This design comes from an exercise in tuning for small area, a short achievable clock period and few clock cycles on the open sky130 flow, not from production work. RTL that was checked went through simulation tests only; none was proved equivalent to the original. Some runs may be left out. An edit can pass the tests and still lose a function that they never use. For runs 2 to 4, only the layout was checked, not whether the RTL still works. No activity file was given, so power comes from the tool's default toggle rates.

[flow/run.sh]
#!/bin/bash
# synth_recipe.tcl (not shown) runs the flow's synth.tcl, then flattens the netlist and writes it again
# the make line also repeats each setting of config.mk as NAME=value (left out here)
make -C /OpenROAD-flow-scripts/flow DESIGN_CONFIG=/design/flow/config.mk WORK_HOME=/design/flow/orfs CLKGATE_MAP_FILE= SYNTH_SCRIPT=/design/flow/synth_recipe.tcl finish
[flow/config.mk]
export PLATFORM = sky130hd
export DESIGN_NAME = mulDiv
export DESIGN_NICKNAME = mulDiv
export VERILOG_FILES = /design/flow/design.v
export SDC_FILE = /design/flow/constraint.sdc
export NUM_CORES = 8
export LEC_CHECK = 0
export CAP_MARGIN = 20
export CORE_MARGIN = 2
export CORE_UTILIZATION = 40
export PLACE_DENSITY = 0.6
export SLEW_MARGIN = 20
[flow/constraint.sdc]
create_clock -name core_clock -period 5.0 [get_ports {clk}]
set_input_delay 1.0000 -clock core_clock [delete_from_list [all_inputs] [get_ports {clk}]]
set_output_delay 1.0000 -clock core_clock [all_outputs]
set_load 0.01 [all_outputs]
[flow/design.v]
module mulDiv(clk, rst_n, valid, ready, mode, in_A, in_B, out);
    input         clk, rst_n;
    input         valid, mode;  
    output        ready;
    input  [31:0] in_A, in_B;
    output [63:0] out;
    parameter IDLE = 2'b00;
    parameter MUL  = 2'b01;
    parameter DIV  = 2'b10;
    parameter OUT  = 2'b11;
    reg  [ 1:0] state, state_nxt;
    reg  [ 4:0] counter, counter_nxt;
    reg  [63:0] shreg, shreg_nxt;
    reg  [31:0] alu_in, alu_in_nxt;
    reg  [32:0] alu_out;
    assign  ready = (state==OUT);
    assign  out = shreg;
    always @(*) begin
        case(state)
            IDLE: begin
                if (valid)
                    state_nxt = (mode==1) ? DIV : MUL;
                else
                    state_nxt = IDLE;
            end
            MUL : state_nxt = (counter==5'b11111) ? OUT : MUL;
            DIV : state_nxt = (counter==5'b11111) ? OUT : DIV;
            OUT : state_nxt = IDLE;       
        endcase
    end
    always @(*) begin
        case(state)
            MUL : counter_nxt = counter + 1'b1;
            DIV : counter_nxt = counter + 1'b1;
            default : counter_nxt = 0;
        endcase
    end
    always @(*) begin
        case(state)
            IDLE: begin
                if (valid) alu_in_nxt = in_B;
                else       alu_in_nxt = 0;
            end
            OUT : alu_in_nxt = 0;
            default: alu_in_nxt = alu_in;
        endcase
    end
    always @(*) begin
        case(state)
            MUL: begin 
                if (shreg[0]==1'b1) alu_out = shreg[63:32] + alu_in;
                else                alu_out = shreg[63:32];
            end
            DIV:begin
                if (shreg[62:31] >= alu_in) alu_out = shreg[62:31] - alu_in;
                else                        alu_out = shreg[62:31];
            end
            default: alu_out = 0;
        endcase
    end
    always @( *) begin
        case(state)
            IDLE: begin
                if (valid)begin
                    shreg_nxt[63:32] = 32'b0;
                    shreg_nxt[31:0] = in_A[31:0];
                end                  
                else
                    shreg_nxt = 0;
            end
            MUL: begin
                shreg_nxt[63:31] = alu_out[32:0];
                shreg_nxt[30:0] = shreg[31:1];
            end
            DIV: begin
                if (shreg[62:31] >= alu_in)begin
                    shreg_nxt[63:32] = alu_out[31:0];
                    shreg_nxt[31:1] = shreg[30:0];
                    shreg_nxt[0] = 1;
                end 
                else begin
                    shreg_nxt[63:32] = alu_out[31:0];
                    shreg_nxt[31:1] = shreg[30:0];
                    shreg_nxt[0] = 0;
                end                        
            end
            default: shreg_nxt = shreg;
        endcase
    end
    always @(posedge clk or negedge rst_n) begin
        if (!rst_n) begin
            state <= IDLE;
            counter <= 0;
            shreg <= 0;
            alu_in <= 0;
        end
        else begin
            state <= state_nxt;
            counter <= counter_nxt;
            shreg <= shreg_nxt;
            alu_in <= alu_in_nxt;
        end
    end
endmodule
**Run 1: signal wires on met1**

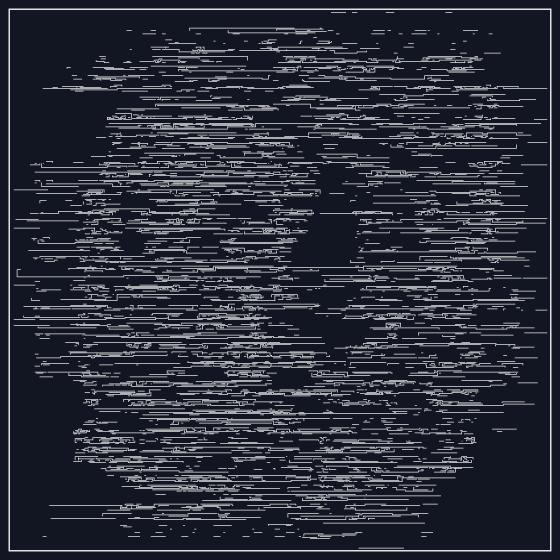
The layer carries 13000 µm of wire. The layer holds 48% of the routed length.
via count: 8356
Total Wirelength: 26950 µm
met1 Use GR: 32.58%

**Run 1: gate families picked out**

Scale bar: 50 µm.
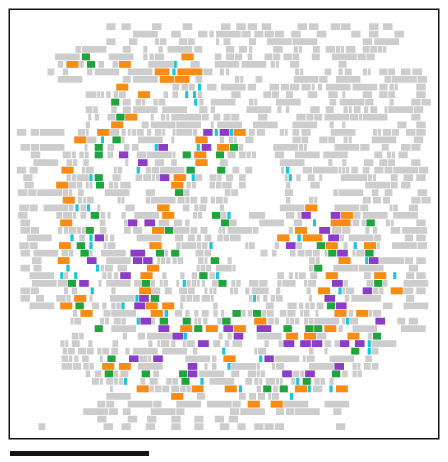
fa/ha/maj cells: in orange, cells 73, where all over the die. mux cells: in purple, cells 50. xor and xnor cells: in green, cells 59. inv cells: in cyan, cells 55.
commonest non-fill, non-tap cell in the layout: clkdlybuf4s50_1
final non-filler cell total: 1418
fraction of area in multi-input gates: 55.19%

**Run 1: port wiring**

Scale bar: 50 µm.
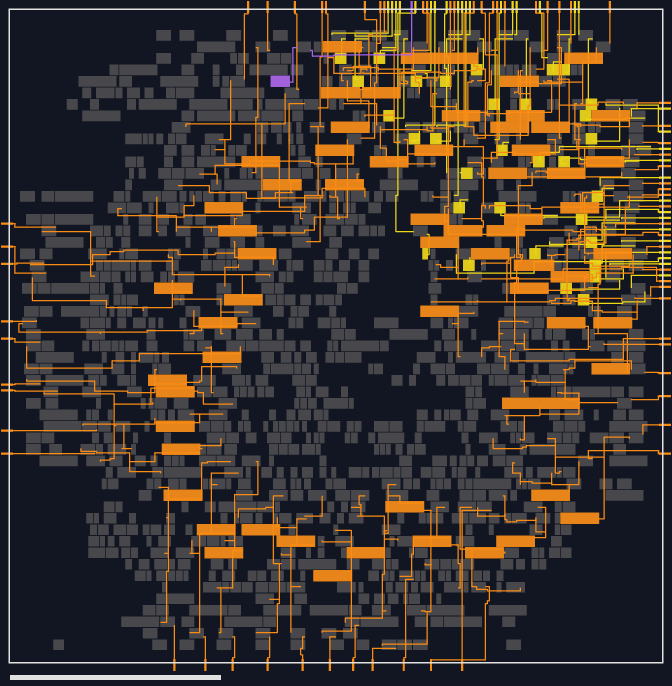
in_A: in yellow, bits 32, direction input, edge 18 top, 14 right, end cells 32, buffers 32, wire 981 µm. out: in orange, bits 64, direction output, edge 22 right, 22 top, 11 bottom, 9 left, end cells 64, buffers 64, wire 4040 µm. ready: in purple, bits 1, direction output, edge top, end cells 1, buffers 1, wire 46.0 µm.
Ports: 133
number of port buffers: 132

[run 1: cell usage after synthesis, types with 3 or more instances]
cell type  instances  area (µm²)
a31o_2             4       35.03
o211ai_1           9       67.56
ha_1              71       888.4
and2_1            13       81.33
o31ai_1            4       30.03
a221o_1            7       70.07
a31oi_1            6       37.54
a21o_1            33       247.7
nand4_1            9       56.30
mux2i_1           32       320.3
buf_6              3       33.78
a311oi_1           4       35.03
clkbuf_1          57       214.0
o21ai_0           74       370.4
nor2_1            36       135.1
a21oi_1           95       475.5
dfrtp_1          103        2577
a22oi_1           32       240.2
mux2_2            15       168.9
and4_1             4       35.03
o21a_1            13       97.59
a22o_1            62       543.0
nor2b_1           16       100.1
o21ai_1            5       25.02
o21bai_1           4       30.03
and3_1             6       37.54
nand3_1           18       90.09
o221ai_1          15       131.4
nand2_1           94       352.8
buf_1              4       15.01
inv_1             54       202.7
xor2_1            18       157.7
nand2b_1           7       43.79
a211oi_1          19       142.6
xnor2_1           41       359.1
nor3_1             7       35.03
[run 1: final cells by class]
cell class                      count  area (µm²)
Clock buffer                        9       225.2
Clock inverter                      7       95.09
Fill cell                        2090       11120
Inverter                           55       206.4
Multi-Input combinational cell    821        5982
Sequential cell                   103        2579
Tap cell                          280       350.3
Timing Repair Buffer              143        1401
[run 1: power groups by stage]
| stage | logic (W) | registers (W) | clock network, W |
|---|---|---|---|
| after global routing | 0.00336 | 0.00133 | 0.000844 |
| after floorplan | 0.00220 | 0.00127 | 0 |
| after detailed placement | 0.00303 | 0.00131 | 0 |
| final | 0.00304 | 0.00129 | 0.000802 |
| after global placement | 0.00302 | 0.00130 | 0 |
| after CTS | 0.00304 | 0.00129 | 0.000822 |
[run 1: logic make-up (layout without fill, tap and decap cells)]
group	count (synthesis)	count (layout)	synth area share (%)
DFF	103	103	28.55
muxes	50	50	5.876
xor gates and xnor gates	59	59	5.723
and+or+nand+nor	217	217	11.36
adders and majority gates	73	73	10.28
buffers and inverters	121	214	5.474
AOI/OAI and AO/OA	422	422	32.73
[run 1: registers in the layout, summed over array words and instances (netlist names)]
name	count
counter	5
state	2
alu_in	32
shreg	64
[run 1: final timing paths]
| path | start | endpoint | slack (ns) |
|---|---|---|---|
| worst max-delay path | shreg[33] | shreg[62] | 1.25 |
| worst min-delay path | counter[0] | counter[0] | 0.47 |
| worst max register to register | shreg[33] | shreg[62] | 1.25 |
| worst min register to register | counter[0] | counter[0] | 0.47 |
| max in group asynchronous | rst_n | shreg[14] | 3.17 |
| min in group asynchronous | rst_n | alu_in[18] | 0.74 |
[run 1: layer usage]
layer	up-vias	wire (µm)	track usage (%)
met5	-	0	0
met4	0	276	5.029
met3	16	1245	3.026
met2	214	12430	37.07
met1	4041	13000	32.58
li1	4085	-	-
[run 1: metrics by stage]
stage	area (µm²)	setup WS, ns	util [%]	hold slack (ns)	power (W)
after floorplan	9029	1.843	-	0.4317	0.003469
after global placement	10520	1.327	47.90	0.4558	0.004325
after detailed placement	10520	1.348	47.90	0.4560	0.004335
after CTS	10840	1.297	49.36	0.4687	0.005155
after global routing	10840	1.137	49.36	0.4945	0.005536
final	10840	1.250	49.36	0.4655	0.005136
[run 1: worst max-delay path, stage by stage, from the launching register on]
cell	delay, ns
dfrtp_1	0.48
ha_1	0.35
a211oi_1	0.59
o211ai_1	0.26
a32oi_1	0.23
buf_4	0.17
o31a_1	0.25
o21ai_1	0.15
a31o_2	0.30
o41a_1	0.33
xor2_1	0.22
a21oi_1	0.12
o31ai_1	0.22
==> metrics.md, run 1 <==
| Metric | Value |
|---|---|
| Initial antenna violation count | `0` |
| Dpl cells | `1402` |
| Switching Fraction | `45.93%` |
| Static leakage | `4.691 nW` |
| Power share of the clock group | `15.6%` |
| Routability cong. | `0.8940` |
| Worst Reg-to-Reg Cells | `12` |
| Syn nets | `1186` |
| Status | `finished clean` |
| H-tree Lvls | `3` |
| Die area | `0.02379 mm²` |
| FMAX | `266.7 MHz` |
| Async SR Flop Fraction | `100.0%` |
| Top_reg_cell synth | `dfrtp_1` |
| CP arrival | `4.02 ns` |
| Post-synth cell types | `76` |
| Number of synthesized register bits | `103` |
| Max-cap violations | `0` |
| Clk_skew | `0.007882 ns` |
| Mapped cell area | `0.009029 mm²` |
| Post-detail-place hpwl | `19370 µm` |
| Setup Viol. Count Final | `0` |
| Sink Count | `103` |
| Synth Instances | `1045` |
| Slew headroom | `25.84%` |
| Final ANT Viol Nets | `0` |
| P_int | `0.002777 W` |
| CTS Buf Count | `9` |
| Min-delay worst type | `flop to flop` |
Testbench counts for the RTL of run 1, summed over its fixed seeds: cycles 54,400.
**Run 1: routing congestion map**

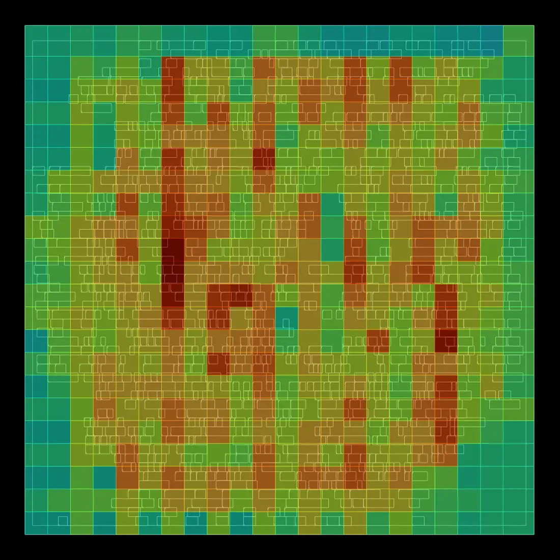

==> inputs of run 2 (changes only) <==
==> flow/design.v (replaced) <==
module mulDiv(clk, rst_n, valid, ready, mode, in_A, in_B, out);
    input         clk, rst_n;
    input         valid, mode;  
    output        ready;
    input  [31:0] in_A, in_B;
    output [63:0] out;
    function [4:0] lzc32;
        input [31:0] x;
        reg   [15:0] x16;
        reg   [7:0]  x8;
        reg   [3:0]  x4;
        reg   [1:0]  x2;
        begin
            lzc32[4] = ~|x[31:16];
            x16      = lzc32[4] ? x[15:0]  : x[31:16];
            lzc32[3] = ~|x16[15:8];
            x8       = lzc32[3] ? x16[7:0] : x16[15:8];
            lzc32[2] = ~|x8[7:4];
            x4       = lzc32[2] ? x8[3:0]  : x8[7:4];
            lzc32[1] = ~|x4[3:2];
            x2       = lzc32[1] ? x4[1:0]  : x4[3:2];
            lzc32[0] = ~x2[1];
        end
    endfunction
    reg         s_norm, s_iter, rdy;
    reg         md;
    reg  [4:0]  cnt;
    reg  [4:0]  lza, lzb;
    reg         za, zb;
    reg  [31:0] X, Y, Z;
    assign ready = rdy;
    assign out   = {X, Y};
    wire        a_short = (lza >= lzb);           
    wire [4:0]  lzm     = a_short ? lza : lzb;
    wire [31:0] mop     = a_short ? X : Z;        
    wire [31:0] nop     = a_short ? Z : X;        
    wire [4:0]  dsh     = lzb - lza;              
    wire [31:0] sh_in   = md ? Z : mop;
    wire [4:0]  sh_amt  = md ? dsh : lzm;
    wire [31:0] sh_out  = sh_in << sh_amt;
    wire        mul_triv = za | zb | (lzm == 5'd31);
    wire        div_triv = zb | (lza > lzb);
    wire [31:0] add_a = md ? X : {Y[30:0], 1'b0};
    wire [31:0] add_b = md ? ~Z : (X[31] ? Z : 32'd0);
    wire [32:0] sum   = {1'b0, add_a} + {1'b0, add_b} + {32'd0, md};
    wire        cy    = sum[32];
    wire [31:0] xinc  = {X[30:0], Y[31]} + {31'd0, cy};
    always @(posedge clk or negedge rst_n) begin
        if (!rst_n) begin
            s_norm <= 1'b0;
            s_iter <= 1'b0;
            rdy    <= 1'b0;
        end else begin
            rdy    <= 1'b0;
            s_norm <= 1'b0;
            if (valid) begin
                s_norm <= 1'b1;
            end
            if (s_norm) begin
                if (md ? div_triv : mul_triv) rdy <= 1'b1;
                else                          s_iter <= 1'b1;
            end
            if (s_iter && cnt == 5'd0) begin
                s_iter <= 1'b0;
                rdy    <= 1'b1;
            end
        end
    end
    always @(posedge clk) begin
        if (valid) begin
            md  <= mode;
            X   <= in_A;
            Z   <= in_B;
            lza <= lzc32(in_A);
            lzb <= lzc32(in_B);
            za  <= ~|in_A;
            zb  <= ~|in_B;
        end
        if (s_norm) begin
            if (md) begin
                cnt <= dsh;
                if (zb) Y <= 32'hFFFFFFFF;
                else    Y <= 32'd0;
                Z <= sh_out;
            end else begin
                cnt <= 5'd30 - lzm;
                if (za | zb) begin
                    X <= 32'd0;
                    Y <= 32'd0;
                end else begin
                    X <= {sh_out[30:0], 1'b0};
                    Y <= nop;
                end
                Z <= nop;
            end
        end
        if (s_iter) begin
            cnt <= cnt - 5'd1;
            if (md) begin
                if (cy) X <= sum[31:0];
                Y <= {Y[30:0], cy};
                Z <= {1'b0, Z[31:1]};
            end else begin
                Y <= sum[31:0];
                X <= xinc;
            end
        end
    end
endmodule
**Run 2: routing congestion map**

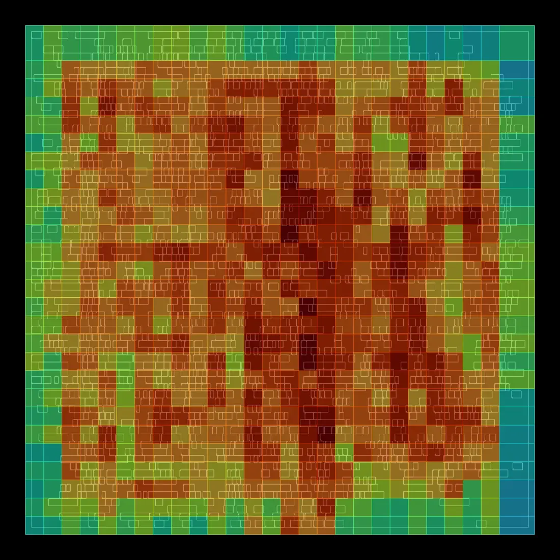
met1 Use GR: 54.46%
GR Layer Usage met2: 57.80%
drt wl/cell: 30.02 µm

**Run 2: port wiring**

Scale bar: 50 µm.
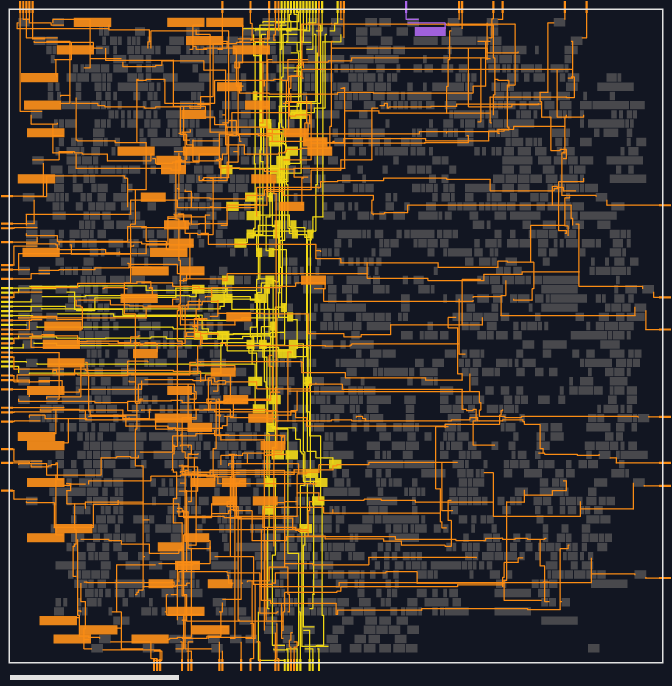
ready: in purple, bits 1, direction output, edge top, end cells 1, buffers 1, wire 19.0 µm. in_A: in yellow, bits 32, direction input, edge 14 top, 11 left, 7 bottom, end cells 56, buffers 32, wire 3320 µm. out: in orange, bits 64, direction output, edge 23 left, 19 top, 15 bottom, 7 right, end cells 64, buffers 87, wire 9680 µm.

**Run 2: gate families picked out**

Scale bar: 50 µm.
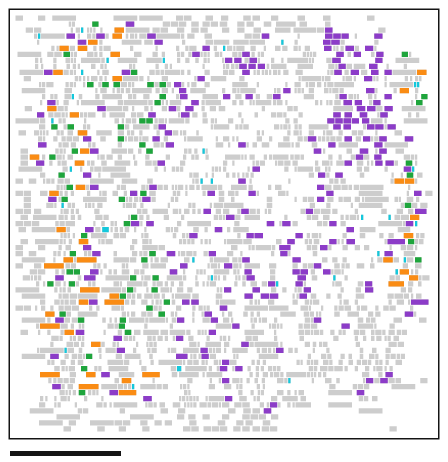
fa/ha/maj cells: in orange, cells 45, where all over the die. xor and xnor cells: in green, cells 59. inv cells: in cyan, cells 32, where all over the die. mux cells: in purple, cells 217, where all over the die.
final non-filler cell total: 2500
commonest non-fill, non-tap cell in the layout: nand2_1

==> metrics.md, run 2 <==
| Metric | Value |
|---|---|
| Status | `finished clean` |
| Mapped cell area | `0.01424 mm²` |
| Main area contributors after synthesis | `edfxtp_1, mux2i_1, dfxtp_1, nand2_1, mux2_2` |
| Die area | `0.03713 mm²` |
| Async SR Flop Fraction | `2.564%` |
| Final ANT Viol Nets | `0` |
| Clk_skew | `0.01525 ns` |
| Number of synthesized register bits | `117` |
| Syn nets | `2035` |
| Static leakage | `6.920 nW` |
| Design area | `0.01720 mm²` |
| GRT overflow | `0` |
| Setup WS post-layout | `0.2743 ns` |
| Slew headroom | `38.31%` |
| Post-synth top area share | `10.54%` |
| Leading area contributor after synthesis | `edfxtp_1` |
| Worst-margin pin slew | `0.9231 ns` |
| Via count | `17010` |
| CTS Buf Count | `17` |
| Post-synthesis mux area share | `16.17%` |
| H-tree Lvls | `4` |
| Initial antenna violation count | `0` |
| Synth Area in XOR/XNOR | `3.629%` |
| Post-synthesis adder-cell area fraction | `4.112%` |
| Post-synth cell types | `91` |
| Sink Count | `117` |
| Dpl cells | `2461` |
| Count leader, synth | `nand2_1` |
| Number of port buffers | `132` |
| CP arrival | `5.02 ns` |
| Final-report hold violation count | `0` |
| Max-cap violations | `0` |
| FMAX | `211.6 MHz` |
| Crit-path max FO | `34` |
| Fill count | `3529` |
| Post-synthesis simple-gate area fraction | `21.01%` |
| Synthesis-to-finish area growth | `20.76%` |
| Setup Viol. Count Final | `0` |
| Ports | `133` |
| Routability cong. | `1.033` |
| Synth Instances | `1922` |
| CTS tree | `yes` |
| Pre-CTS setup slack | `0.2528 ns` |
| Total Power | `0.01176 W` |
| Post-detail-place hpwl | `56210 µm` |
| Placed Area | `0.01651 mm²` |
| Most frequent cells after synthesis | `nand2_1, a21oi_1, nor2_1` |
| Synth Area in Compound Gates | `28.89%` |
| Top_reg_cell synth | `dfxtp_1` |
| Min-delay worst type | `flop to flop` |
| Top Registers | `X (32), Y (32), Z (32)` |
-- run 2: changes by cell type after synthesis, sizes merged, moves of 48 or more --
cell	change
nand2	+141
a21oi	+74
a22o	-60
mux2	+60
mux2i	+107
edfxtp	+50
dfrtp	-100
buf	+48
nand3	+80
o21ai	+57
nor2	+134
clkbuf	+60
dfxtp	+64
-- run 2: worst paths after layout --
path / startpoint / end / slack, ns / cells after the start
worst max register to register: md / X[23] / 0.27 / 20
max in group asynchronous: rst_n / s_norm / 4.11 / 1
worst min register to register: cnt[4] / rdy / 0.62 / 1
min in group asynchronous: rst_n / rdy / 0.72 / 1
worst min-delay path: cnt[4] / rdy / 0.62 / 1
worst max-delay path: md / X[23] / 0.27 / 20
-- run 2: power by group --
group | switching, W | internal [W]
Sequential | 0.000865 | 0.00153
Combinational | 0.00475 | 0.00328
Clock | 0.000563 | 0.000769
Total | 0.00618 | 0.00558
-- run 2: timing repair --
action                     4_1_cts  5_1_grt
buffers inserted                 0        4
resized for setup                0        3
setup endpoints to repair        0        5
-- run 2: per-stage QoR --
stage	TNS (ns)	util (%)	hold slack, ns
finish	0	48.70	0.6167
CTS	0	48.45	0.6152
global placement	0	46.75	0.5944
detailed placement	0	46.76	0.5915
floorplan	-0.01950	-	0.4913
global route	-0.0009357	48.69	0.6342
-- run 2: critical path: stages (launching register included) --
cell	delay [ns]
edfxtp_1	0.45
clkbuf_16	0.29
mux2_2	0.37
ha_1	0.39
o21ai_0	0.12
a21oi_1	0.30
nand3_2	0.17
a211oi_2	0.26
o21ai_1	0.14
a21bo_2	0.26
clkinv_4	0.06
ha_4	0.13
and3_1	0.16
and2_4	0.17
nand2_4	0.08
nor3_1	0.43
and3_1	0.25
xnor2_1	0.12
nor2_1	0.05
a31oi_1	0.18
o221ai_1	0.15
-- run 2: kinds of logic (layout without fill, tap and decap cells) --
| logic type | after synthesis | count (layout) |
|---|---|---|
| compound gates | 620 | 620 |
| xor+xnor | 59 | 59 |
| fa+ha+maj | 45 | 45 |
| buf+inv | 206 | 322 |
| flops | 117 | 117 |
| mux | 217 | 217 |
| other cells | 0 | 1 |
| simple gates | 658 | 658 |
-- run 2: routing by layer --
layer	part of all wire, %	GRT usage (%)	up-vias
met5	0	0	-
met1	40	54.46	8146
met3	12	8.947	211
met4	5.2	19.91	0
li1	-	-	7398
met2	42	57.80	1258
-- run 2: cell type report --
type | count | area [µm²] | share of cell area, %
Antenna cell | 1 | 2.502 | 0.01455
Clock buffer | 22 | 506.7 | 2.947
Clock inverter | 10 | 88.84 | 0.5166
Inverter | 32 | 127.6 | 0.7421
Multi-Input combinational cell | 1599 | 10680 | 62.12
Sequential cell | 117 | 2863 | 16.65
Tap cell | 461 | 576.8 | 3.354
Timing Repair Buffer | 258 | 2349 | 13.66
**Run 2: wire density map**

The die is cut into 39 by 39 equal tiles; white is low, dark blue is high, scaled to the fullest tile. Values are wire area over tile area, all layers added.
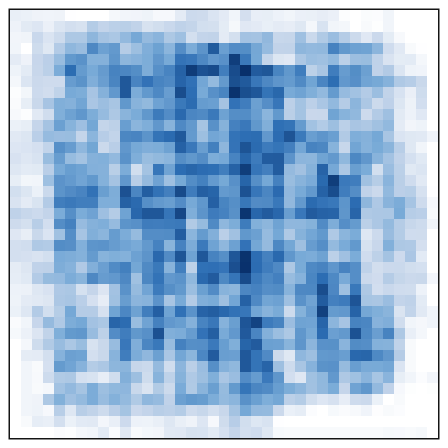

==> inputs of run 3 (changes only) <==
--- a/flow/config.mk
+++ b/flow/config.mk
@@ -10,3 +10,4 @@
 export CORE_UTILIZATION = 40
 export PLACE_DENSITY = 0.6
+export SETUP_SLACK_MARGIN = 1.5
 export SLEW_MARGIN = 20
**Run 3: wire density map**

The die is cut into 39 by 39 equal tiles; white is low, dark blue is high, scaled to the fullest tile. Values are wire area over tile area, all layers added.
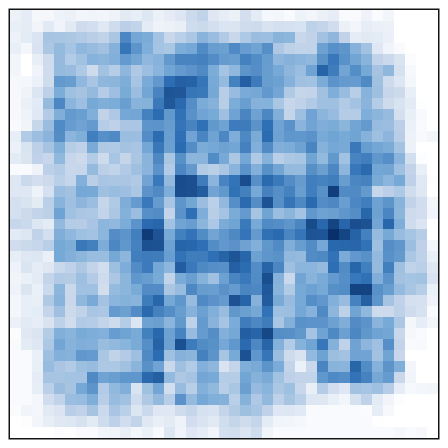
4.7% of the tiles are nearly empty. 35% of the tiles are over half the peak. The densest ninth of the die: middle.
drt wl/cell: 29.40 µm
via count: 18070
GRT Resource Usage Total: 40.46%
Total Wirelength: 78820 µm

**Run 3: gate families picked out**

Scale bar: 50 µm.
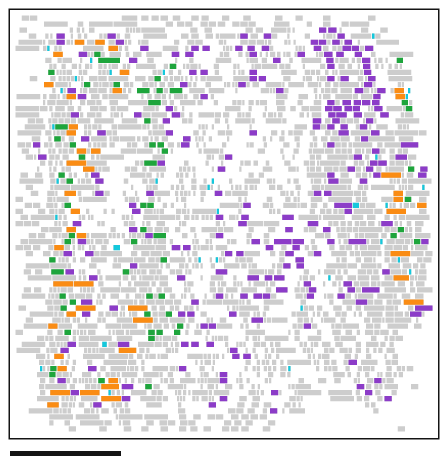
mux cells: in purple, cells 217, where all over the die. fa/ha/maj cells: in orange, cells 45, where all over the die. inv cells: in cyan, cells 32, where all over the die. xor and xnor cells: in green, cells 59.
commonest non-fill, non-tap cell in the layout: buf_4
fraction of area in multi-input gates: 58.77%
final non-filler cell total: 2681

**Run 3: signal wires on met1**

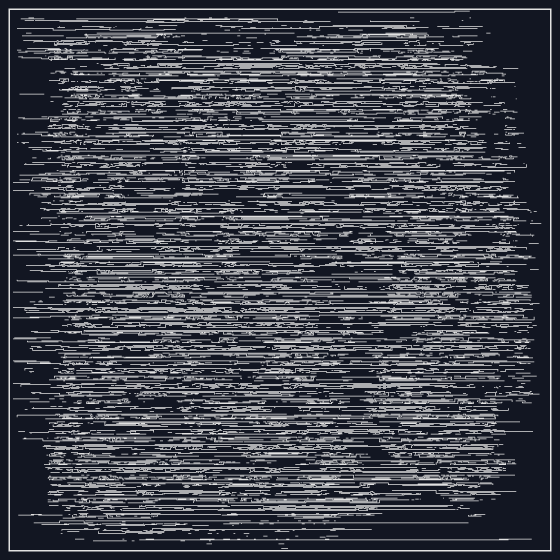
The layer carries 31.4 mm of wire. The wires run mostly horizontal.
met1 Use GR: 54.42%

==> metrics.md, run 3 <==
| Metric | Value |
|---|---|
| Status | `finished clean` |
| R2R setup slack | `0.41 ns` |
| CP max stage delay | `0.42 ns` |
| Post-synth cell types | `91` |
| CP arrival | `4.94 ns` |
| Hold_sp | `cnt[4]` |
| Top Registers | `X (32), Y (32), Z (32)` |
| Hold Path Stages | `1` |
| Most frequent cells after synthesis | `nand2_1, a21oi_1, nor2_1` |
| CTS Buf Count | `17` |
| CP cell instances | `buf_6 -> buf_12 -> mux2_2 -> ha_1 -> a2111oi_4 -> o21ai_2 -> nand3_4 -> a211oi_4 -> o21ai_2 -> a21bo_2 -> clkinv_4 -> ha_4 -> and3_4 -> buf_4 -> buf_6 -> buf_6 -> buf_6 -> buf_6 -> buf_6 -> and3_4 -> and3_4 -> xnor2_2 -> a221oi_2 -> a31o_2` |
| Critical path launch point | `md` |
| Worst hold slack | `0.5505 ns` |
| Crit-path slowest cell | `edfxtp_1` |
| R2r endpoint | `X[14]` |
| Syn nets | `2035` |
| Top_reg_cell synth | `dfxtp_1` |
| Number of synthesized register bits | `117` |
| Vias per cell | `6.740` |
| Ant diodes | `0` |
| Setup Viol. Count Final | `0` |
| RR Startpoint | `md` |
| Sink Count | `117` |
| Count leader, synth | `nand2_1` |
| Drt pass-1 iters | `6` |
| Post-synth top area share | `10.54%` |
| CTS tree | `yes` |
| Max-cap violations | `0` |
| Worst-margin pin slew | `0.9821 ns` |
| Die area | `0.03713 mm²` |
| Core region area | `0.03531 mm²` |
| Most frequent CP cell | `buf_6` |
| Clk_skew | `0.01390 ns` |
| Maximum number of pins on one net before global-route repair | `68` |
| Final ANT Viol Nets | `0` |
| Static leakage | `8.273 nW` |
| Routability cong. | `1.025` |
| Synthesis-to-finish area growth | `43.82%` |
| Worst Reg-to-Reg Cells | `24` |
| Min-delay worst type | `flop to flop` |
| Crit path buf inv count | `9` |
| Ports | `133` |
| Leading area contributor after synthesis | `edfxtp_1` |
| Crit share post-route | `91.70%` |
| Final-report hold violation count | `0` |
| Initial antenna violation count | `1` |
| Mapped cell area | `0.01424 mm²` |
| Async SR Flop Fraction | `2.564%` |
| Number of port buffers | `132` |
| Design area | `0.02048 mm²` |
| Fill count | `3239` |
| Post-detail-place hpwl | `55780 µm` |
| Crit-path max FO | `15` |
| Placed Area | `0.01664 mm²` |
run 3: cell counts after synthesis:
No cell type changed its count.
run 3: stage by stage:
step                       TNS, ns  std cells  power (W)  utilization, %  setup slack (ns)
after CTS                        0       2588    0.01228           53.14            0.4404
after detailed placement         0       2470    0.01009           47.12            0.1252
after floorplan           -0.01561       1922   0.007038               -          -0.01561
final                            0       2681    0.01361           58.00            0.4149
after global routing             0       2681    0.01420           58.00            0.2716
after global placement           0       2470    0.01007           47.12            0.1728
run 3: cell type report:
class / instances / area (µm²) / share of cell area, %
tap: 461 / 576.8 / 2.816
inverter: 32 / 132.6 / 0.6476
timing repair buffer: 439 / 4267 / 20.83
clock inverter: 5 / 32.53 / 0.1588
clock buffer: 26 / 573.1 / 2.798
sequential: 117 / 2863 / 13.98
multi-input combinational: 1601 / 12040 / 58.77
run 3: cell families (layout without fill, tap and decap cells):
kind of cell	count (synthesis)	in the layout	synth area share [%]
XOR/XNOR	59	59	3.629
multiplexers	217	217	16.17
adder cells (fa/ha/maj)	45	45	4.112
buffers and inverters	206	502	6.124
AND/OR/NAND/NOR	658	659	21.01
flip-flops	117	117	20.07
AO/OA/AOI/OAI	620	621	28.89
run 3: worst min-delay path by stage:
stage          slack, ns   to
2_1_floorplan       0.49  rdy
3_3_place_gp        0.55  rdy
3_5_place_dp        0.56  rdy
4_1_cts             0.57  rdy
5_1_grt             0.58  rdy
6_report            0.55  rdy
run 3: timing repair:
action | CTS | global route
setup endpoints to repair | 84 | 89
gates cloned | 5 | 6
gates resized for setup | 156 | 191
setup buffers | 82 | 86
pin swaps | 58 | 74
run 3: report_power, final:
group | internal [W] | total [W] | switching, W
clock network | 0.000785 | 0.00132 | 0.000535
logic | 0.00440 | 0.00994 | 0.00553
registers | 0.00153 | 0.00235 | 0.000822
total | 0.00672 | 0.0136 | 0.00689
run 3: per-layer routing:
layer	share of wire [%]	GRT usage (%)	vias to the layer above	routed length (µm)
met4	6.6	22.84	2	5237
li1	-	-	7774	-
met1	40	54.42	8665	31440
met5	0.016	0	-	13
met3	12	10.20	287	9232
met2	42	58.44	1342	32900
==> inputs of run 4 (changes only) <==
--- a/flow/config.mk
+++ b/flow/config.mk
@@ -6,8 +6,8 @@
 export NUM_CORES = 8
 export LEC_CHECK = 0
+export ABC_CLOCK_PERIOD_IN_PS = 2000
 export CAP_MARGIN = 20
 export CORE_MARGIN = 2
 export CORE_UTILIZATION = 40
 export PLACE_DENSITY = 0.6
-export SETUP_SLACK_MARGIN = 1.5
 export SLEW_MARGIN = 20
**Run 4: signal wires on met1**

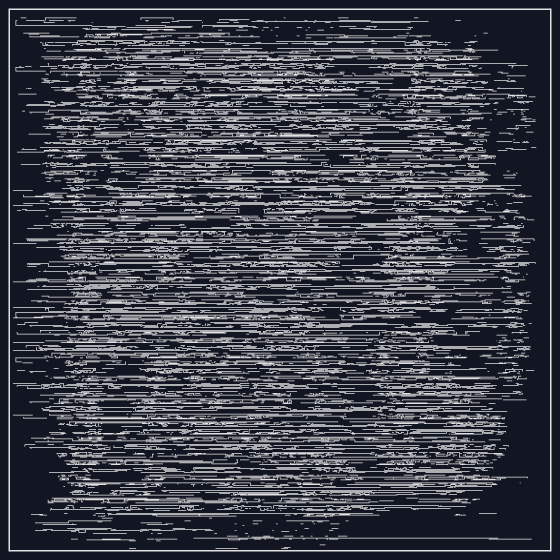
The longest straight run is 109 µm. The wires run mostly horizontal.
via count: 17010
met1 Use GR: 54.46%

==> metrics.md, run 4 <==
| Metric | Value |
|---|---|
| Main area contributors after synthesis | `edfxtp_1, mux2i_1, dfxtp_1, nand2_1, mux2_2` |
| Top Registers | `X (32), Y (32), Z (32)` |
| H-tree Lvls | `4` |
| CTS tree | `yes` |
| Final ANT Viol Nets | `0` |
| Worst hold slack | `0.6167 ns` |
| CTS Buf Count | `17` |
| Initial antenna violation count | `0` |
| Most frequent CP cell | `and3_1` |
| Async SR Flop Fraction | `2.564%` |
| Final-report hold violation count | `0` |
| P_int | `0.005582 W` |
| Post-synthesis mux area share | `16.17%` |
| Syn nets | `2035` |
| Largest family of logic cells by synthesized area | `compound AO/OA/AOI/OAI gates` |
| Flop pwr share | `20.4%` |
| P_sw | `0.006176 W` |
| Most frequent cells after synthesis | `nand2_1, a21oi_1, nor2_1` |
| Status | `finished clean` |
| Number of port buffers | `132` |
| Drt wl/cell | `30.02 µm` |
| Synth Instances | `1922` |
| CP max stage delay | `0.45 ns` |
| CP cell instances | `clkbuf_16 -> mux2_2 -> ha_1 -> o21ai_0 -> a21oi_1 -> nand3_2 -> a211oi_2 -> o21ai_1 -> a21bo_2 -> clkinv_4 -> ha_4 -> and3_1 -> and2_4 -> nand2_4 -> nor3_1 -> and3_1 -> xnor2_1 -> nor2_1 -> a31oi_1 -> o221ai_1` |
| Clk_skew | `0.01525 ns` |
| Synth Area in Compound Gates | `28.89%` |
## run 4: cell counts after synthesis
No cell type changed its count.
## run 4: path summary, 6_finish.rpt
check,depth (start not counted),endpoint,startpoint
setup reg to reg,20,X[23],md
setup / recovery,20,X[23],md
hold / removal,1,rdy,cnt[4]
max in group asynchronous,1,s_norm,rst_n
hold reg to reg,1,rdy,cnt[4]
min in group asynchronous,1,rdy,rst_n
## run 4: what timing repair did
item / in CTS / in global routing
setup buffers: 0 / 4
setup endpoints to repair: 0 / 5
gates resized for setup: 0 / 3
endpoints found under the hold margin: 0 / 0
## run 4: layer usage
layer	vias up	GRT usage, %	routed length, µm	share of wire (%)
met5	-	0	0	0
met4	0	19.91	3886	5.2
met3	211	8.947	9222	12
met2	1258	57.80	31770	42
met1	8146	54.46	30170	40
li1	7398	-	-	-
## run 4: final cells by class
class,count,area (µm²)
inverter,32,127.6
clock inverter,10,88.84
timing repair buffer,258,2349
antenna,1,2.502
fill,3529,18110
clock buffer,22,506.7
multi-input combinational,1599,10680
sequential,117,2863
tap,461,576.8
## run 4: cell families after synthesis
kind of cell / Yosys count
compound gates: 620
buf+inv: 206
fa+ha+maj: 45
flops: 117
mux: 217
xor+xnor: 59
simple gates: 658
## run 4: critical path: cells and delay by family (launching register included)
kind / cells / cell delay (ns)
buffers and inverters: 2 / 0.35
AOI/OAI and AO/OA: 7 / 1.41
muxes: 1 / 0.37
and+or+nand+nor: 7 / 1.31
adders and majority gates: 2 / 0.52
xor gates and xnor gates: 1 / 0.12
DFF: 1 / 0.45
## run 4: per-stage QoR
step / std cells / util (%) / instance area [µm²]
final: 2500 / 48.70 / 17200
after global routing: 2499 / 48.69 / 17190
after CTS: 2493 / 48.45 / 17110
after detailed placement: 2461 / 46.76 / 16510
after global placement: 2461 / 46.75 / 16510
after floorplan: 1922 / - / 14530
## run 4: power by group through the flow
| stage | registers, W | clock network (W) | logic [W] |
|---|---|---|---|
| 2_1_floorplan | 0.00195 | 0 | 0.00501 |
| 3_3_place_gp | 0.00233 | 0 | 0.00766 |
| 3_5_place_dp | 0.00233 | 0 | 0.00770 |
| 4_1_cts | 0.00232 | 0.00133 | 0.00775 |
| 5_1_grt | 0.00241 | 0.00136 | 0.00856 |
| 6_report | 0.00240 | 0.00133 | 0.00803 |
## Run 5: files that changed since run 4, shown whole
==> flow/design.v <==
module mulDiv(clk, rst_n, valid, ready, mode, in_A, in_B, out);
    input         clk, rst_n;
    input         valid, mode;  
    output        ready;
    input  [31:0] in_A, in_B;
    output [63:0] out;
    function [4:0] lzc32;
        input [31:0] x;
        reg   [15:0] v1;           
        reg   [15:0] p1;           
        reg   [7:0]  v2;
        reg   [15:0] p2;           
        reg   [3:0]  v3;
        reg   [11:0] p3;           
        reg   [1:0]  v4;
        reg   [7:0]  p4;           
        integer i;
        begin
            for (i = 0; i < 16; i = i + 1) begin
                v1[i] = x[2*i+1] | x[2*i];
                p1[i] = ~x[2*i+1];
            end
            for (i = 0; i < 8; i = i + 1) begin
                v2[i] = v1[2*i+1] | v1[2*i];
                p2[2*i+1]   = ~v1[2*i+1];
                p2[2*i]     = v1[2*i+1] ? p1[2*i+1] : p1[2*i];
            end
            for (i = 0; i < 4; i = i + 1) begin
                v3[i] = v2[2*i+1] | v2[2*i];
                p3[3*i+2]   = ~v2[2*i+1];
                p3[3*i+:2]  = v2[2*i+1] ? p2[2*(2*i+1)+:2] : p2[2*(2*i)+:2];
            end
            for (i = 0; i < 2; i = i + 1) begin
                v4[i] = v3[2*i+1] | v3[2*i];
                p4[4*i+3]   = ~v3[2*i+1];
                p4[4*i+:3]  = v3[2*i+1] ? p3[3*(2*i+1)+:3] : p3[3*(2*i)+:3];
            end
            lzc32[4]   = ~v4[1];
            lzc32[3:0] = v4[1] ? p4[7:4] : p4[3:0];
        end
    endfunction
    function [31:0] below_msb;
        input [31:0] x;
        integer i;
        begin
            below_msb[31] = x[31];
            for (i = 30; i >= 0; i = i - 1)
                below_msb[i] = below_msb[i+1] | x[i];
        end
    endfunction
    function [30:0] inc31;
        input [30:0] x;
        input        ci;
        reg   [30:0] p;
        integer i, l;
        begin
            p = x;
            for (l = 0; l < 5; l = l + 1)
                for (i = 30; i >= 0; i = i - 1)
                    if (i >= (1 << l)) p[i] = p[i] & p[i - (1 << l)];
            inc31[0] = x[0] ^ ci;
            for (i = 1; i < 31; i = i + 1)
                inc31[i] = x[i] ^ (ci & p[i-1]);
        end
    endfunction
    reg         s_norm, s_iter, s_fin, s_fix, rdy;
    reg         md;
    reg  [4:0]  cnt;
    reg         last;      
    reg  [4:0]  lza, lzb;
    reg         zb;
    reg         a_short;   
    reg         en, inv;   
    reg  [31:0] X, Y, Z;
    reg         e;       
    reg         xm;      
    assign ready = rdy;
    assign out   = {X, Y};
    wire [31:0] ma_in  = below_msb(in_A);
    wire [31:0] mb_in  = below_msb(in_B);
    wire        a_lt_b = |(in_B & ~ma_in);    
    wire        a_gt_b = |(in_A & ~mb_in);    
    wire        triv   = mode ? a_lt_b : ~ma_in[0];
    wire [4:0]  lzm     = a_short ? lza : lzb;
    wire [31:0] nop     = a_short ? Z : X;        
    wire [31:0] mop     = a_short ? X : Z;        
    wire [4:0]  dsh     = lzb - lza;
    wire [31:0] sh_in   = md ? Z : mop;
    wire [4:0]  sh_amt  = md ? dsh : lzm;
    wire [31:0] sh_out  = sh_in << sh_amt;
    wire        one     = (lzm == 5'd31);         
    wire [31:0] b    = (Z & {32{en}}) ^ {32{inv}};
    wire [33:0] t    = {1'b0, Y, 1'b1} + {1'b0, b, inv};
    wire [31:0] s    = t[32:1];
    wire        c    = t[33];
    wire        sgn  = e ^ inv ^ c;               
    wire        inc_lo = s_fix ? ~X[0] : X[0];
    wire [30:0] inc_hi = inc31(X[31:1], s_fix ? X[0] : (e & ~md));
    wire [31:0] inc    = {inc_hi, inc_lo};
    wire n_norm = valid & ~triv;
    wire n_iter = (s_norm & ~(md & zb)) | (s_iter & ~last);
    wire n_fin  = (s_norm & md & zb) | (s_iter & last & md);
    wire n_fix  = s_iter & last & ~md & c;
    wire n_rdy  = (valid & triv) | s_fin | s_fix | (s_iter & last & ~md & ~c);
    wire [4:0] n_cnt = s_norm ? (md ? dsh : (one ? 5'd0 : 5'd30 - lzm)) : cnt - 5'd1;
    always @(posedge clk or negedge rst_n) begin
        if (!rst_n) begin
            s_norm <= 1'b0;
            s_iter <= 1'b0;
            s_fin  <= 1'b0;
            s_fix  <= 1'b0;
            rdy    <= 1'b0;
        end else begin
            s_norm <= n_norm;
            s_iter <= n_iter;
            s_fin  <= n_fin;
            s_fix  <= n_fix;
            rdy    <= n_rdy;
        end
    end
    always @(posedge clk) begin
        lza     <= lzc32(in_A);
        lzb     <= lzc32(in_B);
        zb      <= ~mb_in[0];
        a_short <= ~a_gt_b;
        cnt     <= n_cnt;
        last    <= (n_cnt == 5'd0);
        if (valid) md <= mode;
        if (md) begin
            en  <= n_iter | (n_fin & sgn);
            inv <= n_iter & ~(s_iter & sgn);
        end else begin
            en  <= n_iter & (s_norm ? (one ? sh_out[31] : sh_out[30]) : X[31]);
            inv <= 1'b0;
        end
        if (s_norm)      e <= 1'b0;
        else if (md)     e <= sgn;
        else             e <= c;
        xm <= s_norm ? (one ? sh_out[31] : sh_out[30]) : X[31];
        if (valid)
            X <= in_A;
        else if (s_norm)
            X <= md ? {32{zb}} : {sh_out[29:0], 1'b0, nop[31] & ~one};
        else if (s_fin)
            X <= s;
        else if (s_fix | (last & ~md))
            X <= inc;
        else
            X <= {inc[30:0], md ? ~sgn : s[31]};
        if (valid)
            Y <= 32'd0;
        else if (s_norm)
            Y <= md ? X : {nop[30:0] & {31{~one}}, 1'b0};
        else if (s_fin)
            Y <= X;
        else if (md | last | s_fix)
            Y <= s;
        else
            Y <= {s[30:0], 1'b0};
        if (valid)
            Z <= in_B;
        else if (s_norm) begin
            if (md)            Z <= sh_out;
            else if (!a_short) Z <= X;
        end else if (s_iter & md & ~last)
            Z <= {1'b0, Z[31:1]};
    end
endmodule
==> flow/config.mk <==
export PLATFORM = sky130hd
export DESIGN_NAME = mulDiv
export DESIGN_NICKNAME = mulDiv
export VERILOG_FILES = /design/flow/design.v
export SDC_FILE = /design/flow/constraint.sdc
export NUM_CORES = 8
export LEC_CHECK = 0
export CAP_MARGIN = 20
export CORE_MARGIN = 2
export CORE_UTILIZATION = 40
export PLACE_DENSITY = 0.6
export SETUP_SLACK_MARGIN = 1.5
export SLEW_MARGIN = 20
**Run 5: port wiring**

Scale bar: 50 µm.
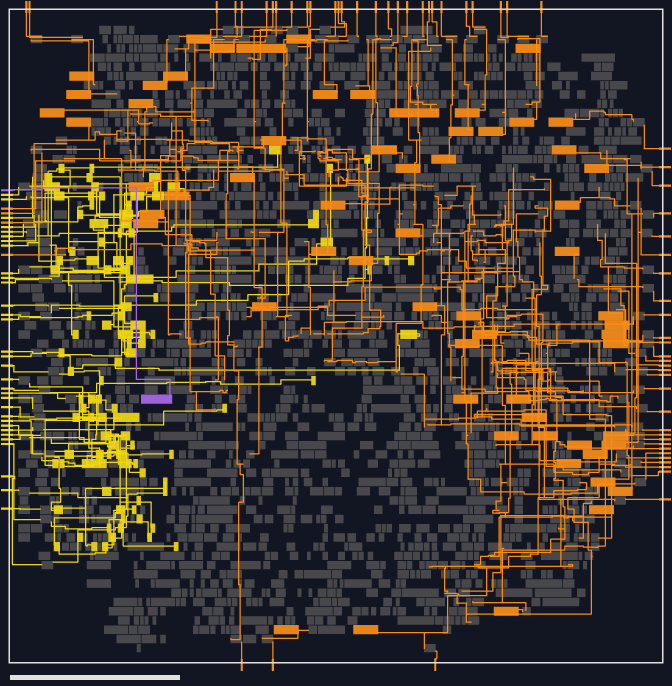
out: in orange, bits 64, direction output, edge 29 right, 28 top, 4 left, 3 bottom, end cells 64, buffers 66, wire 7230 µm. ready: in purple, bits 1, direction output, edge left, end cells 1, buffers 1, wire 112 µm. in_A: in yellow, bits 32, direction input, edge left, end cells 115, buffers 32, wire 2810 µm.

**Run 5: gate families picked out**

Scale bar: 50 µm.
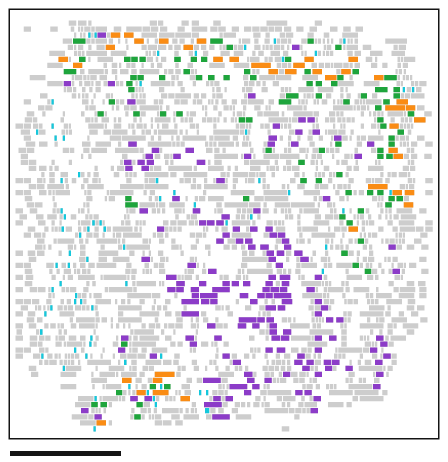
fa/ha/maj cells: in orange, cells 40, where all over the die. xor and xnor cells: in green, cells 89. mux cells: in purple, cells 162. inv cells: in cyan, cells 73, where all over the die.
commonest non-fill, non-tap cell in the layout: nand2_1
fraction of area in multi-input gates: 62.53%

**Run 5: signal wires on met1**

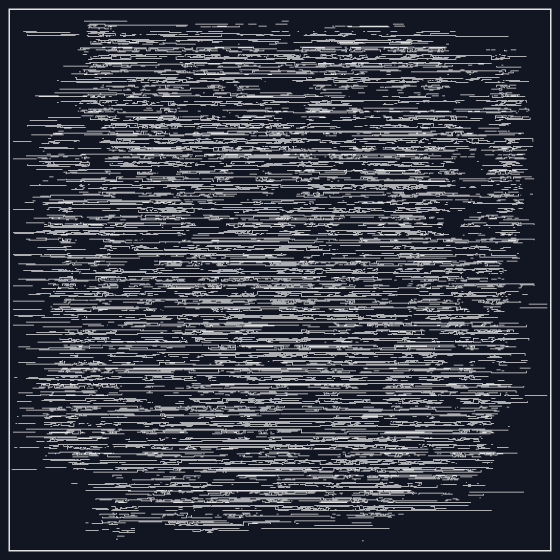
The layer carries 28.4 mm of wire. The layer holds 40% of the routed length. 2020 nets have wire on it. The longest straight run is 117 µm.
met1 Use GR: 50.26%
Total Wirelength: 71170 µm
via count: 16920

==> metrics.md, run 5 <==
| Metric | Value |
|---|---|
| Crit share post-route | `70.10%` |
| Combinational share of power | `68.1%` |
| Core region area | `0.03471 mm²` |
| Fill count | `3443` |
| Critical path launch point | `md` |
| Die area | `0.03694 mm²` |
| Post-detail-place hpwl | `52250 µm` |
| Synth Area in XOR/XNOR | `5.503%` |
| R2R setup slack | `1.49 ns` |
| Worst Reg-to-Reg Cells | `9` |
| Setup_tns | `0 ns` |
| Clk_skew | `0.01402 ns` |
| Post-synth cell types | `89` |
| Leading area contributor after synthesis | `dfxtp_1` |
| RR Startpoint | `md` |
| Hold_buf cts | `0` |
| Status | `finished clean` |
| Flop pwr share | `17.8%` |
| Number of synthesized register bits | `123` |
| Ports | `133` |
| GRT Resource Usage Total | `37.55%` |
| GRT overflow | `0` |
| Drt pass-1 iters | `6` |
| Number of port buffers | `132` |
| Slew headroom | `40.68%` |
| Top_reg_cell synth | `dfxtp_1` |
| Max-cap violations | `0` |
| Synth Area in Compound Gates | `31.60%` |
| Mapped cell area | `0.01417 mm²` |
| CTS tree | `yes` |
| Util after Layout | `50.36%` |
| Top Registers | `X (32), Y (32), Z (32)` |
| Syn nets | `2060` |
| Most frequent cells after synthesis | `nand2_1, a21oi_1, nor2_1` |
| CTS Buf Count | `17` |
| Largest family of logic cells by synthesized area | `compound AO/OA/AOI/OAI gates` |
| Final ANT Viol Nets | `0` |
| Sink Count | `123` |
| Synthesis-to-finish area growth | `23.41%` |
| Static leakage | `6.948 nW` |
| Count leader, synth | `nand2_1` |
| Post-synthesis mux area share | `12.37%` |
| CP endpoint | `Z[25]` |
| Setup Viol. Count Final | `0` |
| Routability cong. | `1.037` |
| Synth Instances | `1952` |
| FMAX | `285.3 MHz` |
| Min-delay worst type | `flop to flop` |
| H-tree Lvls | `4` |
| Worst-margin pin slew | `0.8898 ns` |
| Power share of the clock group | `14.1%` |
| P_sw | `0.004795 W` |
| Vias per cell | `6.724` |
| Initial antenna violation count | `0` |
| Row count | `68` |
| Final-report hold violation count | `0` |
| Maximum number of pins on one net before global-route repair | `77` |
| Main area contributors after synthesis | `dfxtp_1, mux2i_1, edfxtp_1, a21oi_1, o21ai_0` |
| Post-synthesis adder-cell area fraction | `3.586%` |
Testbench counts for the RTL of run 5, summed over its fixed seeds: cycles 16,045.
-- run 5: cell types whose count changed in the layout (fill, tap and decap cells not counted), sizes merged, moves of 26 or more --
cell and delta:
nand3 -58, mux2 -46, inv +38, o21ai +37, xnor2 +34, buf -26
-- run 5: cell type report --
type,instances,area (µm²),share of cell area (%)
repair buffers,234,2260,12.93
clock inverters,12,143.9,0.8231
inverters,73,276.5,1.582
clock buffers,20,467.9,2.677
multi-input cells,1600,10930,62.53
well taps,455,569.3,3.257
flip-flops and latches,123,2834,16.21
-- run 5: kinds of logic (layout without fill, tap and decap cells) --
logic type | Yosys count | after routing
flops | 123 | 123
fa+ha+maj | 40 | 40
buf+inv | 229 | 339
compound gates | 694 | 694
simple gates | 615 | 615
xor+xnor | 89 | 89
mux | 162 | 162
-- run 5: worst min path at each step --
stage	startpoint	endpoint	slack, ns	depth (start not counted)
6_report	cnt[0]	cnt[0]	0.49	1
5_1_grt	cnt[0]	cnt[0]	0.52	1
4_1_cts	cnt[0]	cnt[0]	0.50	1
3_5_place_dp	cnt[0]	cnt[0]	0.48	1
3_3_place_gp	cnt[0]	cnt[0]	0.47	1
2_1_floorplan	cnt[0]	cnt[0]	0.45	1
-- run 5: power by group through the flow --
stage                     clock network, W  logic, W  registers [W]
final                              0.00135   0.00652        0.00170
after global routing               0.00139   0.00693        0.00171
after CTS                          0.00134   0.00577        0.00169
after detailed placement                 0   0.00550        0.00173
after global placement                   0   0.00548        0.00173
after floorplan                          0   0.00378        0.00153
-- run 5: worst max-delay path, cell delays in order, from the launching register on --
cell and delay [ns]:
edfxtp_1 0.54, buf_12 0.25, nand2b_1 0.41, o21ai_0 0.54, mux2i_1 0.19, mux2_2 0.32
mux2_2 0.29, mux2i_4 0.23, mux2i_1 0.12, a221o_1 0.33
-- run 5: routing by layer --
layer | up-vias | global-route usage (%) | routed length (µm)
met1 | 8124 | 50.26 | 28410
met4 | 0 | 16.76 | 3670
met3 | 194 | 8.825 | 8340
met2 | 1172 | 57.21 | 30760
met5 | - | 0 | 0
li1 | 7434 | - | -
-- run 5: what timing repair did --
action / CTS / global route
cloned: 3 / 2
buffers inserted: 11 / 38
gates resized for setup: 37 / 79
pin swaps: 3 / 20
setup endpoints to repair: 62 / 59
-- run 5: through the flow --
stage                     setup WS, ns  area (µm²)  std cells  total power, W
after floorplan                  1.536       14170       1952        0.005311
after global placement          0.9982       15800       2431        0.007213
after detailed placement        0.8416       15800       2431        0.007233
after CTS                        1.506       16760       2477        0.008809
after global routing             1.472       17480       2517         0.01003
final                            1.495       17480       2517        0.009573
**Run 5: routing congestion map**

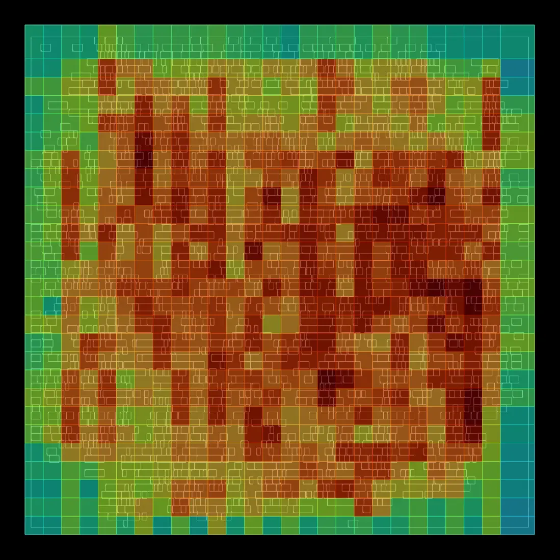

==> inputs of run 6 (changes only) <==
--- a/flow/design.v
+++ b/flow/design.v
@@ -49,23 +49,28 @@
         end
     endfunction
-    function [30:0] inc31;
-        input [30:0] x;
+    function [31:0] inc32;
+        input [31:0] x;
         input        ci;
-        reg   [30:0] p;
+        input [1:0]  k;
+        reg   [31:0] q;            
+        reg   [31:0] pa;           
+        reg   [31:0] cy;
         integer i, l;
         begin
-            p = x;
+            for (i = 0; i < 32; i = i + 1)
+                q[i] = x[i] | (i < k);
+            pa = q;
             for (l = 0; l < 5; l = l + 1)
-                for (i = 30; i >= 0; i = i - 1)
-                    if (i >= (1 << l)) p[i] = p[i] & p[i - (1 << l)];
-            inc31[0] = x[0] ^ ci;
-            for (i = 1; i < 31; i = i + 1)
-                inc31[i] = x[i] ^ (ci & p[i-1]);
+                for (i = 31; i >= 0; i = i - 1)
+                    if (i >= (1 << l)) pa[i] = pa[i] & pa[i - (1 << l)];
+            cy[0] = ci & (k == 2'd0);
+            for (i = 1; i < 32; i = i + 1)
+                cy[i] = ci & (i >= k) & pa[i-1];
+            inc32 = x ^ cy;
         end
     endfunction
     reg         s_norm, s_iter, s_fin, s_fix, rdy;
     reg         md;
-    reg  [4:0]  cnt;
-    reg         last;      
+    reg  [4:0]  r1;        
     reg  [4:0]  lza, lzb;
     reg         zb;
@@ -73,6 +78,6 @@
     reg         en, inv;   
     reg  [31:0] X, Y, Z;
-    reg         e;       
-    reg         xm;      
+    reg         e;         
+    reg  [1:0]  kp;        
     assign ready = rdy;
     assign out   = {X, Y};
@@ -90,4 +95,26 @@
     wire [31:0] sh_out  = sh_in << sh_amt;
     wire        one     = (lzm == 5'd31);         
+    reg  [1:0]  zc;        
+    reg  [1:0]  k;         
+    reg         last;      
+    wire [4:0]  r1n  = s_norm ? (md ? dsh : (one ? 5'd0 : 5'd30 - lzm))
+                              : r1 - 5'd1 - {3'd0, zc};
+    reg         xn31, xn30;
+    always @(*) begin
+        if (s_norm) begin
+            xn31 = sh_out[29];
+            xn30 = sh_out[28];
+        end else
+            case (k)
+                2'd1:    begin xn31 = X[30]; xn30 = X[29]; end
+                2'd2:    begin xn31 = X[29]; xn30 = X[28]; end
+                default: begin xn31 = X[28]; xn30 = X[27]; end
+            endcase
+    end
+    wire        z1n   = ~md & (r1n != 5'd0) & ~xn31;
+    wire        z2n   = z1n & (r1n != 5'd1) & ~xn30;
+    wire [1:0]  zcn   = {z2n, z1n & ~z2n};
+    wire        lastn = (r1n == {3'd0, zcn});
+    wire [1:0]  kn    = md ? 2'd1 : (lastn ? zcn : zcn + 2'd1);
     wire [31:0] b    = (Z & {32{en}}) ^ {32{inv}};
     wire [33:0] t    = {1'b0, Y, 1'b1} + {1'b0, b, inv};
@@ -95,7 +122,5 @@
     wire        c    = t[33];
     wire        sgn  = e ^ inv ^ c;               
-    wire        inc_lo = s_fix ? ~X[0] : X[0];
-    wire [30:0] inc_hi = inc31(X[31:1], s_fix ? X[0] : (e & ~md));
-    wire [31:0] inc    = {inc_hi, inc_lo};
+    wire [31:0] inc  = inc32(X, e & ~md, kp);
     wire n_norm = valid & ~triv;
     wire n_iter = (s_norm & ~(md & zb)) | (s_iter & ~last);
@@ -103,5 +128,4 @@
     wire n_fix  = s_iter & last & ~md & c;
     wire n_rdy  = (valid & triv) | s_fin | s_fix | (s_iter & last & ~md & ~c);
-    wire [4:0] n_cnt = s_norm ? (md ? dsh : (one ? 5'd0 : 5'd30 - lzm)) : cnt - 5'd1;
     always @(posedge clk or negedge rst_n) begin
         if (!rst_n) begin
@@ -124,12 +148,21 @@
         zb      <= ~mb_in[0];
         a_short <= ~a_gt_b;
-        cnt     <= n_cnt;
-        last    <= (n_cnt == 5'd0);
         if (valid) md <= mode;
+        r1   <= r1n;
+        zc   <= zcn;
+        k    <= kn;
+        last <= lastn;
         if (md) begin
             en  <= n_iter | (n_fin & sgn);
             inv <= n_iter & ~(s_iter & sgn);
         end else begin
-            en  <= n_iter & (s_norm ? (one ? sh_out[31] : sh_out[30]) : X[31]);
+            if (s_norm)
+                en <= one ? sh_out[31] : sh_out[30];
+            else
+                case (k)
+                    2'd1:    en <= X[31] & ~last;
+                    2'd2:    en <= X[30] & ~last;
+                    default: en <= X[29] & ~last;
+                endcase
             inv <= 1'b0;
         end
@@ -137,5 +170,5 @@
         else if (md)     e <= sgn;
         else             e <= c;
-        xm <= s_norm ? (one ? sh_out[31] : sh_out[30]) : X[31];
+        kp <= s_norm ? 2'd0 : k;
         if (valid)
             X <= in_A;
@@ -144,8 +177,13 @@
         else if (s_fin)
             X <= s;
-        else if (s_fix | (last & ~md))
+        else if (s_fix)
             X <= inc;
         else
-            X <= {inc[30:0], md ? ~sgn : s[31]};
+            case (k)
+                2'd0: X <= inc;
+                2'd1: X <= {inc[30:0], md ? ~sgn : s[31]};
+                2'd2: X <= {inc[29:0], s[31:30]};
+                2'd3: X <= {inc[28:0], s[31:29]};
+            endcase
         if (valid)
             Y <= 32'd0;
@@ -154,8 +192,13 @@
         else if (s_fin)
             Y <= X;
-        else if (md | last | s_fix)
+        else if (md | s_fix)
             Y <= s;
         else
-            Y <= {s[30:0], 1'b0};
+            case (k)
+                2'd0: Y <= s;
+                2'd1: Y <= {s[30:0], 1'b0};
+                2'd2: Y <= {s[29:0], 2'b0};
+                2'd3: Y <= {s[28:0], 3'b0};
+            endcase
         if (valid)
             Z <= in_B;
**Run 6: routing congestion map**

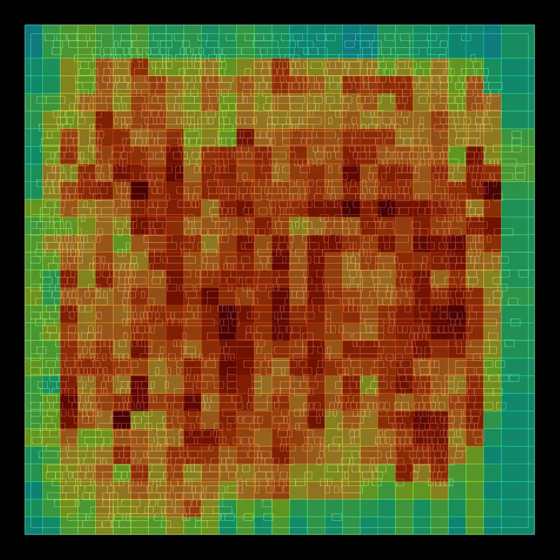
drt wl/cell: 29.34 µm
Most Crowded Layer GR: met2

**Run 6: wire density map**

The die is cut into 40 by 40 equal tiles; white is low, dark blue is high, scaled to the fullest tile. Values are wire area over tile area, all layers added.
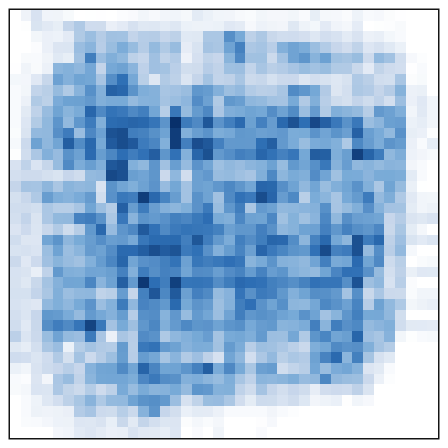
35% of the tiles are over half the peak. 9.2% of the tiles are nearly empty. The emptiest ninth of the die: bottom right.
via count: 18610
GRT Resource Usage Total: 38.53%
Total Wirelength: 78630 µm

**Run 6: signal wires on met1**

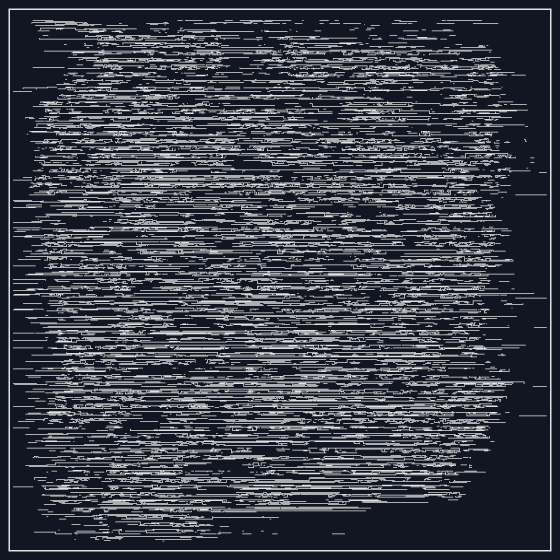
2117 nets have wire on it. The layer carries 30.5 mm of wire. The longest straight run is 86.7 µm. The wires run mostly horizontal.
met1 Use GR: 50.40%

==> metrics.md, run 6 <==
| Metric | Value |
|---|---|
| Status | `finished clean` |
| Crit share post-route | `70.11%` |
| Clk_skew | `0.008363 ns` |
| Post-synthesis mux area share | `12.54%` |
| R2r endpoint | `X[29]` |
| Number of synthesized register bits | `129` |
| Top Registers | `X (32), Y (32), Z (32)` |
| Routability cong. | `1.035` |
| Mapped cell area | `0.01525 mm²` |
| Maximum number of pins on one net before global-route repair | `67` |
| Initial antenna violation count | `4` |
| Most frequent cells after synthesis | `nand2_1, a21oi_1, nor2_1` |
| CTS tree | `yes` |
| Post-detail-place hpwl | `57920 µm` |
| Syn nets | `2171` |
| Post-synthesis adder-cell area fraction | `3.790%` |
| Vias per cell | `6.944` |
| Final-report hold violation count | `0` |
| Top_reg_cell synth | `dfxtp_1` |
| Min-delay worst type | `flop to flop` |
| Final ANT Viol Nets | `0` |
| Hold_sp | `s_iter` |
| CP arrival | `3.89 ns` |
| Max-cap violations | `0` |
| RR Startpoint | `lzb[0]` |
| H-tree Lvls | `4` |
| Setup Viol. Count Final | `0` |
| Synth Instances | `2058` |
| Leading area contributor after synthesis | `dfxtp_1` |
| GRT overflow | `0` |
| Hold_buf cts | `0` |
| Post-synth top area share | `11.94%` |
| FMAX | `285.3 MHz` |
| Worst-margin pin slew | `1.238 ns` |
| Count leader, synth | `nand2_1` |
| CP endpoint | `X[29]` |
| Worst Reg-to-Reg Cells | `12` |
| Largest family of logic cells by synthesized area | `compound AO/OA/AOI/OAI gates` |
Testbench counts for the RTL of run 6, summed over its fixed seeds: cycles 13,418.
## run 6: cells by family after synthesis
logic type / Yosys count
AND/OR/NAND/NOR: 578
AO/OA/AOI/OAI: 780
XOR/XNOR: 101
multiplexers: 180
flip-flops: 129
buffers and inverters: 245
adder cells (fa/ha/maj): 45
## run 6: area by class of cell
cell class	count	area, µm²
clock inverter	11	160.2
multi-input combinational	1687	11910
inverter	68	257.7
clock buffer	21	450.4
fill	3724	18880
antenna	1	2.502
tap	511	639.4
sequential	129	2952
timing repair buffer	252	2325
## run 6: per-stage QoR
stage                     setup slack [ns]  area [µm²]  utilization (%)  power [W]  std cells
final                                1.495       18700            49.77    0.01260       2680
after global routing                 1.364       18700            49.76    0.01318       2679
after CTS                            1.505       17990            47.89    0.01151       2638
after detailed placement            0.7577       16890            44.95   0.009713       2575
after global placement              0.7820       16890            44.94   0.009682       2575
after floorplan                      1.521       15270                -   0.007129       2058
## run 6: power by group
| group | switching, W | internal, W | leakage [nW] |
|---|---|---|---|
| Combinational | 0.00539 | 0.00371 | 5.90 |
| Clock | 0.000554 | 0.000844 | 0.299 |
| Sequential | 0.000696 | 0.00141 | 1.17 |
| Total | 0.00664 | 0.00596 | 7.37 |
## run 6: worst max-delay path, stage by stage (launching register included)
cell	delay [ns]
dfxtp_2	0.31
inv_1	0.11
ha_4	0.15
inv_1	0.05
fa_2	0.69
mux2_4	0.34
nand3_1	0.13
a21oi_2	0.31
inv_1	0.19
mux2_2	0.34
and2_1	0.20
o31ai_2	0.36
o2111a_1	0.25
## run 6: metal layers
metal / track usage (%) / part of all wire, %
met2: 56.68 / 42
met1: 50.40 / 39
met5: 0 / 0.014
met3: 9.823 / 13
met4: 23.38 / 6.7
## run 6: how the worst min path moves through the flow
stage | endpoint | depth (start not counted)
detailed placement | inv | 1
global route | inv | 1
CTS | inv | 1
floorplan | inv | 1
global placement | inv | 1
finish | inv | 1
## run 6: repair_timing
item,in CTS,in global routing
gates cloned,3,1
setup endpoints to repair,84,69
setup buffers,28,40
gates resized for setup,48,74
pin swaps,5,24
**Run 6: gate families picked out**

Scale bar: 50 µm.
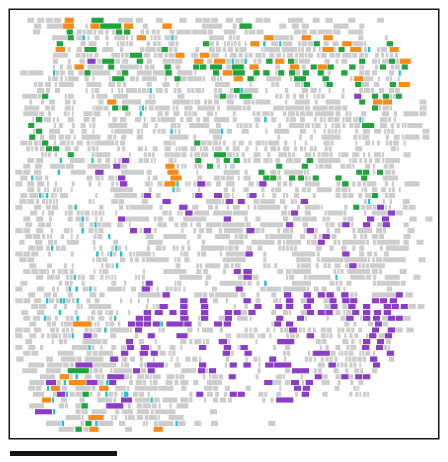

==> inputs of run 7 (changes only) <==
--- a/flow/design.v
+++ b/flow/design.v
@@ -62,6 +62,6 @@
             pa = q;
             for (l = 0; l < 5; l = l + 1)
-                for (i = 31; i >= 0; i = i - 1)
-                    if (i >= (1 << l)) pa[i] = pa[i] & pa[i - (1 << l)];
+                for (i = 0; i < 32; i = i + 1)
+                    if ((i >> l) & 1) pa[i] = pa[i] & pa[((i >> l) << l) - 1];
             cy[0] = ci & (k == 2'd0);
             for (i = 1; i < 32; i = i + 1)
--- a/flow/config.mk
+++ b/flow/config.mk
@@ -6,8 +6,9 @@
 export NUM_CORES = 8
 export LEC_CHECK = 0
+export ABC_AREA = 1
 export CAP_MARGIN = 20
 export CORE_MARGIN = 2
-export CORE_UTILIZATION = 40
-export PLACE_DENSITY = 0.6
-export SETUP_SLACK_MARGIN = 1.5
+export CORE_UTILIZATION = 50
+export PLACE_DENSITY = 0.7
+export SETUP_SLACK_MARGIN = 1.7
 export SLEW_MARGIN = 20
**Run 7: gate families picked out**

Scale bar: 50 µm.
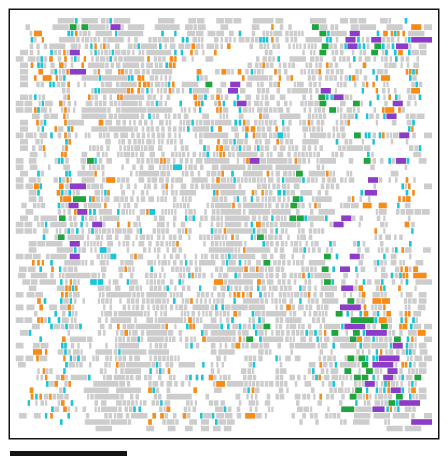
inv cells: in cyan, cells 323, where all over the die. fa/ha/maj cells: in purple, cells 45, where all over the die. xor and xnor cells: in green, cells 52, where all over the die. nor cells: in orange, cells 270, where all over the die.
final non-filler cell total: 3324
fraction of area in multi-input gates: 61.73%

**Run 7: signal wires on met1**

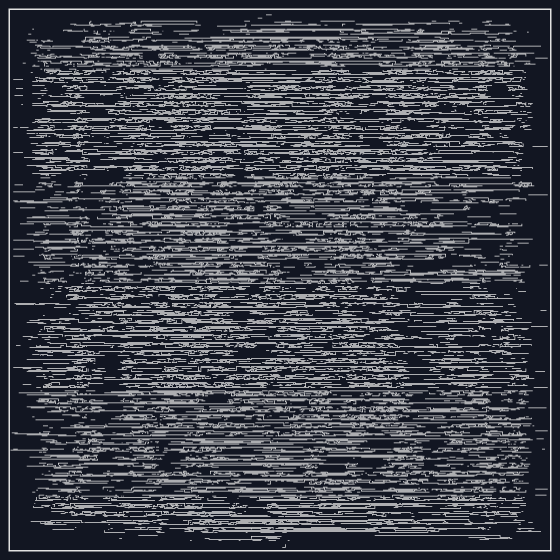
The wires run mostly horizontal. 2828 nets have wire on it.
Total Wirelength: 79100 µm
via count: 21830

**Run 7: wire density map**

The die is cut into 37 by 37 equal tiles; white is low, dark blue is high, scaled to the fullest tile. Values are wire area over tile area, all layers added.
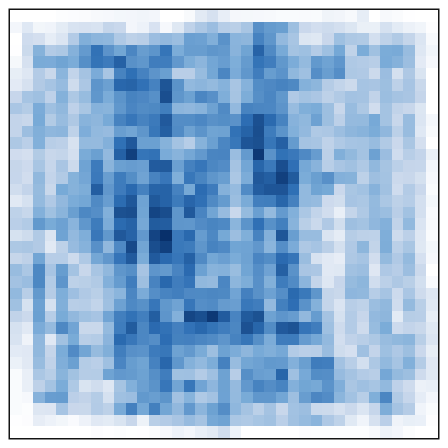
The fullest tile reaches 1.0. The densest ninth of the die: middle. 3.7% of the tiles are nearly empty. The mean over all tiles is 0.43.
GRT Resource Usage Total: 45.26%
drt wl/cell: 23.80 µm

==> metrics.md, run 7 <==
| Metric | Value |
|---|---|
| Worst Reg-to-Reg Cells | `16` |
| P_int | `0.005280 W` |
| R2R setup slack | `1.71 ns` |
| Routed wl met3 | `11340 µm` |
| Total Power | `0.01250 W` |
| Die area | `0.03339 mm²` |
| Static leakage | `8.608 nW` |
| Count leader, synth | `nand2_1` |
| Number of synthesized register bits | `129` |
| Max-cap violations | `0` |
| Critical path launch point | `lzb[0]` |
| Maximum number of pins on one net before global-route repair | `69` |
| CP endpoint | `X[26]` |
| Post-synth top area share | `17.88%` |
| Max Used Layer | `met5` |
| Min-delay worst type | `flop to flop` |
| Status | `finished clean` |
| Most frequent cells after synthesis | `nand2_1, nand3_1, inv_1` |
| H-tree Lvls | `4` |
| Post-synth cell types | `63` |
| Flop pwr share | `15.5%` |
| Slew headroom | `31.55%` |
| CP arrival | `3.63 ns` |
| Vias per cell | `6.568` |
| Ant diodes | `0` |
| WL met2 | `34260 µm` |
| CTS Buf Count | `17` |
Testbench counts for the RTL of run 7, summed over its fixed seeds: cycles 13,418.
[run 7: cell count changes in the layout (fill, tap and decap cells not counted), sizes merged, moves of 52 or more]
cell / previous run / this run
mux2i: 152 / 1
nand2: 209 / 772
buf: 121 / 69
nand3: 56 / 358
o21ai: 161 / 267
xnor2: 76 / 5
inv: 68 / 318
[run 7: logic make-up after synthesis]
group | synth area share [%]
AO/OA/AOI/OAI | 23.03
XOR/XNOR | 2.851
adder cells (fa/ha/maj) | 3.619
buffers and inverters | 11.96
flip-flops | 18.39
multiplexers | 0.06266
AND/OR/NAND/NOR | 40.09
[run 7: layout make-up]
class / count / area [µm²]
clock buffer: 21 / 471.7
fill: 3118 / 12630
clock inverter: 11 / 125.1
timing repair inverter: 1 / 5.005
timing repair buffer: 201 / 1916
inverter: 322 / 1241
tap: 402 / 503.0
multi-input combinational: 2237 / 11630
sequential: 129 / 2952
[run 7: worst min-delay path by stage]
stage	endpoint	slack, ns	cells after the start
finish	r1[4]	0.60	3
global route	r1[4]	0.65	3
CTS	rdy	0.59	2
detailed placement	rdy	0.58	2
global placement	r1[4]	0.57	3
floorplan	rdy	0.46	2
[run 7: power by group through the flow]
stage	clock (W)	combinational [W]	sequential [W]
2_1_floorplan	0	0.00558	0.00176
3_3_place_gp	0	0.00805	0.00190
3_5_place_dp	0	0.00817	0.00191
4_1_cts	0.00132	0.00828	0.00189
5_1_grt	0.00136	0.00998	0.00194
6_report	0.00133	0.00922	0.00194
[run 7: metrics by stage]
step                      std cells  util [%]
after floorplan                2844         -
after global placement         3262     55.33
after detailed placement       3262     55.33
after CTS                      3300     57.65
after global routing           3324     59.88
final                          3324     59.88
[run 7: routing by layer]
metal / vias to the layer above / global-route usage [%]
met4: 4 / 24.42
met2: 1932 / 71.80
met5: - / 0
met1: 9775 / 56.37
met3: 395 / 11.56
li1: 9725 / -
[run 7: timing repair]
| action | 4_1_cts | 5_1_grt |
|---|---|---|
| gates resized for setup | 26 | 123 |
| cloned | 0 | 2 |
| setup endpoints to repair | 82 | 78 |
| pin swaps | 1 | 14 |
| setup buffers | 6 | 22 |
| hold buffers | 0 | 0 |
[run 7: critical path: stages (launching register included)]
cell and delay, ns:
dfxtp_1 0.30, inv_1 0.12, ha_1 0.17, inv_1 0.06
fa_1 0.43, nand3_1 0.14, nand3_1 0.10, nand2_1 0.15
nand2_1 0.24, nand2_4 0.31, clkinvlp_4 0.22, buf_4 0.21
nand3_1 0.18, nand3_1 0.10, nand2_1 0.08, nand2_1 0.08
o21ai_0 0.29
**Run 7: routing congestion map**

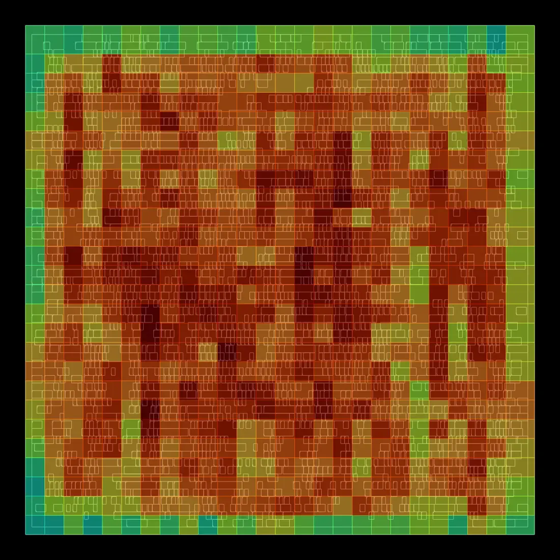

==> inputs of run 8 (changes only) <==
==> flow/flow/run.sh (new file) <==
#!/bin/bash
# Own layout flow: the standard ORFS flow (standard.sh, unchanged synthesis
# and steps), except that the input and output ports are buffered with the
# smallest buffer cell (sky130_fd_sc_hd__buf_1) instead of the cell
# buffer_ports picks by default.  Every step's full output goes to a log file
# of its own in this folder (make.log) and in orfs/logs/.
set -euo pipefail
export BUFFER_PORTS_ARGS="-buffer_cell sky130_fd_sc_hd__buf_1"
bash standard.sh > make.log 2>&1
==> flow/standard.sh (new file) <==
#!/bin/bash
# synth_recipe.tcl (not shown) runs the flow's synth.tcl, then flattens the netlist and writes it again
# the make line also repeats each setting of config.mk as NAME=value (left out here)
make -C /OpenROAD-flow-scripts/flow DESIGN_CONFIG=/design/flow/config.mk WORK_HOME=/design/flow/orfs CLKGATE_MAP_FILE= SYNTH_SCRIPT=/design/flow/synth_recipe.tcl "${@:-finish}"
--- a/flow/config.mk
+++ b/flow/config.mk
@@ -6,5 +6,4 @@
 export NUM_CORES = 8
 export LEC_CHECK = 0
-export ABC_AREA = 1
 export CAP_MARGIN = 20
 export CORE_MARGIN = 2
removed: flow/run.sh
**Run 8: routing congestion map**

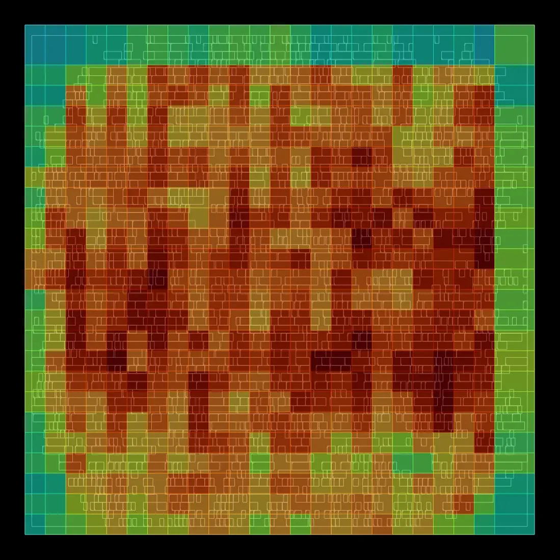
met1 Use GR: 54.25%
met3 Track Usage GR: 6.294%
GR Layer Usage met2: 63.68%
drt wl/cell: 26.18 µm
GRT Resource Usage Total: 41.35%

**Run 8: port wiring**

Scale bar: 50 µm.
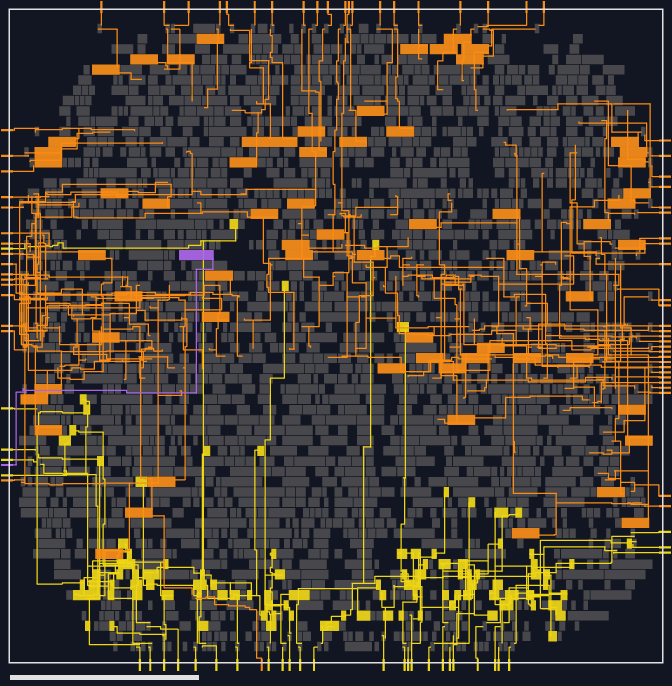
out: in orange, bits 64, direction output, edge 27 right, 20 top, 16 left, 1 bottom, end cells 64, buffers 66, wire 5600 µm. in_A: in yellow, bits 32, direction input, edge 24 bottom, 5 left, 3 right, end cells 113, buffers 32, wire 2280 µm. ready: in purple, bits 1, direction output, edge left, end cells 1, buffers 1, wire 110 µm.

**Run 8: wire density map**

The die is cut into 34 by 34 equal tiles; white is low, dark blue is high, scaled to the fullest tile. Values are wire area over tile area, all layers added.
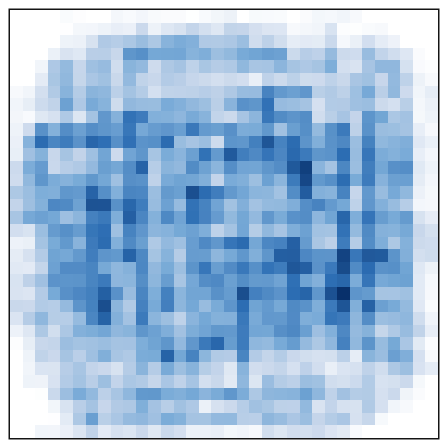
The fullest tile reaches 0.99. 6.4% of the tiles are nearly empty. 32% of the tiles are over half the peak. The densest ninth of the die: middle. The mean over all tiles is 0.38.
Total Wirelength: 63380 µm
via count: 16860

==> metrics.md, run 8 <==
| Metric | Value |
|---|---|
| Worst-margin pin slew | `1.093 ns` |
| Mapped cell area | `0.01414 mm²` |
| Post-synth cell types | `80` |
| Max-cap violations | `0` |
| Synthesis-to-finish area growth | `25.49%` |
| Routability cong. | `1.003` |
| CTS Buf Count | `17` |
| Most frequent cells after synthesis | `a21oi_1, nand2_1, nor2_1` |
| FMAX | `285.2 MHz` |
| Util after Layout | `63.87%` |
| Post-synthesis mux area share | `14.19%` |
| Crit share post-route | `70.14%` |
| Initial antenna violation count | `0` |
| Final ANT Viol Nets | `0` |
| Largest family of logic cells by synthesized area | `compound AO/OA/AOI/OAI gates` |
| Number of synthesized register bits | `129` |
| Main area contributors after synthesis | `dfxtp_1, mux2i_1, a21oi_1, edfxtp_1, xnor2_1` |
| Crit-path max FO | `6` |
| Static leakage | `7.038 nW` |
| Final-report hold violation count | `0` |
| Setup Viol. Count Final | `0` |
| Row count | `61` |
| P_int | `0.006111 W` |
| Number of port buffers | `132` |
| Async SR Flop Fraction | `3.876%` |
| Min-delay worst type | `primary input to async pin` |
| Post-synth top area share | `12.88%` |
| Worst hold slack | `0.4860 ns` |
| CTS tree | `yes` |
| Synth Instances | `1885` |
| Status | `finished clean` |
| Clk_skew | `0.01767 ns` |
| P_sw | `0.006530 W` |
run 8: final timing paths:
path,from,endpoint,slack [ns],depth (start not counted)
max,lzb[0],en,1.49,16
min,rst_n,s_norm,0.49,1
max reg2reg,lzb[0],en,1.49,16
min reg2reg,s_iter,inv,0.52,1
max in group asynchronous,rst_n,s_fin,4.14,1
min in group core_clock,s_iter,inv,0.52,1
run 8: cell type report:
type	instances	area, µm²
repair inverters	2	31.28
clock inverters	13	162.7
well taps	378	473.0
clock buffers	19	475.5
fillers	2481	10040
repair buffers	274	1762
multi-input cells	1555	11670
flip-flops and latches	129	2952
inverters	51	220.2
run 8: power groups by stage:
stage / registers, W / clock network [W] / logic, W
finish: 0.00194 / 0.00142 / 0.00928
global route: 0.00196 / 0.00145 / 0.00985
CTS: 0.00191 / 0.00140 / 0.00786
detailed placement: 0.00196 / 0 / 0.00671
global placement: 0.00196 / 0 / 0.00663
floorplan: 0.00172 / 0 / 0.00500
run 8: timing repair:
action                                  CTS  global route
endpoints found under the setup margin   93            80
gates cloned                              2             1
pin swaps                                49            69
setup buffers                            53            48
gates resized for setup                 122           168
run 8: cells by family (layout without fill, tap and decap cells):
group / count (synthesis) / in the layout
AOI/OAI and AO/OA: 679 / 680
and+or+nand+nor: 537 / 537
buffers and inverters: 202 / 359
muxes: 192 / 192
DFF: 129 / 129
xor gates and xnor gates: 101 / 101
adders and majority gates: 45 / 45
run 8: stage by stage:
step                      total power (W)  instances  worst slack (ns)  cell area (µm²)
after global routing              0.01326       2421             1.382            17740
after global placement           0.008592       2285            0.9207            14850
after detailed placement         0.008674       2285            0.8559            14850
after floorplan                  0.006717       1885             1.701            14160
after CTS                         0.01117       2372             1.582            16570
final                             0.01264       2421             1.493            17740
run 8: critical path, cell delays in order (launching register included):
cell       delay (ns)
dfxtp_2          0.33
inv_2            0.07
ha_4             0.13
inv_2            0.04
fa_2             0.44
xnor2_4          0.16
mux2i_4          0.24
buf_12           0.18
clkinv_16        0.07
buf_4            0.15
mux2i_4          0.19
mux2i_1          0.37
mux2i_1          0.13
mux2_2           0.29
mux2i_1          0.20
a211oi_2         0.12
a21oi_1          0.27
run 8: layer usage:
layer	vias to the layer above	track usage (%)	routed length (µm)
met1	7904	54.25	24030
li1	7383	-	-
met4	0	26.05	4832
met5	-	0	0
met3	289	6.294	6950
met2	1284	63.68	27560
**Run 8: gate families picked out**

Scale bar: 50 µm.
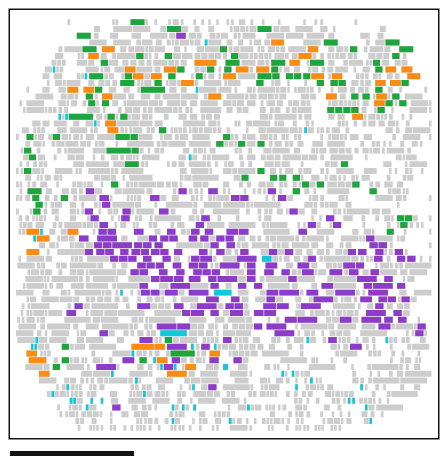

==> inputs of run 9 (changes only) <==
--- a/flow/config.mk
+++ b/flow/config.mk
@@ -6,4 +6,5 @@
 export NUM_CORES = 8
 export LEC_CHECK = 0
+export ABC_AREA = 1
 export CAP_MARGIN = 20
 export CORE_MARGIN = 2
**Run 9: gate families picked out**

Scale bar: 50 µm.
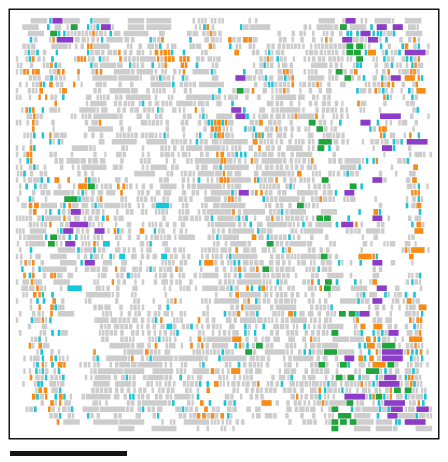
fa/ha/maj cells: in purple, cells 45, where all over the die. xor and xnor cells: in green, cells 52, where all over the die. inv cells: in cyan, cells 323, where all over the die. nor cells: in orange, cells 270, where all over the die.
final non-filler cell total: 3318
fraction of area in multi-input gates: 64.74%

**Run 9: wire density map**

The die is cut into 37 by 37 equal tiles; white is low, dark blue is high, scaled to the fullest tile. Values are wire area over tile area, all layers added.
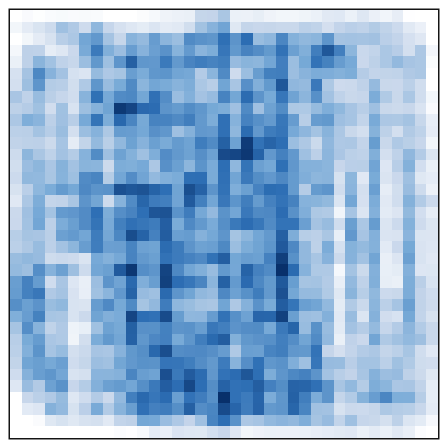
The fullest tile reaches 0.99. 2.3% of the tiles are nearly empty. 40% of the tiles are over half the peak.
Total Wirelength: 79320 µm
GRT Resource Usage Total: 45.74%
drt wl/cell: 23.91 µm
via count: 21730

**Run 9: signal wires on met1**

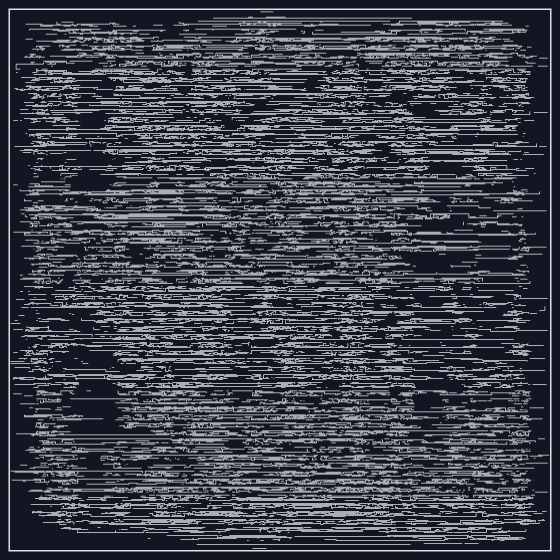
2796 nets have wire on it. The layer carries 28.6 mm of wire. The layer holds 36% of the routed length. The wires run mostly horizontal. The longest straight run is 72.2 µm.
met1 Use GR: 56.61%

==> metrics.md, run 9 <==
| Metric | Value |
|---|---|
| Most frequent cells after synthesis | `nand2_1, nand3_1, inv_1` |
| Max-cap violations | `0` |
| Hold_buf cts | `0` |
| P_sw | `0.007250 W` |
| Row count | `65` |
| Combinational share of power | `73.2%` |
| Final-report hold violation count | `0` |
| P_int | `0.005026 W` |
| Initial antenna violation count | `0` |
| Design area | `0.01800 mm²` |
| Power share of the clock group | `11.0%` |
| Top Registers | `X (32), Y (32), Z (32)` |
| Setup_tns | `0 ns` |
| RR Startpoint | `Z[10]` |
| Setup Viol. Count Final | `0` |
| Sink Count | `129` |
| Placed Area | `0.01656 mm²` |
| CTS tree | `yes` |
| Post-synth cell types | `63` |
| Commonest non-fill, non-tap cell in the layout | `nand2_1` |
| Worst Reg-to-Reg Cells | `21` |
| Synth Instances | `2844` |
| Static leakage | `8.267 nW` |
| Slew headroom | `29.18%` |
| Min-delay worst type | `primary input to async pin` |
| Flop pwr share | `15.8%` |
| Drt pass-1 iters | `10` |
| Core region area | `0.03147 mm²` |
| Number of synthesized register bits | `129` |
| Crit share post-route | `65.38%` |
| R2r endpoint | `X[0]` |
| CTS Buf Count | `17` |
| H-tree Lvls | `4` |
| Count leader, synth | `nand2_1` |
| Status | `finished clean` |
| Leading area contributor after synthesis | `nand2_1` |
| Die area | `0.03339 mm²` |
| Post-synth top area share | `17.88%` |
| Ant diodes | `0` |
| Main area contributors after synthesis | `nand2_1, dfxtp_1, nand3_1, o21ai_0, inv_1` |
| Syn nets | `2957` |
| GRT overflow | `0` |
| Synthesis-to-finish area growth | `12.68%` |
| Crit-path max FO | `4` |
| Async SR Flop Fraction | `3.876%` |
| Vias per cell | `6.548` |
| Final ANT Viol Nets | `0` |
-- run 9: cell count changes in the layout (fill, tap and decap cells not counted), moves of 64 or more --
cell | before | now
o21ai_0 | 117 | 231
nand2_1 | 177 | 741
inv_1 | 46 | 308
mux2i_1 | 123 | 1
xnor2_1 | 67 | 3
nand3_1 | 32 | 347
-- run 9: through the flow --
| step | setup WS [ns] | util, % | total power, W | std cells | hold slack, ns |
|---|---|---|---|---|---|
| floorplan | 1.933 | - | 0.007337 | 2844 | 0.4595 |
| global placement | 0.8899 | 52.61 | 0.009689 | 3257 | 0.5730 |
| detailed placement | 0.8650 | 52.61 | 0.009787 | 3257 | 0.5825 |
| CTS | 1.615 | 55.21 | 0.01128 | 3298 | 0.4688 |
| global route | 1.518 | 57.19 | 0.01305 | 3318 | 0.4815 |
| finish | 1.731 | 57.19 | 0.01228 | 3318 | 0.4843 |
-- run 9: what timing repair did --
item / in CTS / in global routing
gates cloned: 1 / 1
setup buffers: 8 / 19
setup endpoints to repair: 85 / 70
pin swaps: 0 / 17
gates resized for setup: 39 / 113
-- run 9: worst max-delay path, cell delays in order (launching register included) --
cell and delay (ns):
edfxtp_1 0.56, nand2_2 0.16, xor2_2 0.14, inv_1 0.09, ha_4 0.30, nand2_1 0.12
nor2_2 0.16, inv_1 0.11, nor3_4 0.14, nand2_1 0.09, nand2_2 0.13, nand3_2 0.14
nand2_1 0.13, nand2_1 0.11, nand2_2 0.10, o21ai_1 0.10, nor2_1 0.17, nand2_1 0.08
nand2_1 0.08, nand2_1 0.10, nand2_1 0.08, nand2_1 0.05
-- run 9: routing by layer --
layer	GRT usage [%]	vias up	part of all wire, %	routed length (µm)
li1	-	9716	-	-
met1	56.61	9797	36	28600
met2	71.00	1858	43	34090
met4	27.52	0	7.1	5622
met5	0	-	0	0
met3	12.57	355	14	11010
-- run 9: how the worst max path moves through the flow --
stage / startpoint / to / slack, ns
finish: Z[10] / X[0] / 1.73
global route: Z[9] / X[0] / 1.52
CTS: en / X[0] / 1.61
detailed placement: en / X[0] / 0.87
global placement: en / X[0] / 0.89
floorplan: inv / Y[16] / 1.93
-- run 9: kinds of logic after synthesis --
group | Yosys count | synth area share, %
flip-flops | 129 | 18.39
XOR/XNOR | 52 | 2.851
AO/OA/AOI/OAI | 654 | 23.03
multiplexers | 1 | 0.06266
AND/OR/NAND/NOR | 1485 | 40.09
adder cells (fa/ha/maj) | 45 | 3.619
buffers and inverters | 478 | 11.96
-- run 9: power groups by stage --
stage	clock (W)	combinational (W)	sequential, W
5_1_grt	0.00139	0.00973	0.00194
2_1_floorplan	0	0.00558	0.00176
3_3_place_gp	0	0.00776	0.00192
6_report	0.00136	0.00898	0.00194
4_1_cts	0.00134	0.00807	0.00187
3_5_place_dp	0	0.00786	0.00193
-- run 9: cell type report --
class | count | area, µm²
Timing Repair Buffer | 195 | 1039
Tap cell | 402 | 503.0
Multi-Input combinational cell | 2237 | 11650
Sequential cell | 129 | 2949
Timing Repair inverter | 1 | 5.005
Clock inverter | 12 | 131.4
Fill cell | 3262 | 13470
Clock buffer | 20 | 467.9
Inverter | 322 | 1251
**Run 9: port wiring**

Scale bar: 50 µm.
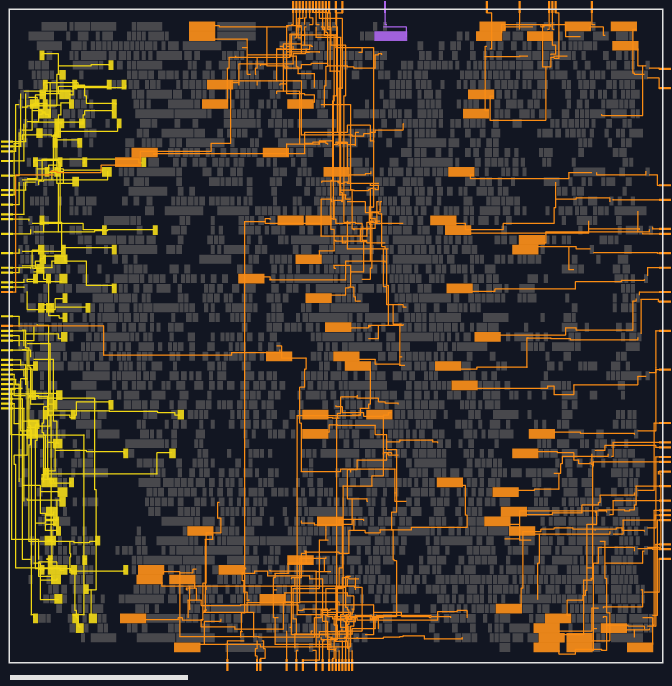

==> inputs of run 10 (changes only) <==
--- a/flow/config.mk
+++ b/flow/config.mk
@@ -6,9 +6,8 @@
 export NUM_CORES = 8
 export LEC_CHECK = 0
-export ABC_AREA = 1
 export CAP_MARGIN = 20
 export CORE_MARGIN = 2
-export CORE_UTILIZATION = 50
-export PLACE_DENSITY = 0.7
+export CORE_UTILIZATION = 60
+export PLACE_DENSITY = 0.75
 export SETUP_SLACK_MARGIN = 1.7
 export SLEW_MARGIN = 20
**Run 10: port wiring**

Scale bar: 50 µm.
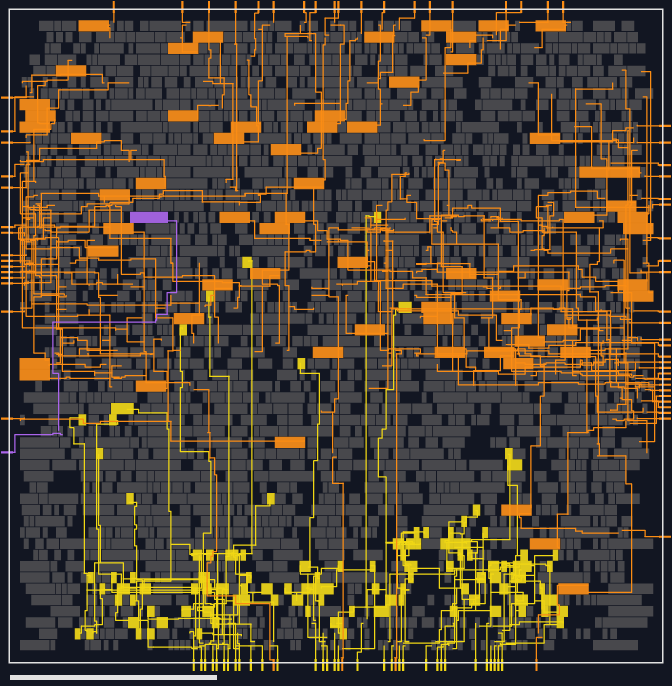
out: in orange, bits 64, direction output, edge 26 right, 19 top, 15 left, 4 bottom, end cells 64, buffers 66, wire 5660 µm. in_A: in yellow, bits 32, direction input, edge bottom, end cells 113, buffers 32, wire 2320 µm. ready: in purple, bits 1, direction output, edge left, end cells 1, buffers 1, wire 101 µm.

**Run 10: wire density map**

The die is cut into 32 by 32 equal tiles; white is low, dark blue is high, scaled to the fullest tile. Values are wire area over tile area, all layers added.
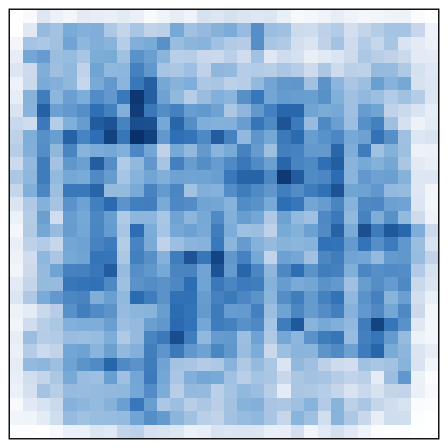
The mean over all tiles is 0.46. 1.3% of the tiles are nearly empty. The fullest tile reaches 1.1.
Total Wirelength: 63270 µm
drt wl/cell: 26.94 µm
GRT Resource Usage Total: 47.31%
via count: 17300

**Run 10: routing congestion map**

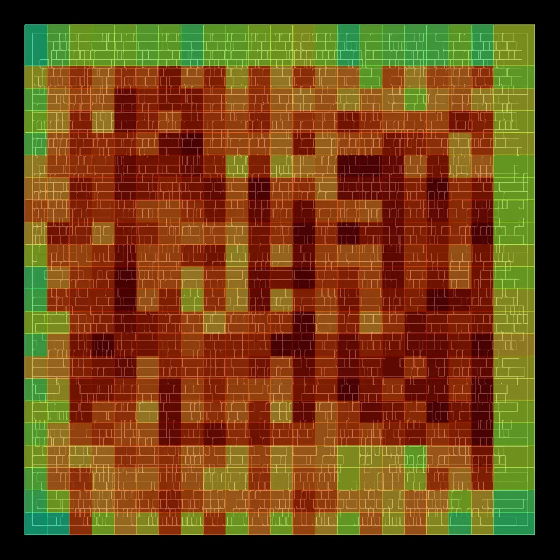
Util after Layout: 75.20%
met3 Track Usage GR: 8.756%
met1 Use GR: 60.94%

==> metrics.md, run 10 <==
| Metric | Value |
|---|---|
| CP max stage delay | `0.56 ns` |
| Slew headroom | `18.62%` |
| Crit path buf inv count | `1` |
| Post-synth cell types | `80` |
| Sink Count | `129` |
| Commonest non-fill, non-tap cell in the layout | `a21oi_1` |
| Vias per cell | `7.363` |
| Top Registers | `X (32), Y (32), Z (32)` |
| R2R setup slack | `1.45 ns` |
| Worst-margin pin slew | `1.214 ns` |
| Delay-heaviest family, CP | `compound AO/OA/AOI/OAI gates` |
| P_int | `0.005985 W` |
| Largest family of logic cells by synthesized area | `compound AO/OA/AOI/OAI gates` |
| Number of port buffers | `132` |
| Fill count | `1809` |
| Dpl cells | `2225` |
| Post-synthesis adder-cell area fraction | `4.088%` |
| Maximum number of pins on one net before global-route repair | `65` |
| Most frequent CP cell | `a21o_1` |
| Synth Instances | `1885` |
| CP arrival | `3.86 ns` |
| Setup_tns | `0 ns` |
| Final non-filler cell total | `2349` |
| Synth Area in XOR/XNOR | `6.256%` |
| Async SR Flop Fraction | `3.876%` |
| CTS tree | `yes` |
| Die area | `0.02481 mm²` |
| Status | `finished clean` |
| Power share of the clock group | `10.7%` |
| H-tree Lvls | `4` |
[run 10: cell count changes after synthesis, moves of 29 or more]
cell	before	now
a21o_1	1	38
nand2_1	761	183
nand4_1	55	14
a211oi_1	1	35
inv_1	312	48
o21ai_0	250	132
mux2i_1	1	160
nand3_1	356	34
nor2_1	202	173
a221oi_1	4	37
xnor2_1	5	81
[run 10: worst max-delay path by stage]
stage | from | to | slack (ns)
6_report | Z[5] | X[1] | 1.45
5_1_grt | Z[15] | Y[31] | 1.30
4_1_cts | Z[7] | Y[25] | 1.58
3_5_place_dp | en | X[24] | 0.85
3_3_place_gp | en | X[24] | 0.93
2_1_floorplan | en | Y[22] | 1.70
[run 10: worst register-to-register path: stages, from the launching register on]
cell and delay [ns]:
edfxtp_1 0.56, nand2_1 0.12, xnor2_1 0.14, ha_1 0.29
a21o_1 0.20, a31o_1 0.19, a21o_1 0.22, o211ai_1 0.34
a31oi_2 0.18, a311oi_2 0.36, buf_4 0.20, xnor2_4 0.11
a221o_1 0.33, a21oi_1 0.12, o21ai_1 0.07
[run 10: per-layer routing]
layer,wire length [µm],global-route usage [%],part of all wire [%]
met4,5775,33.55,9.1
met2,27140,71.12,43
met3,7716,8.756,12
met1,22640,60.94,36
met5,0,0,0
[run 10: power groups by stage]
stage / clock (W) / sequential (W) / combinational [W]
detailed placement: 0 / 0.00195 / 0.00664
CTS: 0.00131 / 0.00191 / 0.00747
global route: 0.00135 / 0.00197 / 0.00965
floorplan: 0 / 0.00172 / 0.00500
finish: 0.00134 / 0.00197 / 0.00917
global placement: 0 / 0.00194 / 0.00654
[run 10: cells by family after synthesis]
group                    count (synthesis)
AO/OA/AOI/OAI                          679
AND/OR/NAND/NOR                        537
multiplexers                           192
flip-flops                             129
adder cells (fa/ha/maj)                 45
XOR/XNOR                               101
buffers and inverters                  202
[run 10: final cells by class]
cell class                      instances  area, µm²  area share, %
Timing Repair Buffer                  262       1650          9.405
Sequential cell                       129       2957          16.85
Clock inverter                         12      118.9         0.6774
Clock buffer                           20      479.2          2.731
Multi-Input combinational cell       1555      11710          66.71
Timing Repair inverter                  1      30.03         0.1711
Inverter                               51      207.7          1.184
Tap cell                              319      399.1          2.275
[run 10: through the flow]
stage | setup slack [ns] | power (W) | cell area (µm²)
finish | 1.448 | 0.01247 | 17550
global route | 1.301 | 0.01296 | 17550
CTS | 1.581 | 0.01069 | 16210
detailed placement | 0.8533 | 0.008587 | 14770
global placement | 0.9273 | 0.008481 | 14770
floorplan | 1.701 | 0.006717 | 14160
[run 10: repair_timing]
action	CTS	global route
resized for setup	88	204
endpoints found under the setup margin	88	79
gates cloned	2	0
endpoints found under the hold margin	0	0
pin swaps	48	66
buffers inserted	50	40
**Run 10: gate families picked out**

Scale bar: 50 µm.
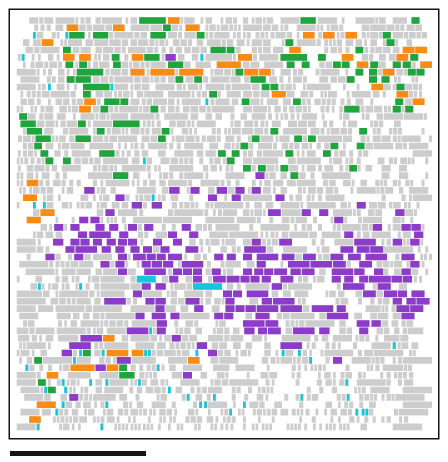

==> inputs of run 11 (changes only) <==
==> flow/flow/run.sh (replaced) <==
#!/bin/bash
# Own layout flow: the standard ORFS flow (standard.sh: unchanged
# synthesis, floorplan, placement, CTS, routing and finishing steps) with two
# changes:
#  - the input and output ports are buffered with sky130_fd_sc_hd__buf_1
#    instead of the cell buffer_ports picks by default;
#  - the setup-slack margin that timing repair aims for is 1.8 ns up to and
#    including CTS, and 1.2 ns for the repair after global routing, so that
#    the post-route repair only fixes what global-route parasitics break
#    instead of upsizing many paths for a few ps.
# Each make run's full output goes to its own log file in this folder
# (make_cts.log, make_finish.log); ORFS keeps each step's log in orfs/logs/.
set -euo pipefail
export BUFFER_PORTS_ARGS="-buffer_cell sky130_fd_sc_hd__buf_1"
SETUP_SLACK_MARGIN=1.8 bash standard.sh cts > make_cts.log 2>&1
SETUP_SLACK_MARGIN=1.2 bash standard.sh > make_finish.log 2>&1
--- a/flow/config.mk
+++ b/flow/config.mk
@@ -8,6 +8,5 @@
 export CAP_MARGIN = 20
 export CORE_MARGIN = 2
-export CORE_UTILIZATION = 60
-export PLACE_DENSITY = 0.75
-export SETUP_SLACK_MARGIN = 1.7
+export CORE_UTILIZATION = 50
+export PLACE_DENSITY = 0.7
 export SLEW_MARGIN = 20
**Run 11: gate families picked out**

Scale bar: 50 µm.
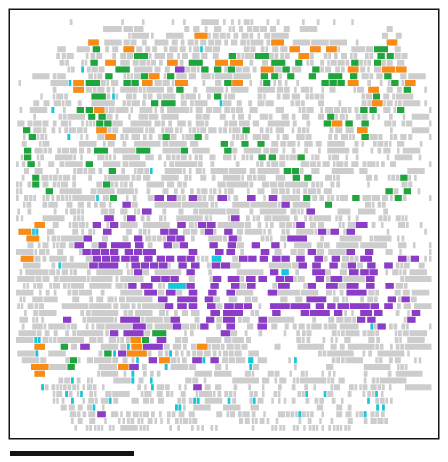
fa/ha/maj cells: in orange, cells 45, where all over the die. mux cells: in purple, cells 192. inv cells: in cyan, cells 53, where all over the die. xor and xnor cells: in green, cells 101.
final non-filler cell total: 2388
commonest non-fill, non-tap cell in the layout: a21oi_1

**Run 11: routing congestion map**

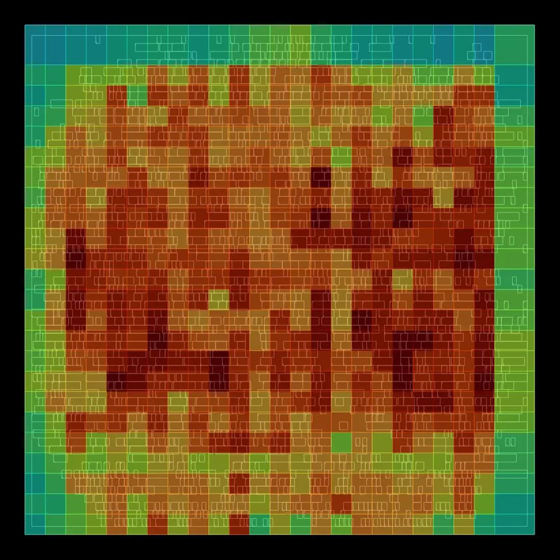
met3 Track Usage GR: 7.713%
GR Layer Usage met2: 64.19%
drt wl/cell: 26.19 µm
Util after Layout: 60.39%
met1 Use GR: 54.04%

==> metrics.md, run 11 <==
| Metric | Value |
|---|---|
| Most frequent CP cell | `a21o_1` |
| Ant diodes | `0` |
| Drt pass-1 iters | `8` |
| Post-synth cell types | `80` |
| Multi-input gate area | `0.01108 mm²` |
| Number of port buffers | `132` |
| Die area | `0.02964 mm²` |
| Status | `finished clean` |
| FF+latch area | `0.002949 mm²` |
| Met1 wire length | `24100 µm` |
| Switching Fraction | `52.40%` |
| Most frequent cells after synthesis | `a21oi_1, nand2_1, nor2_1` |
| Maximum number of pins on one net before global-route repair | `73` |
| Mapped cell area | `0.01414 mm²` |
| CP cell instances | `nand2_2 -> xnor2_1 -> ha_1 -> a21o_1 -> a31o_1 -> a21o_1 -> o41a_1 -> a21o_1 -> a21oi_2 -> xnor2_2 -> a221o_1 -> a21oi_2 -> o22ai_1` |
| Setup Viol. Count Final | `0` |
| Sink Count | `129` |
| GRT overflow | `0` |
| Final-report hold violation count | `0` |
| Count leader, synth | `a21oi_1` |
| Routability cong. | `1.006` |
| Clk_skew | `0.02234 ns` |
| Post-detail-place hpwl | `44850 µm` |
| Min-delay worst type | `primary input to async pin` |
| Initial antenna violation count | `1` |
| WL met2 | `27120 µm` |
| Max-cap violations | `0` |
| Worst hold slack | `0.4226 ns` |
| Vias per cell | `6.962` |
| P_int | `0.005493 W` |
| Total Power | `0.01154 W` |
| Flop pwr share | `16.7%` |
| Power share of the clock group | `12.3%` |
| Crit-path slowest cell | `edfxtp_1` |
| Routed wl met3 | `6572 µm` |
| Static leakage | `6.748 nW` |
| Final ANT Viol Nets | `0` |
**Run 11: wire density map**

The die is cut into 34 by 34 equal tiles; white is low, dark blue is high, scaled to the fullest tile. Values are wire area over tile area, all layers added.
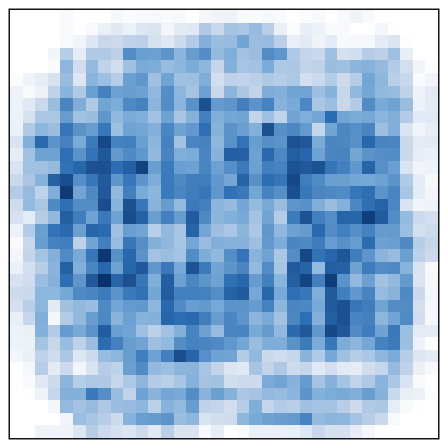
The fullest tile reaches 0.88. 6.0% of the tiles are nearly empty. 41% of the tiles are over half the peak. The mean over all tiles is 0.37.
via count: 16630
Total Wirelength: 62550 µm
GRT Resource Usage Total: 42.12%

run 11: cell counts after synthesis:
No cell type changed its count.
run 11: through the flow:
stage               area (µm²)  setup WS, ns
global route             16780         1.215
global placement         14920        0.9631
finish                   16780         1.352
detailed placement       14920        0.9383
CTS                      16780         1.647
floorplan                14210         1.766
run 11: layout make-up:
| class | instances | area share (%) |
|---|---|---|
| timing repair inverter | 2 | 0.1193 |
| inverter | 51 | 1.253 |
| clock inverter | 13 | 0.9248 |
| sequential | 129 | 17.58 |
| multi-input combinational | 1556 | 66.02 |
| clock buffer | 19 | 2.834 |
| timing repair buffer | 240 | 8.457 |
| tap | 378 | 2.819 |
run 11: worst max-delay path: cells and delay by family (launching register included):
family / cells / cell delay, ns
adders and majority gates: 1 / 0.27
DFF: 1 / 0.68
xor gates and xnor gates: 2 / 0.33
AOI/OAI and AO/OA: 9 / 2.13
and+or+nand+nor: 1 / 0.11
run 11: power groups by stage:
stage / combinational (W) / sequential [W] / clock (W)
2_1_floorplan: 0.00507 / 0.00172 / 0
3_3_place_gp: 0.00668 / 0.00195 / 0
3_5_place_dp: 0.00675 / 0.00195 / 0
4_1_cts: 0.00787 / 0.00190 / 0.00140
5_1_grt: 0.00874 / 0.00195 / 0.00145
6_report: 0.00819 / 0.00193 / 0.00142
run 11: path summary, 6_finish.rpt:
check	start	endpoint	slack (ns)
worst max-delay path	Z[5]	Y[21]	1.35
worst min-delay path	rst_n	s_fix	0.42
min in group core_clock	s_iter	inv	0.56
max in group asynchronous	rst_n	s_fin	4.30
worst min register to register	s_iter	inv	0.56
worst max register to register	Z[5]	Y[21]	1.35
run 11: what timing repair did:
item / CTS / global route
hold endpoints to repair: 0 / 0
gates resized for setup: 137 / 0
buffers inserted: 63 / 0
setup endpoints to repair: 100 / 0
run 11: kinds of logic after synthesis:
kind of cell | share of synthesized area, %
xor+xnor | 6.256
buf+inv | 5.725
compound gates | 31.74
simple gates | 17.22
mux | 14.19
flops | 20.78
fa+ha+maj | 4.088
run 11: per-layer routing:
metal  global-route usage (%)  up-vias
li1                         -     7327
met1                    54.04     7793
met2                    64.19     1236
met3                    7.713      270
met4                    28.97        0
met5                        0        -
**Run 11: port wiring**

Scale bar: 50 µm.
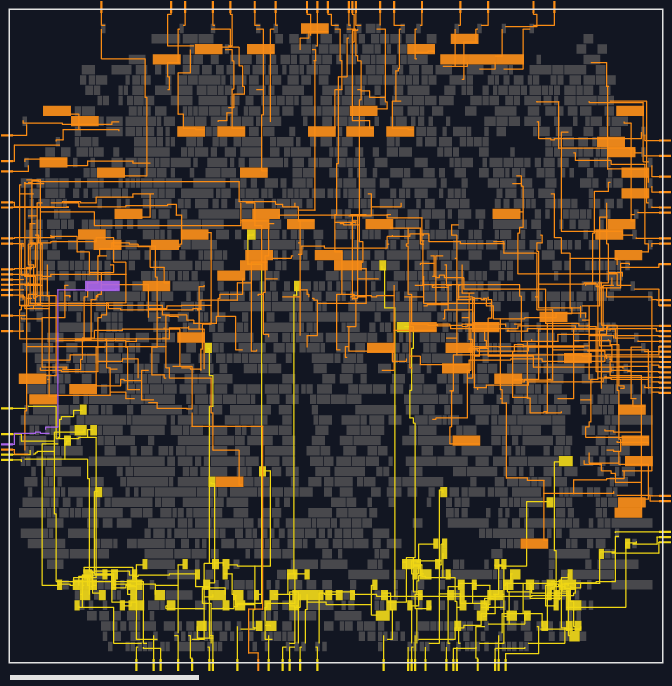

==> inputs of run 12 (changes only) <==
--- a/flow/flow/run.sh
+++ b/flow/flow/run.sh
@@ -5,5 +5,5 @@
 #  - the input and output ports are buffered with sky130_fd_sc_hd__buf_1
 #    instead of the cell buffer_ports picks by default;
-#  - the setup-slack margin that timing repair aims for is 1.8 ns up to and
+#  - the setup-slack margin that timing repair aims for is 1.7 ns up to and
 #    including CTS, and 1.2 ns for the repair after global routing, so that
 #    the post-route repair only fixes what global-route parasitics break
@@ -13,4 +13,4 @@
 set -euo pipefail
 export BUFFER_PORTS_ARGS="-buffer_cell sky130_fd_sc_hd__buf_1"
-SETUP_SLACK_MARGIN=1.8 bash standard.sh cts > make_cts.log 2>&1
+SETUP_SLACK_MARGIN=1.7 bash standard.sh cts > make_cts.log 2>&1
 SETUP_SLACK_MARGIN=1.2 bash standard.sh > make_finish.log 2>&1
--- a/flow/config.mk
+++ b/flow/config.mk
@@ -6,7 +6,7 @@
 export NUM_CORES = 8
 export LEC_CHECK = 0
-export CAP_MARGIN = 20
+export CAP_MARGIN = 10
 export CORE_MARGIN = 2
 export CORE_UTILIZATION = 50
 export PLACE_DENSITY = 0.7
-export SLEW_MARGIN = 20
+export SLEW_MARGIN = 10
**Run 12: port wiring**

Scale bar: 50 µm.
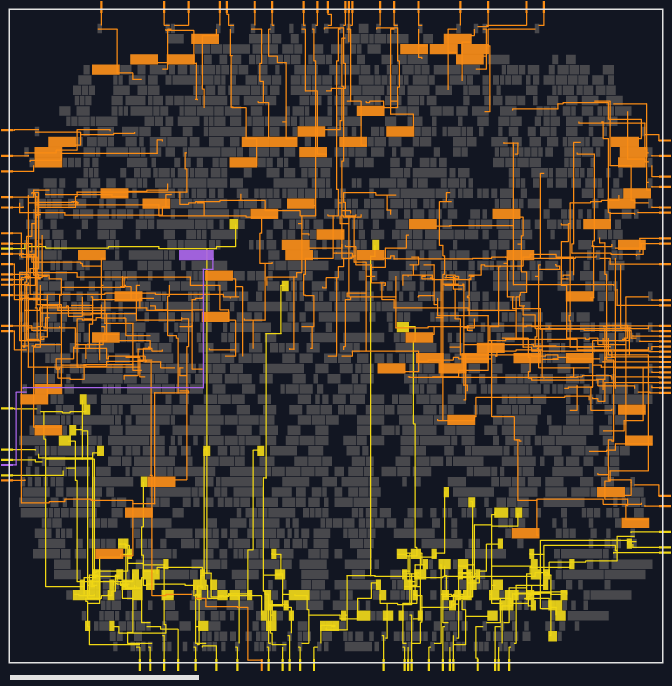
in_A: in yellow, bits 32, direction input, edge 24 bottom, 5 left, 3 right, end cells 113, buffers 32, wire 2280 µm. out: in orange, bits 64, direction output, edge 27 right, 20 top, 16 left, 1 bottom, end cells 64, buffers 66, wire 5560 µm. ready: in purple, bits 1, direction output, edge left, end cells 1, buffers 1, wire 108 µm.

**Run 12: wire density map**

The die is cut into 34 by 34 equal tiles; white is low, dark blue is high, scaled to the fullest tile. Values are wire area over tile area, all layers added.
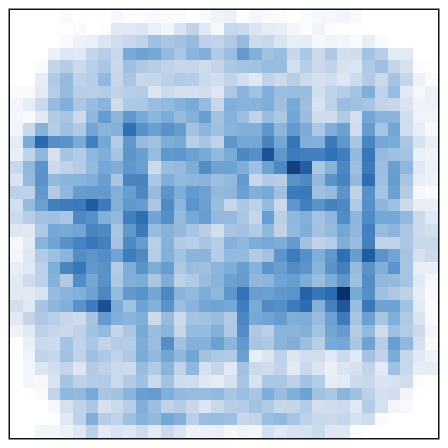
The mean over all tiles is 0.36. 7.0% of the tiles are nearly empty. The fullest tile reaches 1.1. 21% of the tiles are over half the peak.
Total Wirelength: 61100 µm
GRT Resource Usage Total: 41.35%

==> metrics.md, run 12 <==
| Metric | Value |
|---|---|
| Die area | `0.02964 mm²` |
| Routability cong. | `1.003` |
| Synthesis-to-finish area growth | `17.17%` |
| Fill count | `2597` |
| Syn nets | `1998` |
| Clk_skew | `0.01942 ns` |
| Core region area | `0.02778 mm²` |
| Slew headroom | `25.74%` |
| Worst-margin pin slew | `1.110 ns` |
| H-tree Lvls | `4` |
| Final ANT Viol Nets | `0` |
| Main area contributors after synthesis | `dfxtp_1, mux2i_1, a21oi_1, edfxtp_1, xnor2_1` |
| Count leader, synth | `a21oi_1` |
| Status | `finished clean` |
| Static leakage | `6.660 nW` |
| Top_reg_cell synth | `dfxtp_1` |
| Sink Count | `129` |
| Mapped cell area | `0.01414 mm²` |
| Maximum number of pins on one net before global-route repair | `57` |
| Number of port buffers | `132` |
| Row count | `61` |
| Via count | `16330` |
| Post-detail-place hpwl | `44650 µm` |
| Async SR Flop Fraction | `3.876%` |
| Post-synth cell types | `80` |
| CP arrival | `3.82 ns` |
| Post-synth top area share | `12.88%` |
| Vias per cell | `6.883` |
| Number of synthesized register bits | `129` |
| Setup Viol. Count Final | `0` |
| Crit-path max FO | `5` |
| Hold_buf cts | `0` |
| Crit share post-route | `69.91%` |
| GRT overflow | `0` |
| Final-report hold violation count | `0` |
| Max-cap violations | `0` |
**Run 12: routing congestion map**

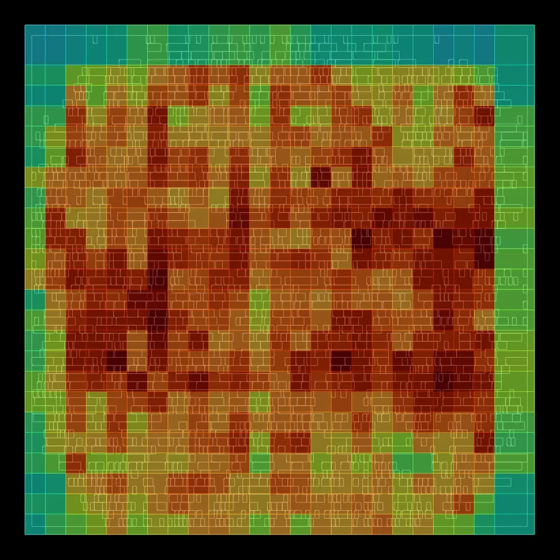
met3 Track Usage GR: 6.294%
met1 Use GR: 54.25%
GR Layer Usage met2: 63.68%
Util after Layout: 59.63%
drt wl/cell: 25.76 µm

[run 12: per-layer routing]
metal	routed length, µm	track usage (%)	vias up
li1	-	-	7266
met1	24120	54.25	7696
met2	26460	63.68	1134
met3	6130	6.294	230
met4	4393	26.05	0
met5	0	0	-
[run 12: repair_timing]
item	4_1_cts	5_1_grt
pin swaps	49	0
resized for setup	122	1
endpoints found under the setup margin	93	1
setup buffers	53	0
cloned	2	0
[run 12: power breakdown]
| part | switching [W] | internal (W) | total [W] |
|---|---|---|---|
| sequential | 0.000533 | 0.00140 | 0.00194 |
| clock | 0.000593 | 0.000814 | 0.00141 |
| combinational | 0.00490 | 0.00326 | 0.00816 |
| total | 0.00603 | 0.00548 | 0.0115 |
[run 12: logic make-up after synthesis]
family | share of synthesized area (%)
compound gates | 31.74
simple gates | 17.22
buf+inv | 5.725
mux | 14.19
flops | 20.78
xor+xnor | 6.256
fa+ha+maj | 4.088
[run 12: worst paths after layout]
path,from,to,slack (ns),cells after the start
hold reg to reg,s_iter,inv,0.53,1
min in group core_clock,s_iter,inv,0.53,1
hold / removal,rst_n,s_norm,0.50,1
max in group asynchronous,rst_n,s_fin,4.12,1
setup reg to reg,Z[5],Y[25],1.50,14
setup / recovery,Z[5],Y[25],1.50,14
[run 12: final cells by class]
type / count / area [µm²] / area share (%)
Multi-Input combinational cell: 1555 / 10950 / 66.11
Sequential cell: 129 / 2950 / 17.81
Timing Repair Buffer: 226 / 1339 / 8.081
Clock buffer: 19 / 475.5 / 2.870
Tap cell: 378 / 473.0 / 2.855
Inverter: 51 / 206.4 / 1.246
Clock inverter: 13 / 162.7 / 0.9818
Timing Repair inverter: 1 / 8.758 / 0.05287
[run 12: metrics by stage]
stage | total power, W | std cells | worst slack, ns | util, % | cell area, µm²
2_1_floorplan | 0.006717 | 1885 | 1.701 | - | 14160
3_3_place_gp | 0.008592 | 2285 | 0.9207 | 53.45 | 14850
3_5_place_dp | 0.008674 | 2285 | 0.8559 | 53.45 | 14850
4_1_cts | 0.01117 | 2372 | 1.582 | 59.63 | 16570
5_1_grt | 0.01214 | 2372 | 1.307 | 59.63 | 16570
6_report | 0.01151 | 2372 | 1.505 | 59.63 | 16570
[run 12: worst max-delay path, stage by stage, from the launching register on]
cell	delay [ns]
edfxtp_1	0.53
nand2_1	0.12
xnor2_1	0.14
ha_1	0.29
a21o_1	0.19
a31o_1	0.24
a21o_1	0.19
o41a_1	0.51
a211o_1	0.34
nand2_4	0.11
o21bai_4	0.07
xor2_2	0.18
buf_6	0.15
a221oi_2	0.23
a21oi_1	0.08

==> notes/layouts.md <==
Pictures saved along the way, in no particular order.

Port wiring.
Scale bar: 50 µm.
Plate I
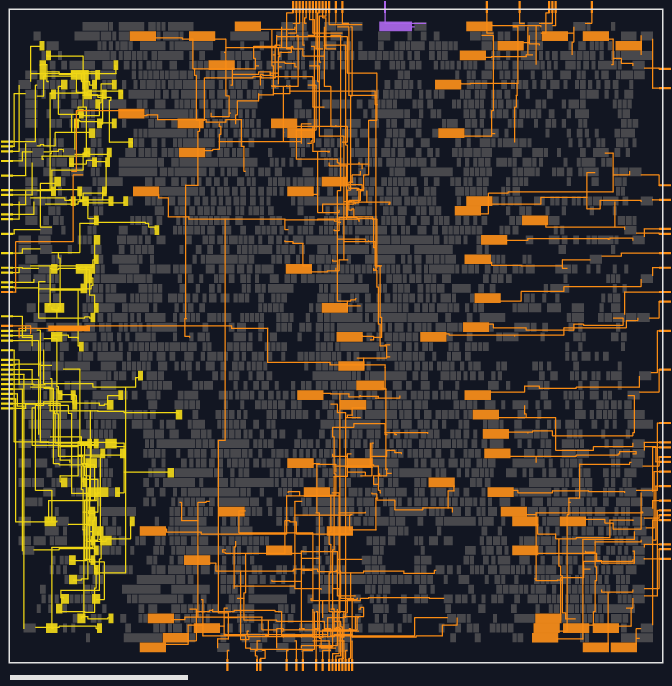
Plate II
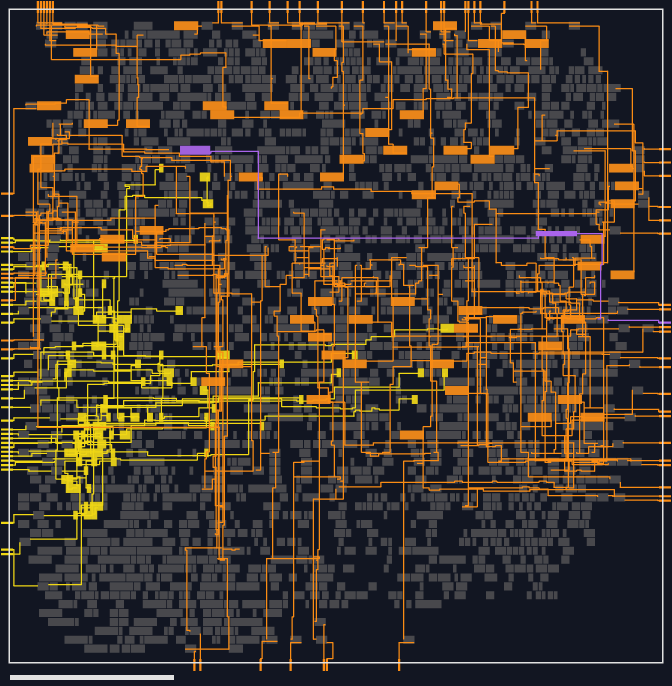
Plate III
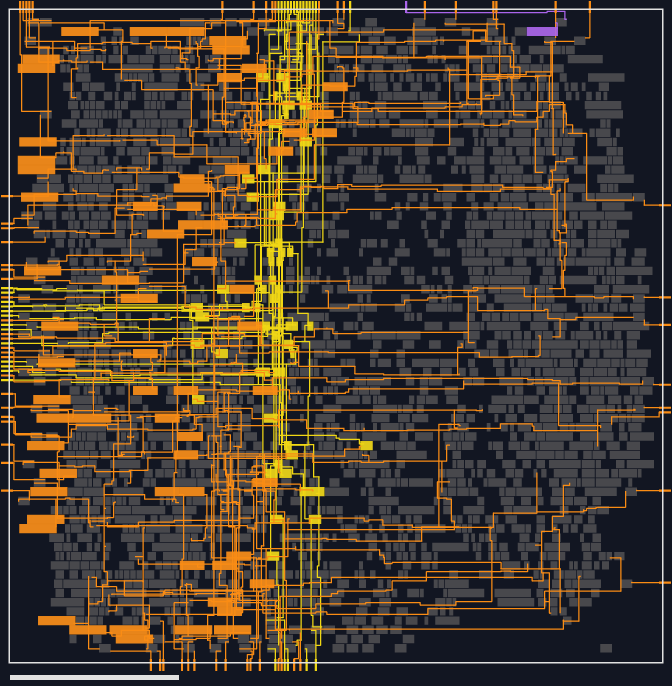
Plate II is run 6.
Plate III is run 3.
Plate I is run 7.

Key to Plate II:
in_A: in yellow, bits 32, direction input, edge left, end cells 101, buffers 32, wire 2780 µm. ready: in purple, bits 1, direction output, edge right, end cells 1, buffers 1, wire 193 µm. out: in orange, bits 64, direction output, edge 28 top, 21 right, 8 left, 7 bottom, end cells 64, buffers 64, wire 8120 µm.


==> notes/layouts.md <==
Pictures saved along the way, in no particular order.

Signal wires on met1.
picture 1
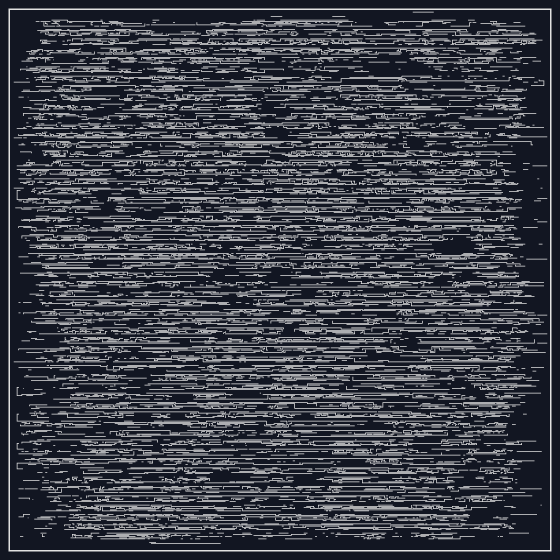
picture 2
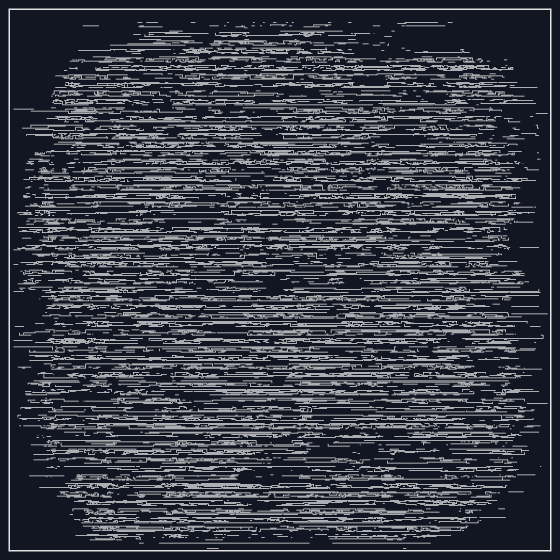
picture 3
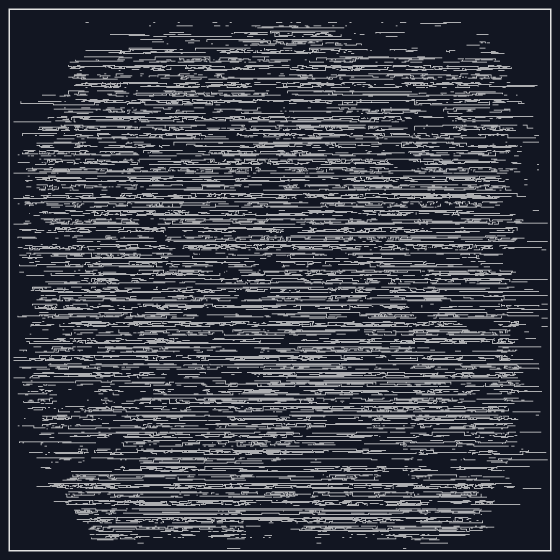
| from | picture |
|---|---|
| run 10 | picture 1 |
| run 12 | picture 2 |
| run 11 | picture 3 |

==> static timing again, ports no longer ideal <==
No port has a modelled driver above. Below, the same layouts with a new extraction and two added sets of constraints.
Step 1 (the two cells are an assumption about what drives the block):
set clk [get_ports {clk}]
set_driving_cell -lib_cell sky130_fd_sc_hd__clkbuf_16 $clk
set_driving_cell -lib_cell sky130_fd_sc_hd__buf_2 [delete_from_list [all_inputs] $clk]
Step 2 adds t to the input delays and takes it off the output delays; t is the mean of the earliest and latest rising clock arrival at the registers after step 1. Input paths then give back, and output paths get back, about the clock's delay inside the block.
Three values: ideal, step 1, step 2; two values: the first two.
run	t, ns	setup WS [ns]	latest minus earliest clock arrival (ns)	slew at the worst register clock pin (ns)	worst slew at a driven data input, ns
run 1	0.411	1.250 / 1.250 / 1.250	0.008 / 0.008	0.08 / 0.08	0.07
run 2	0.519	0.274 / 0.274 / 0.274	0.015 / 0.016	0.07 / 0.07	0.04
run 3	0.513	0.415 / 0.415 / 0.415	0.014 / 0.014	0.07 / 0.07	0.06
run 4	0.519	0.274 / 0.274 / 0.274	0.015 / 0.016	0.07 / 0.07	0.04
run 5	0.485	1.495 / 1.495 / 1.228	0.014 / 0.014	0.07 / 0.07	0.05
run 6	0.501	1.495 / 1.495 / 1.201	0.009 / 0.008	0.07 / 0.07	0.04
run 7	0.498	1.706 / 1.706 / 1.294	0.011 / 0.011	0.07 / 0.07	0.07
run 8	0.490	1.493 / 1.493 / 1.369	0.018 / 0.017	0.07 / 0.07	0.04
run 9	0.495	1.731 / 1.731 / 1.558	0.017 / 0.017	0.07 / 0.07	0.07
run 10	0.494	1.448 / 1.448 / 1.308	0.022 / 0.022	0.08 / 0.08	0.04
run 11	0.498	1.352 / 1.352 / 1.352	0.023 / 0.022	0.08 / 0.08	0.04
run 12	0.488	1.505 / 1.505 / 1.239	0.019 / 0.019	0.07 / 0.07	0.04
After both steps every run listed still meets setup and hold. For run 7, which loses most, drivers alone change the setup slack by 0.000 ns; drivers and shift together by -0.412 ns.
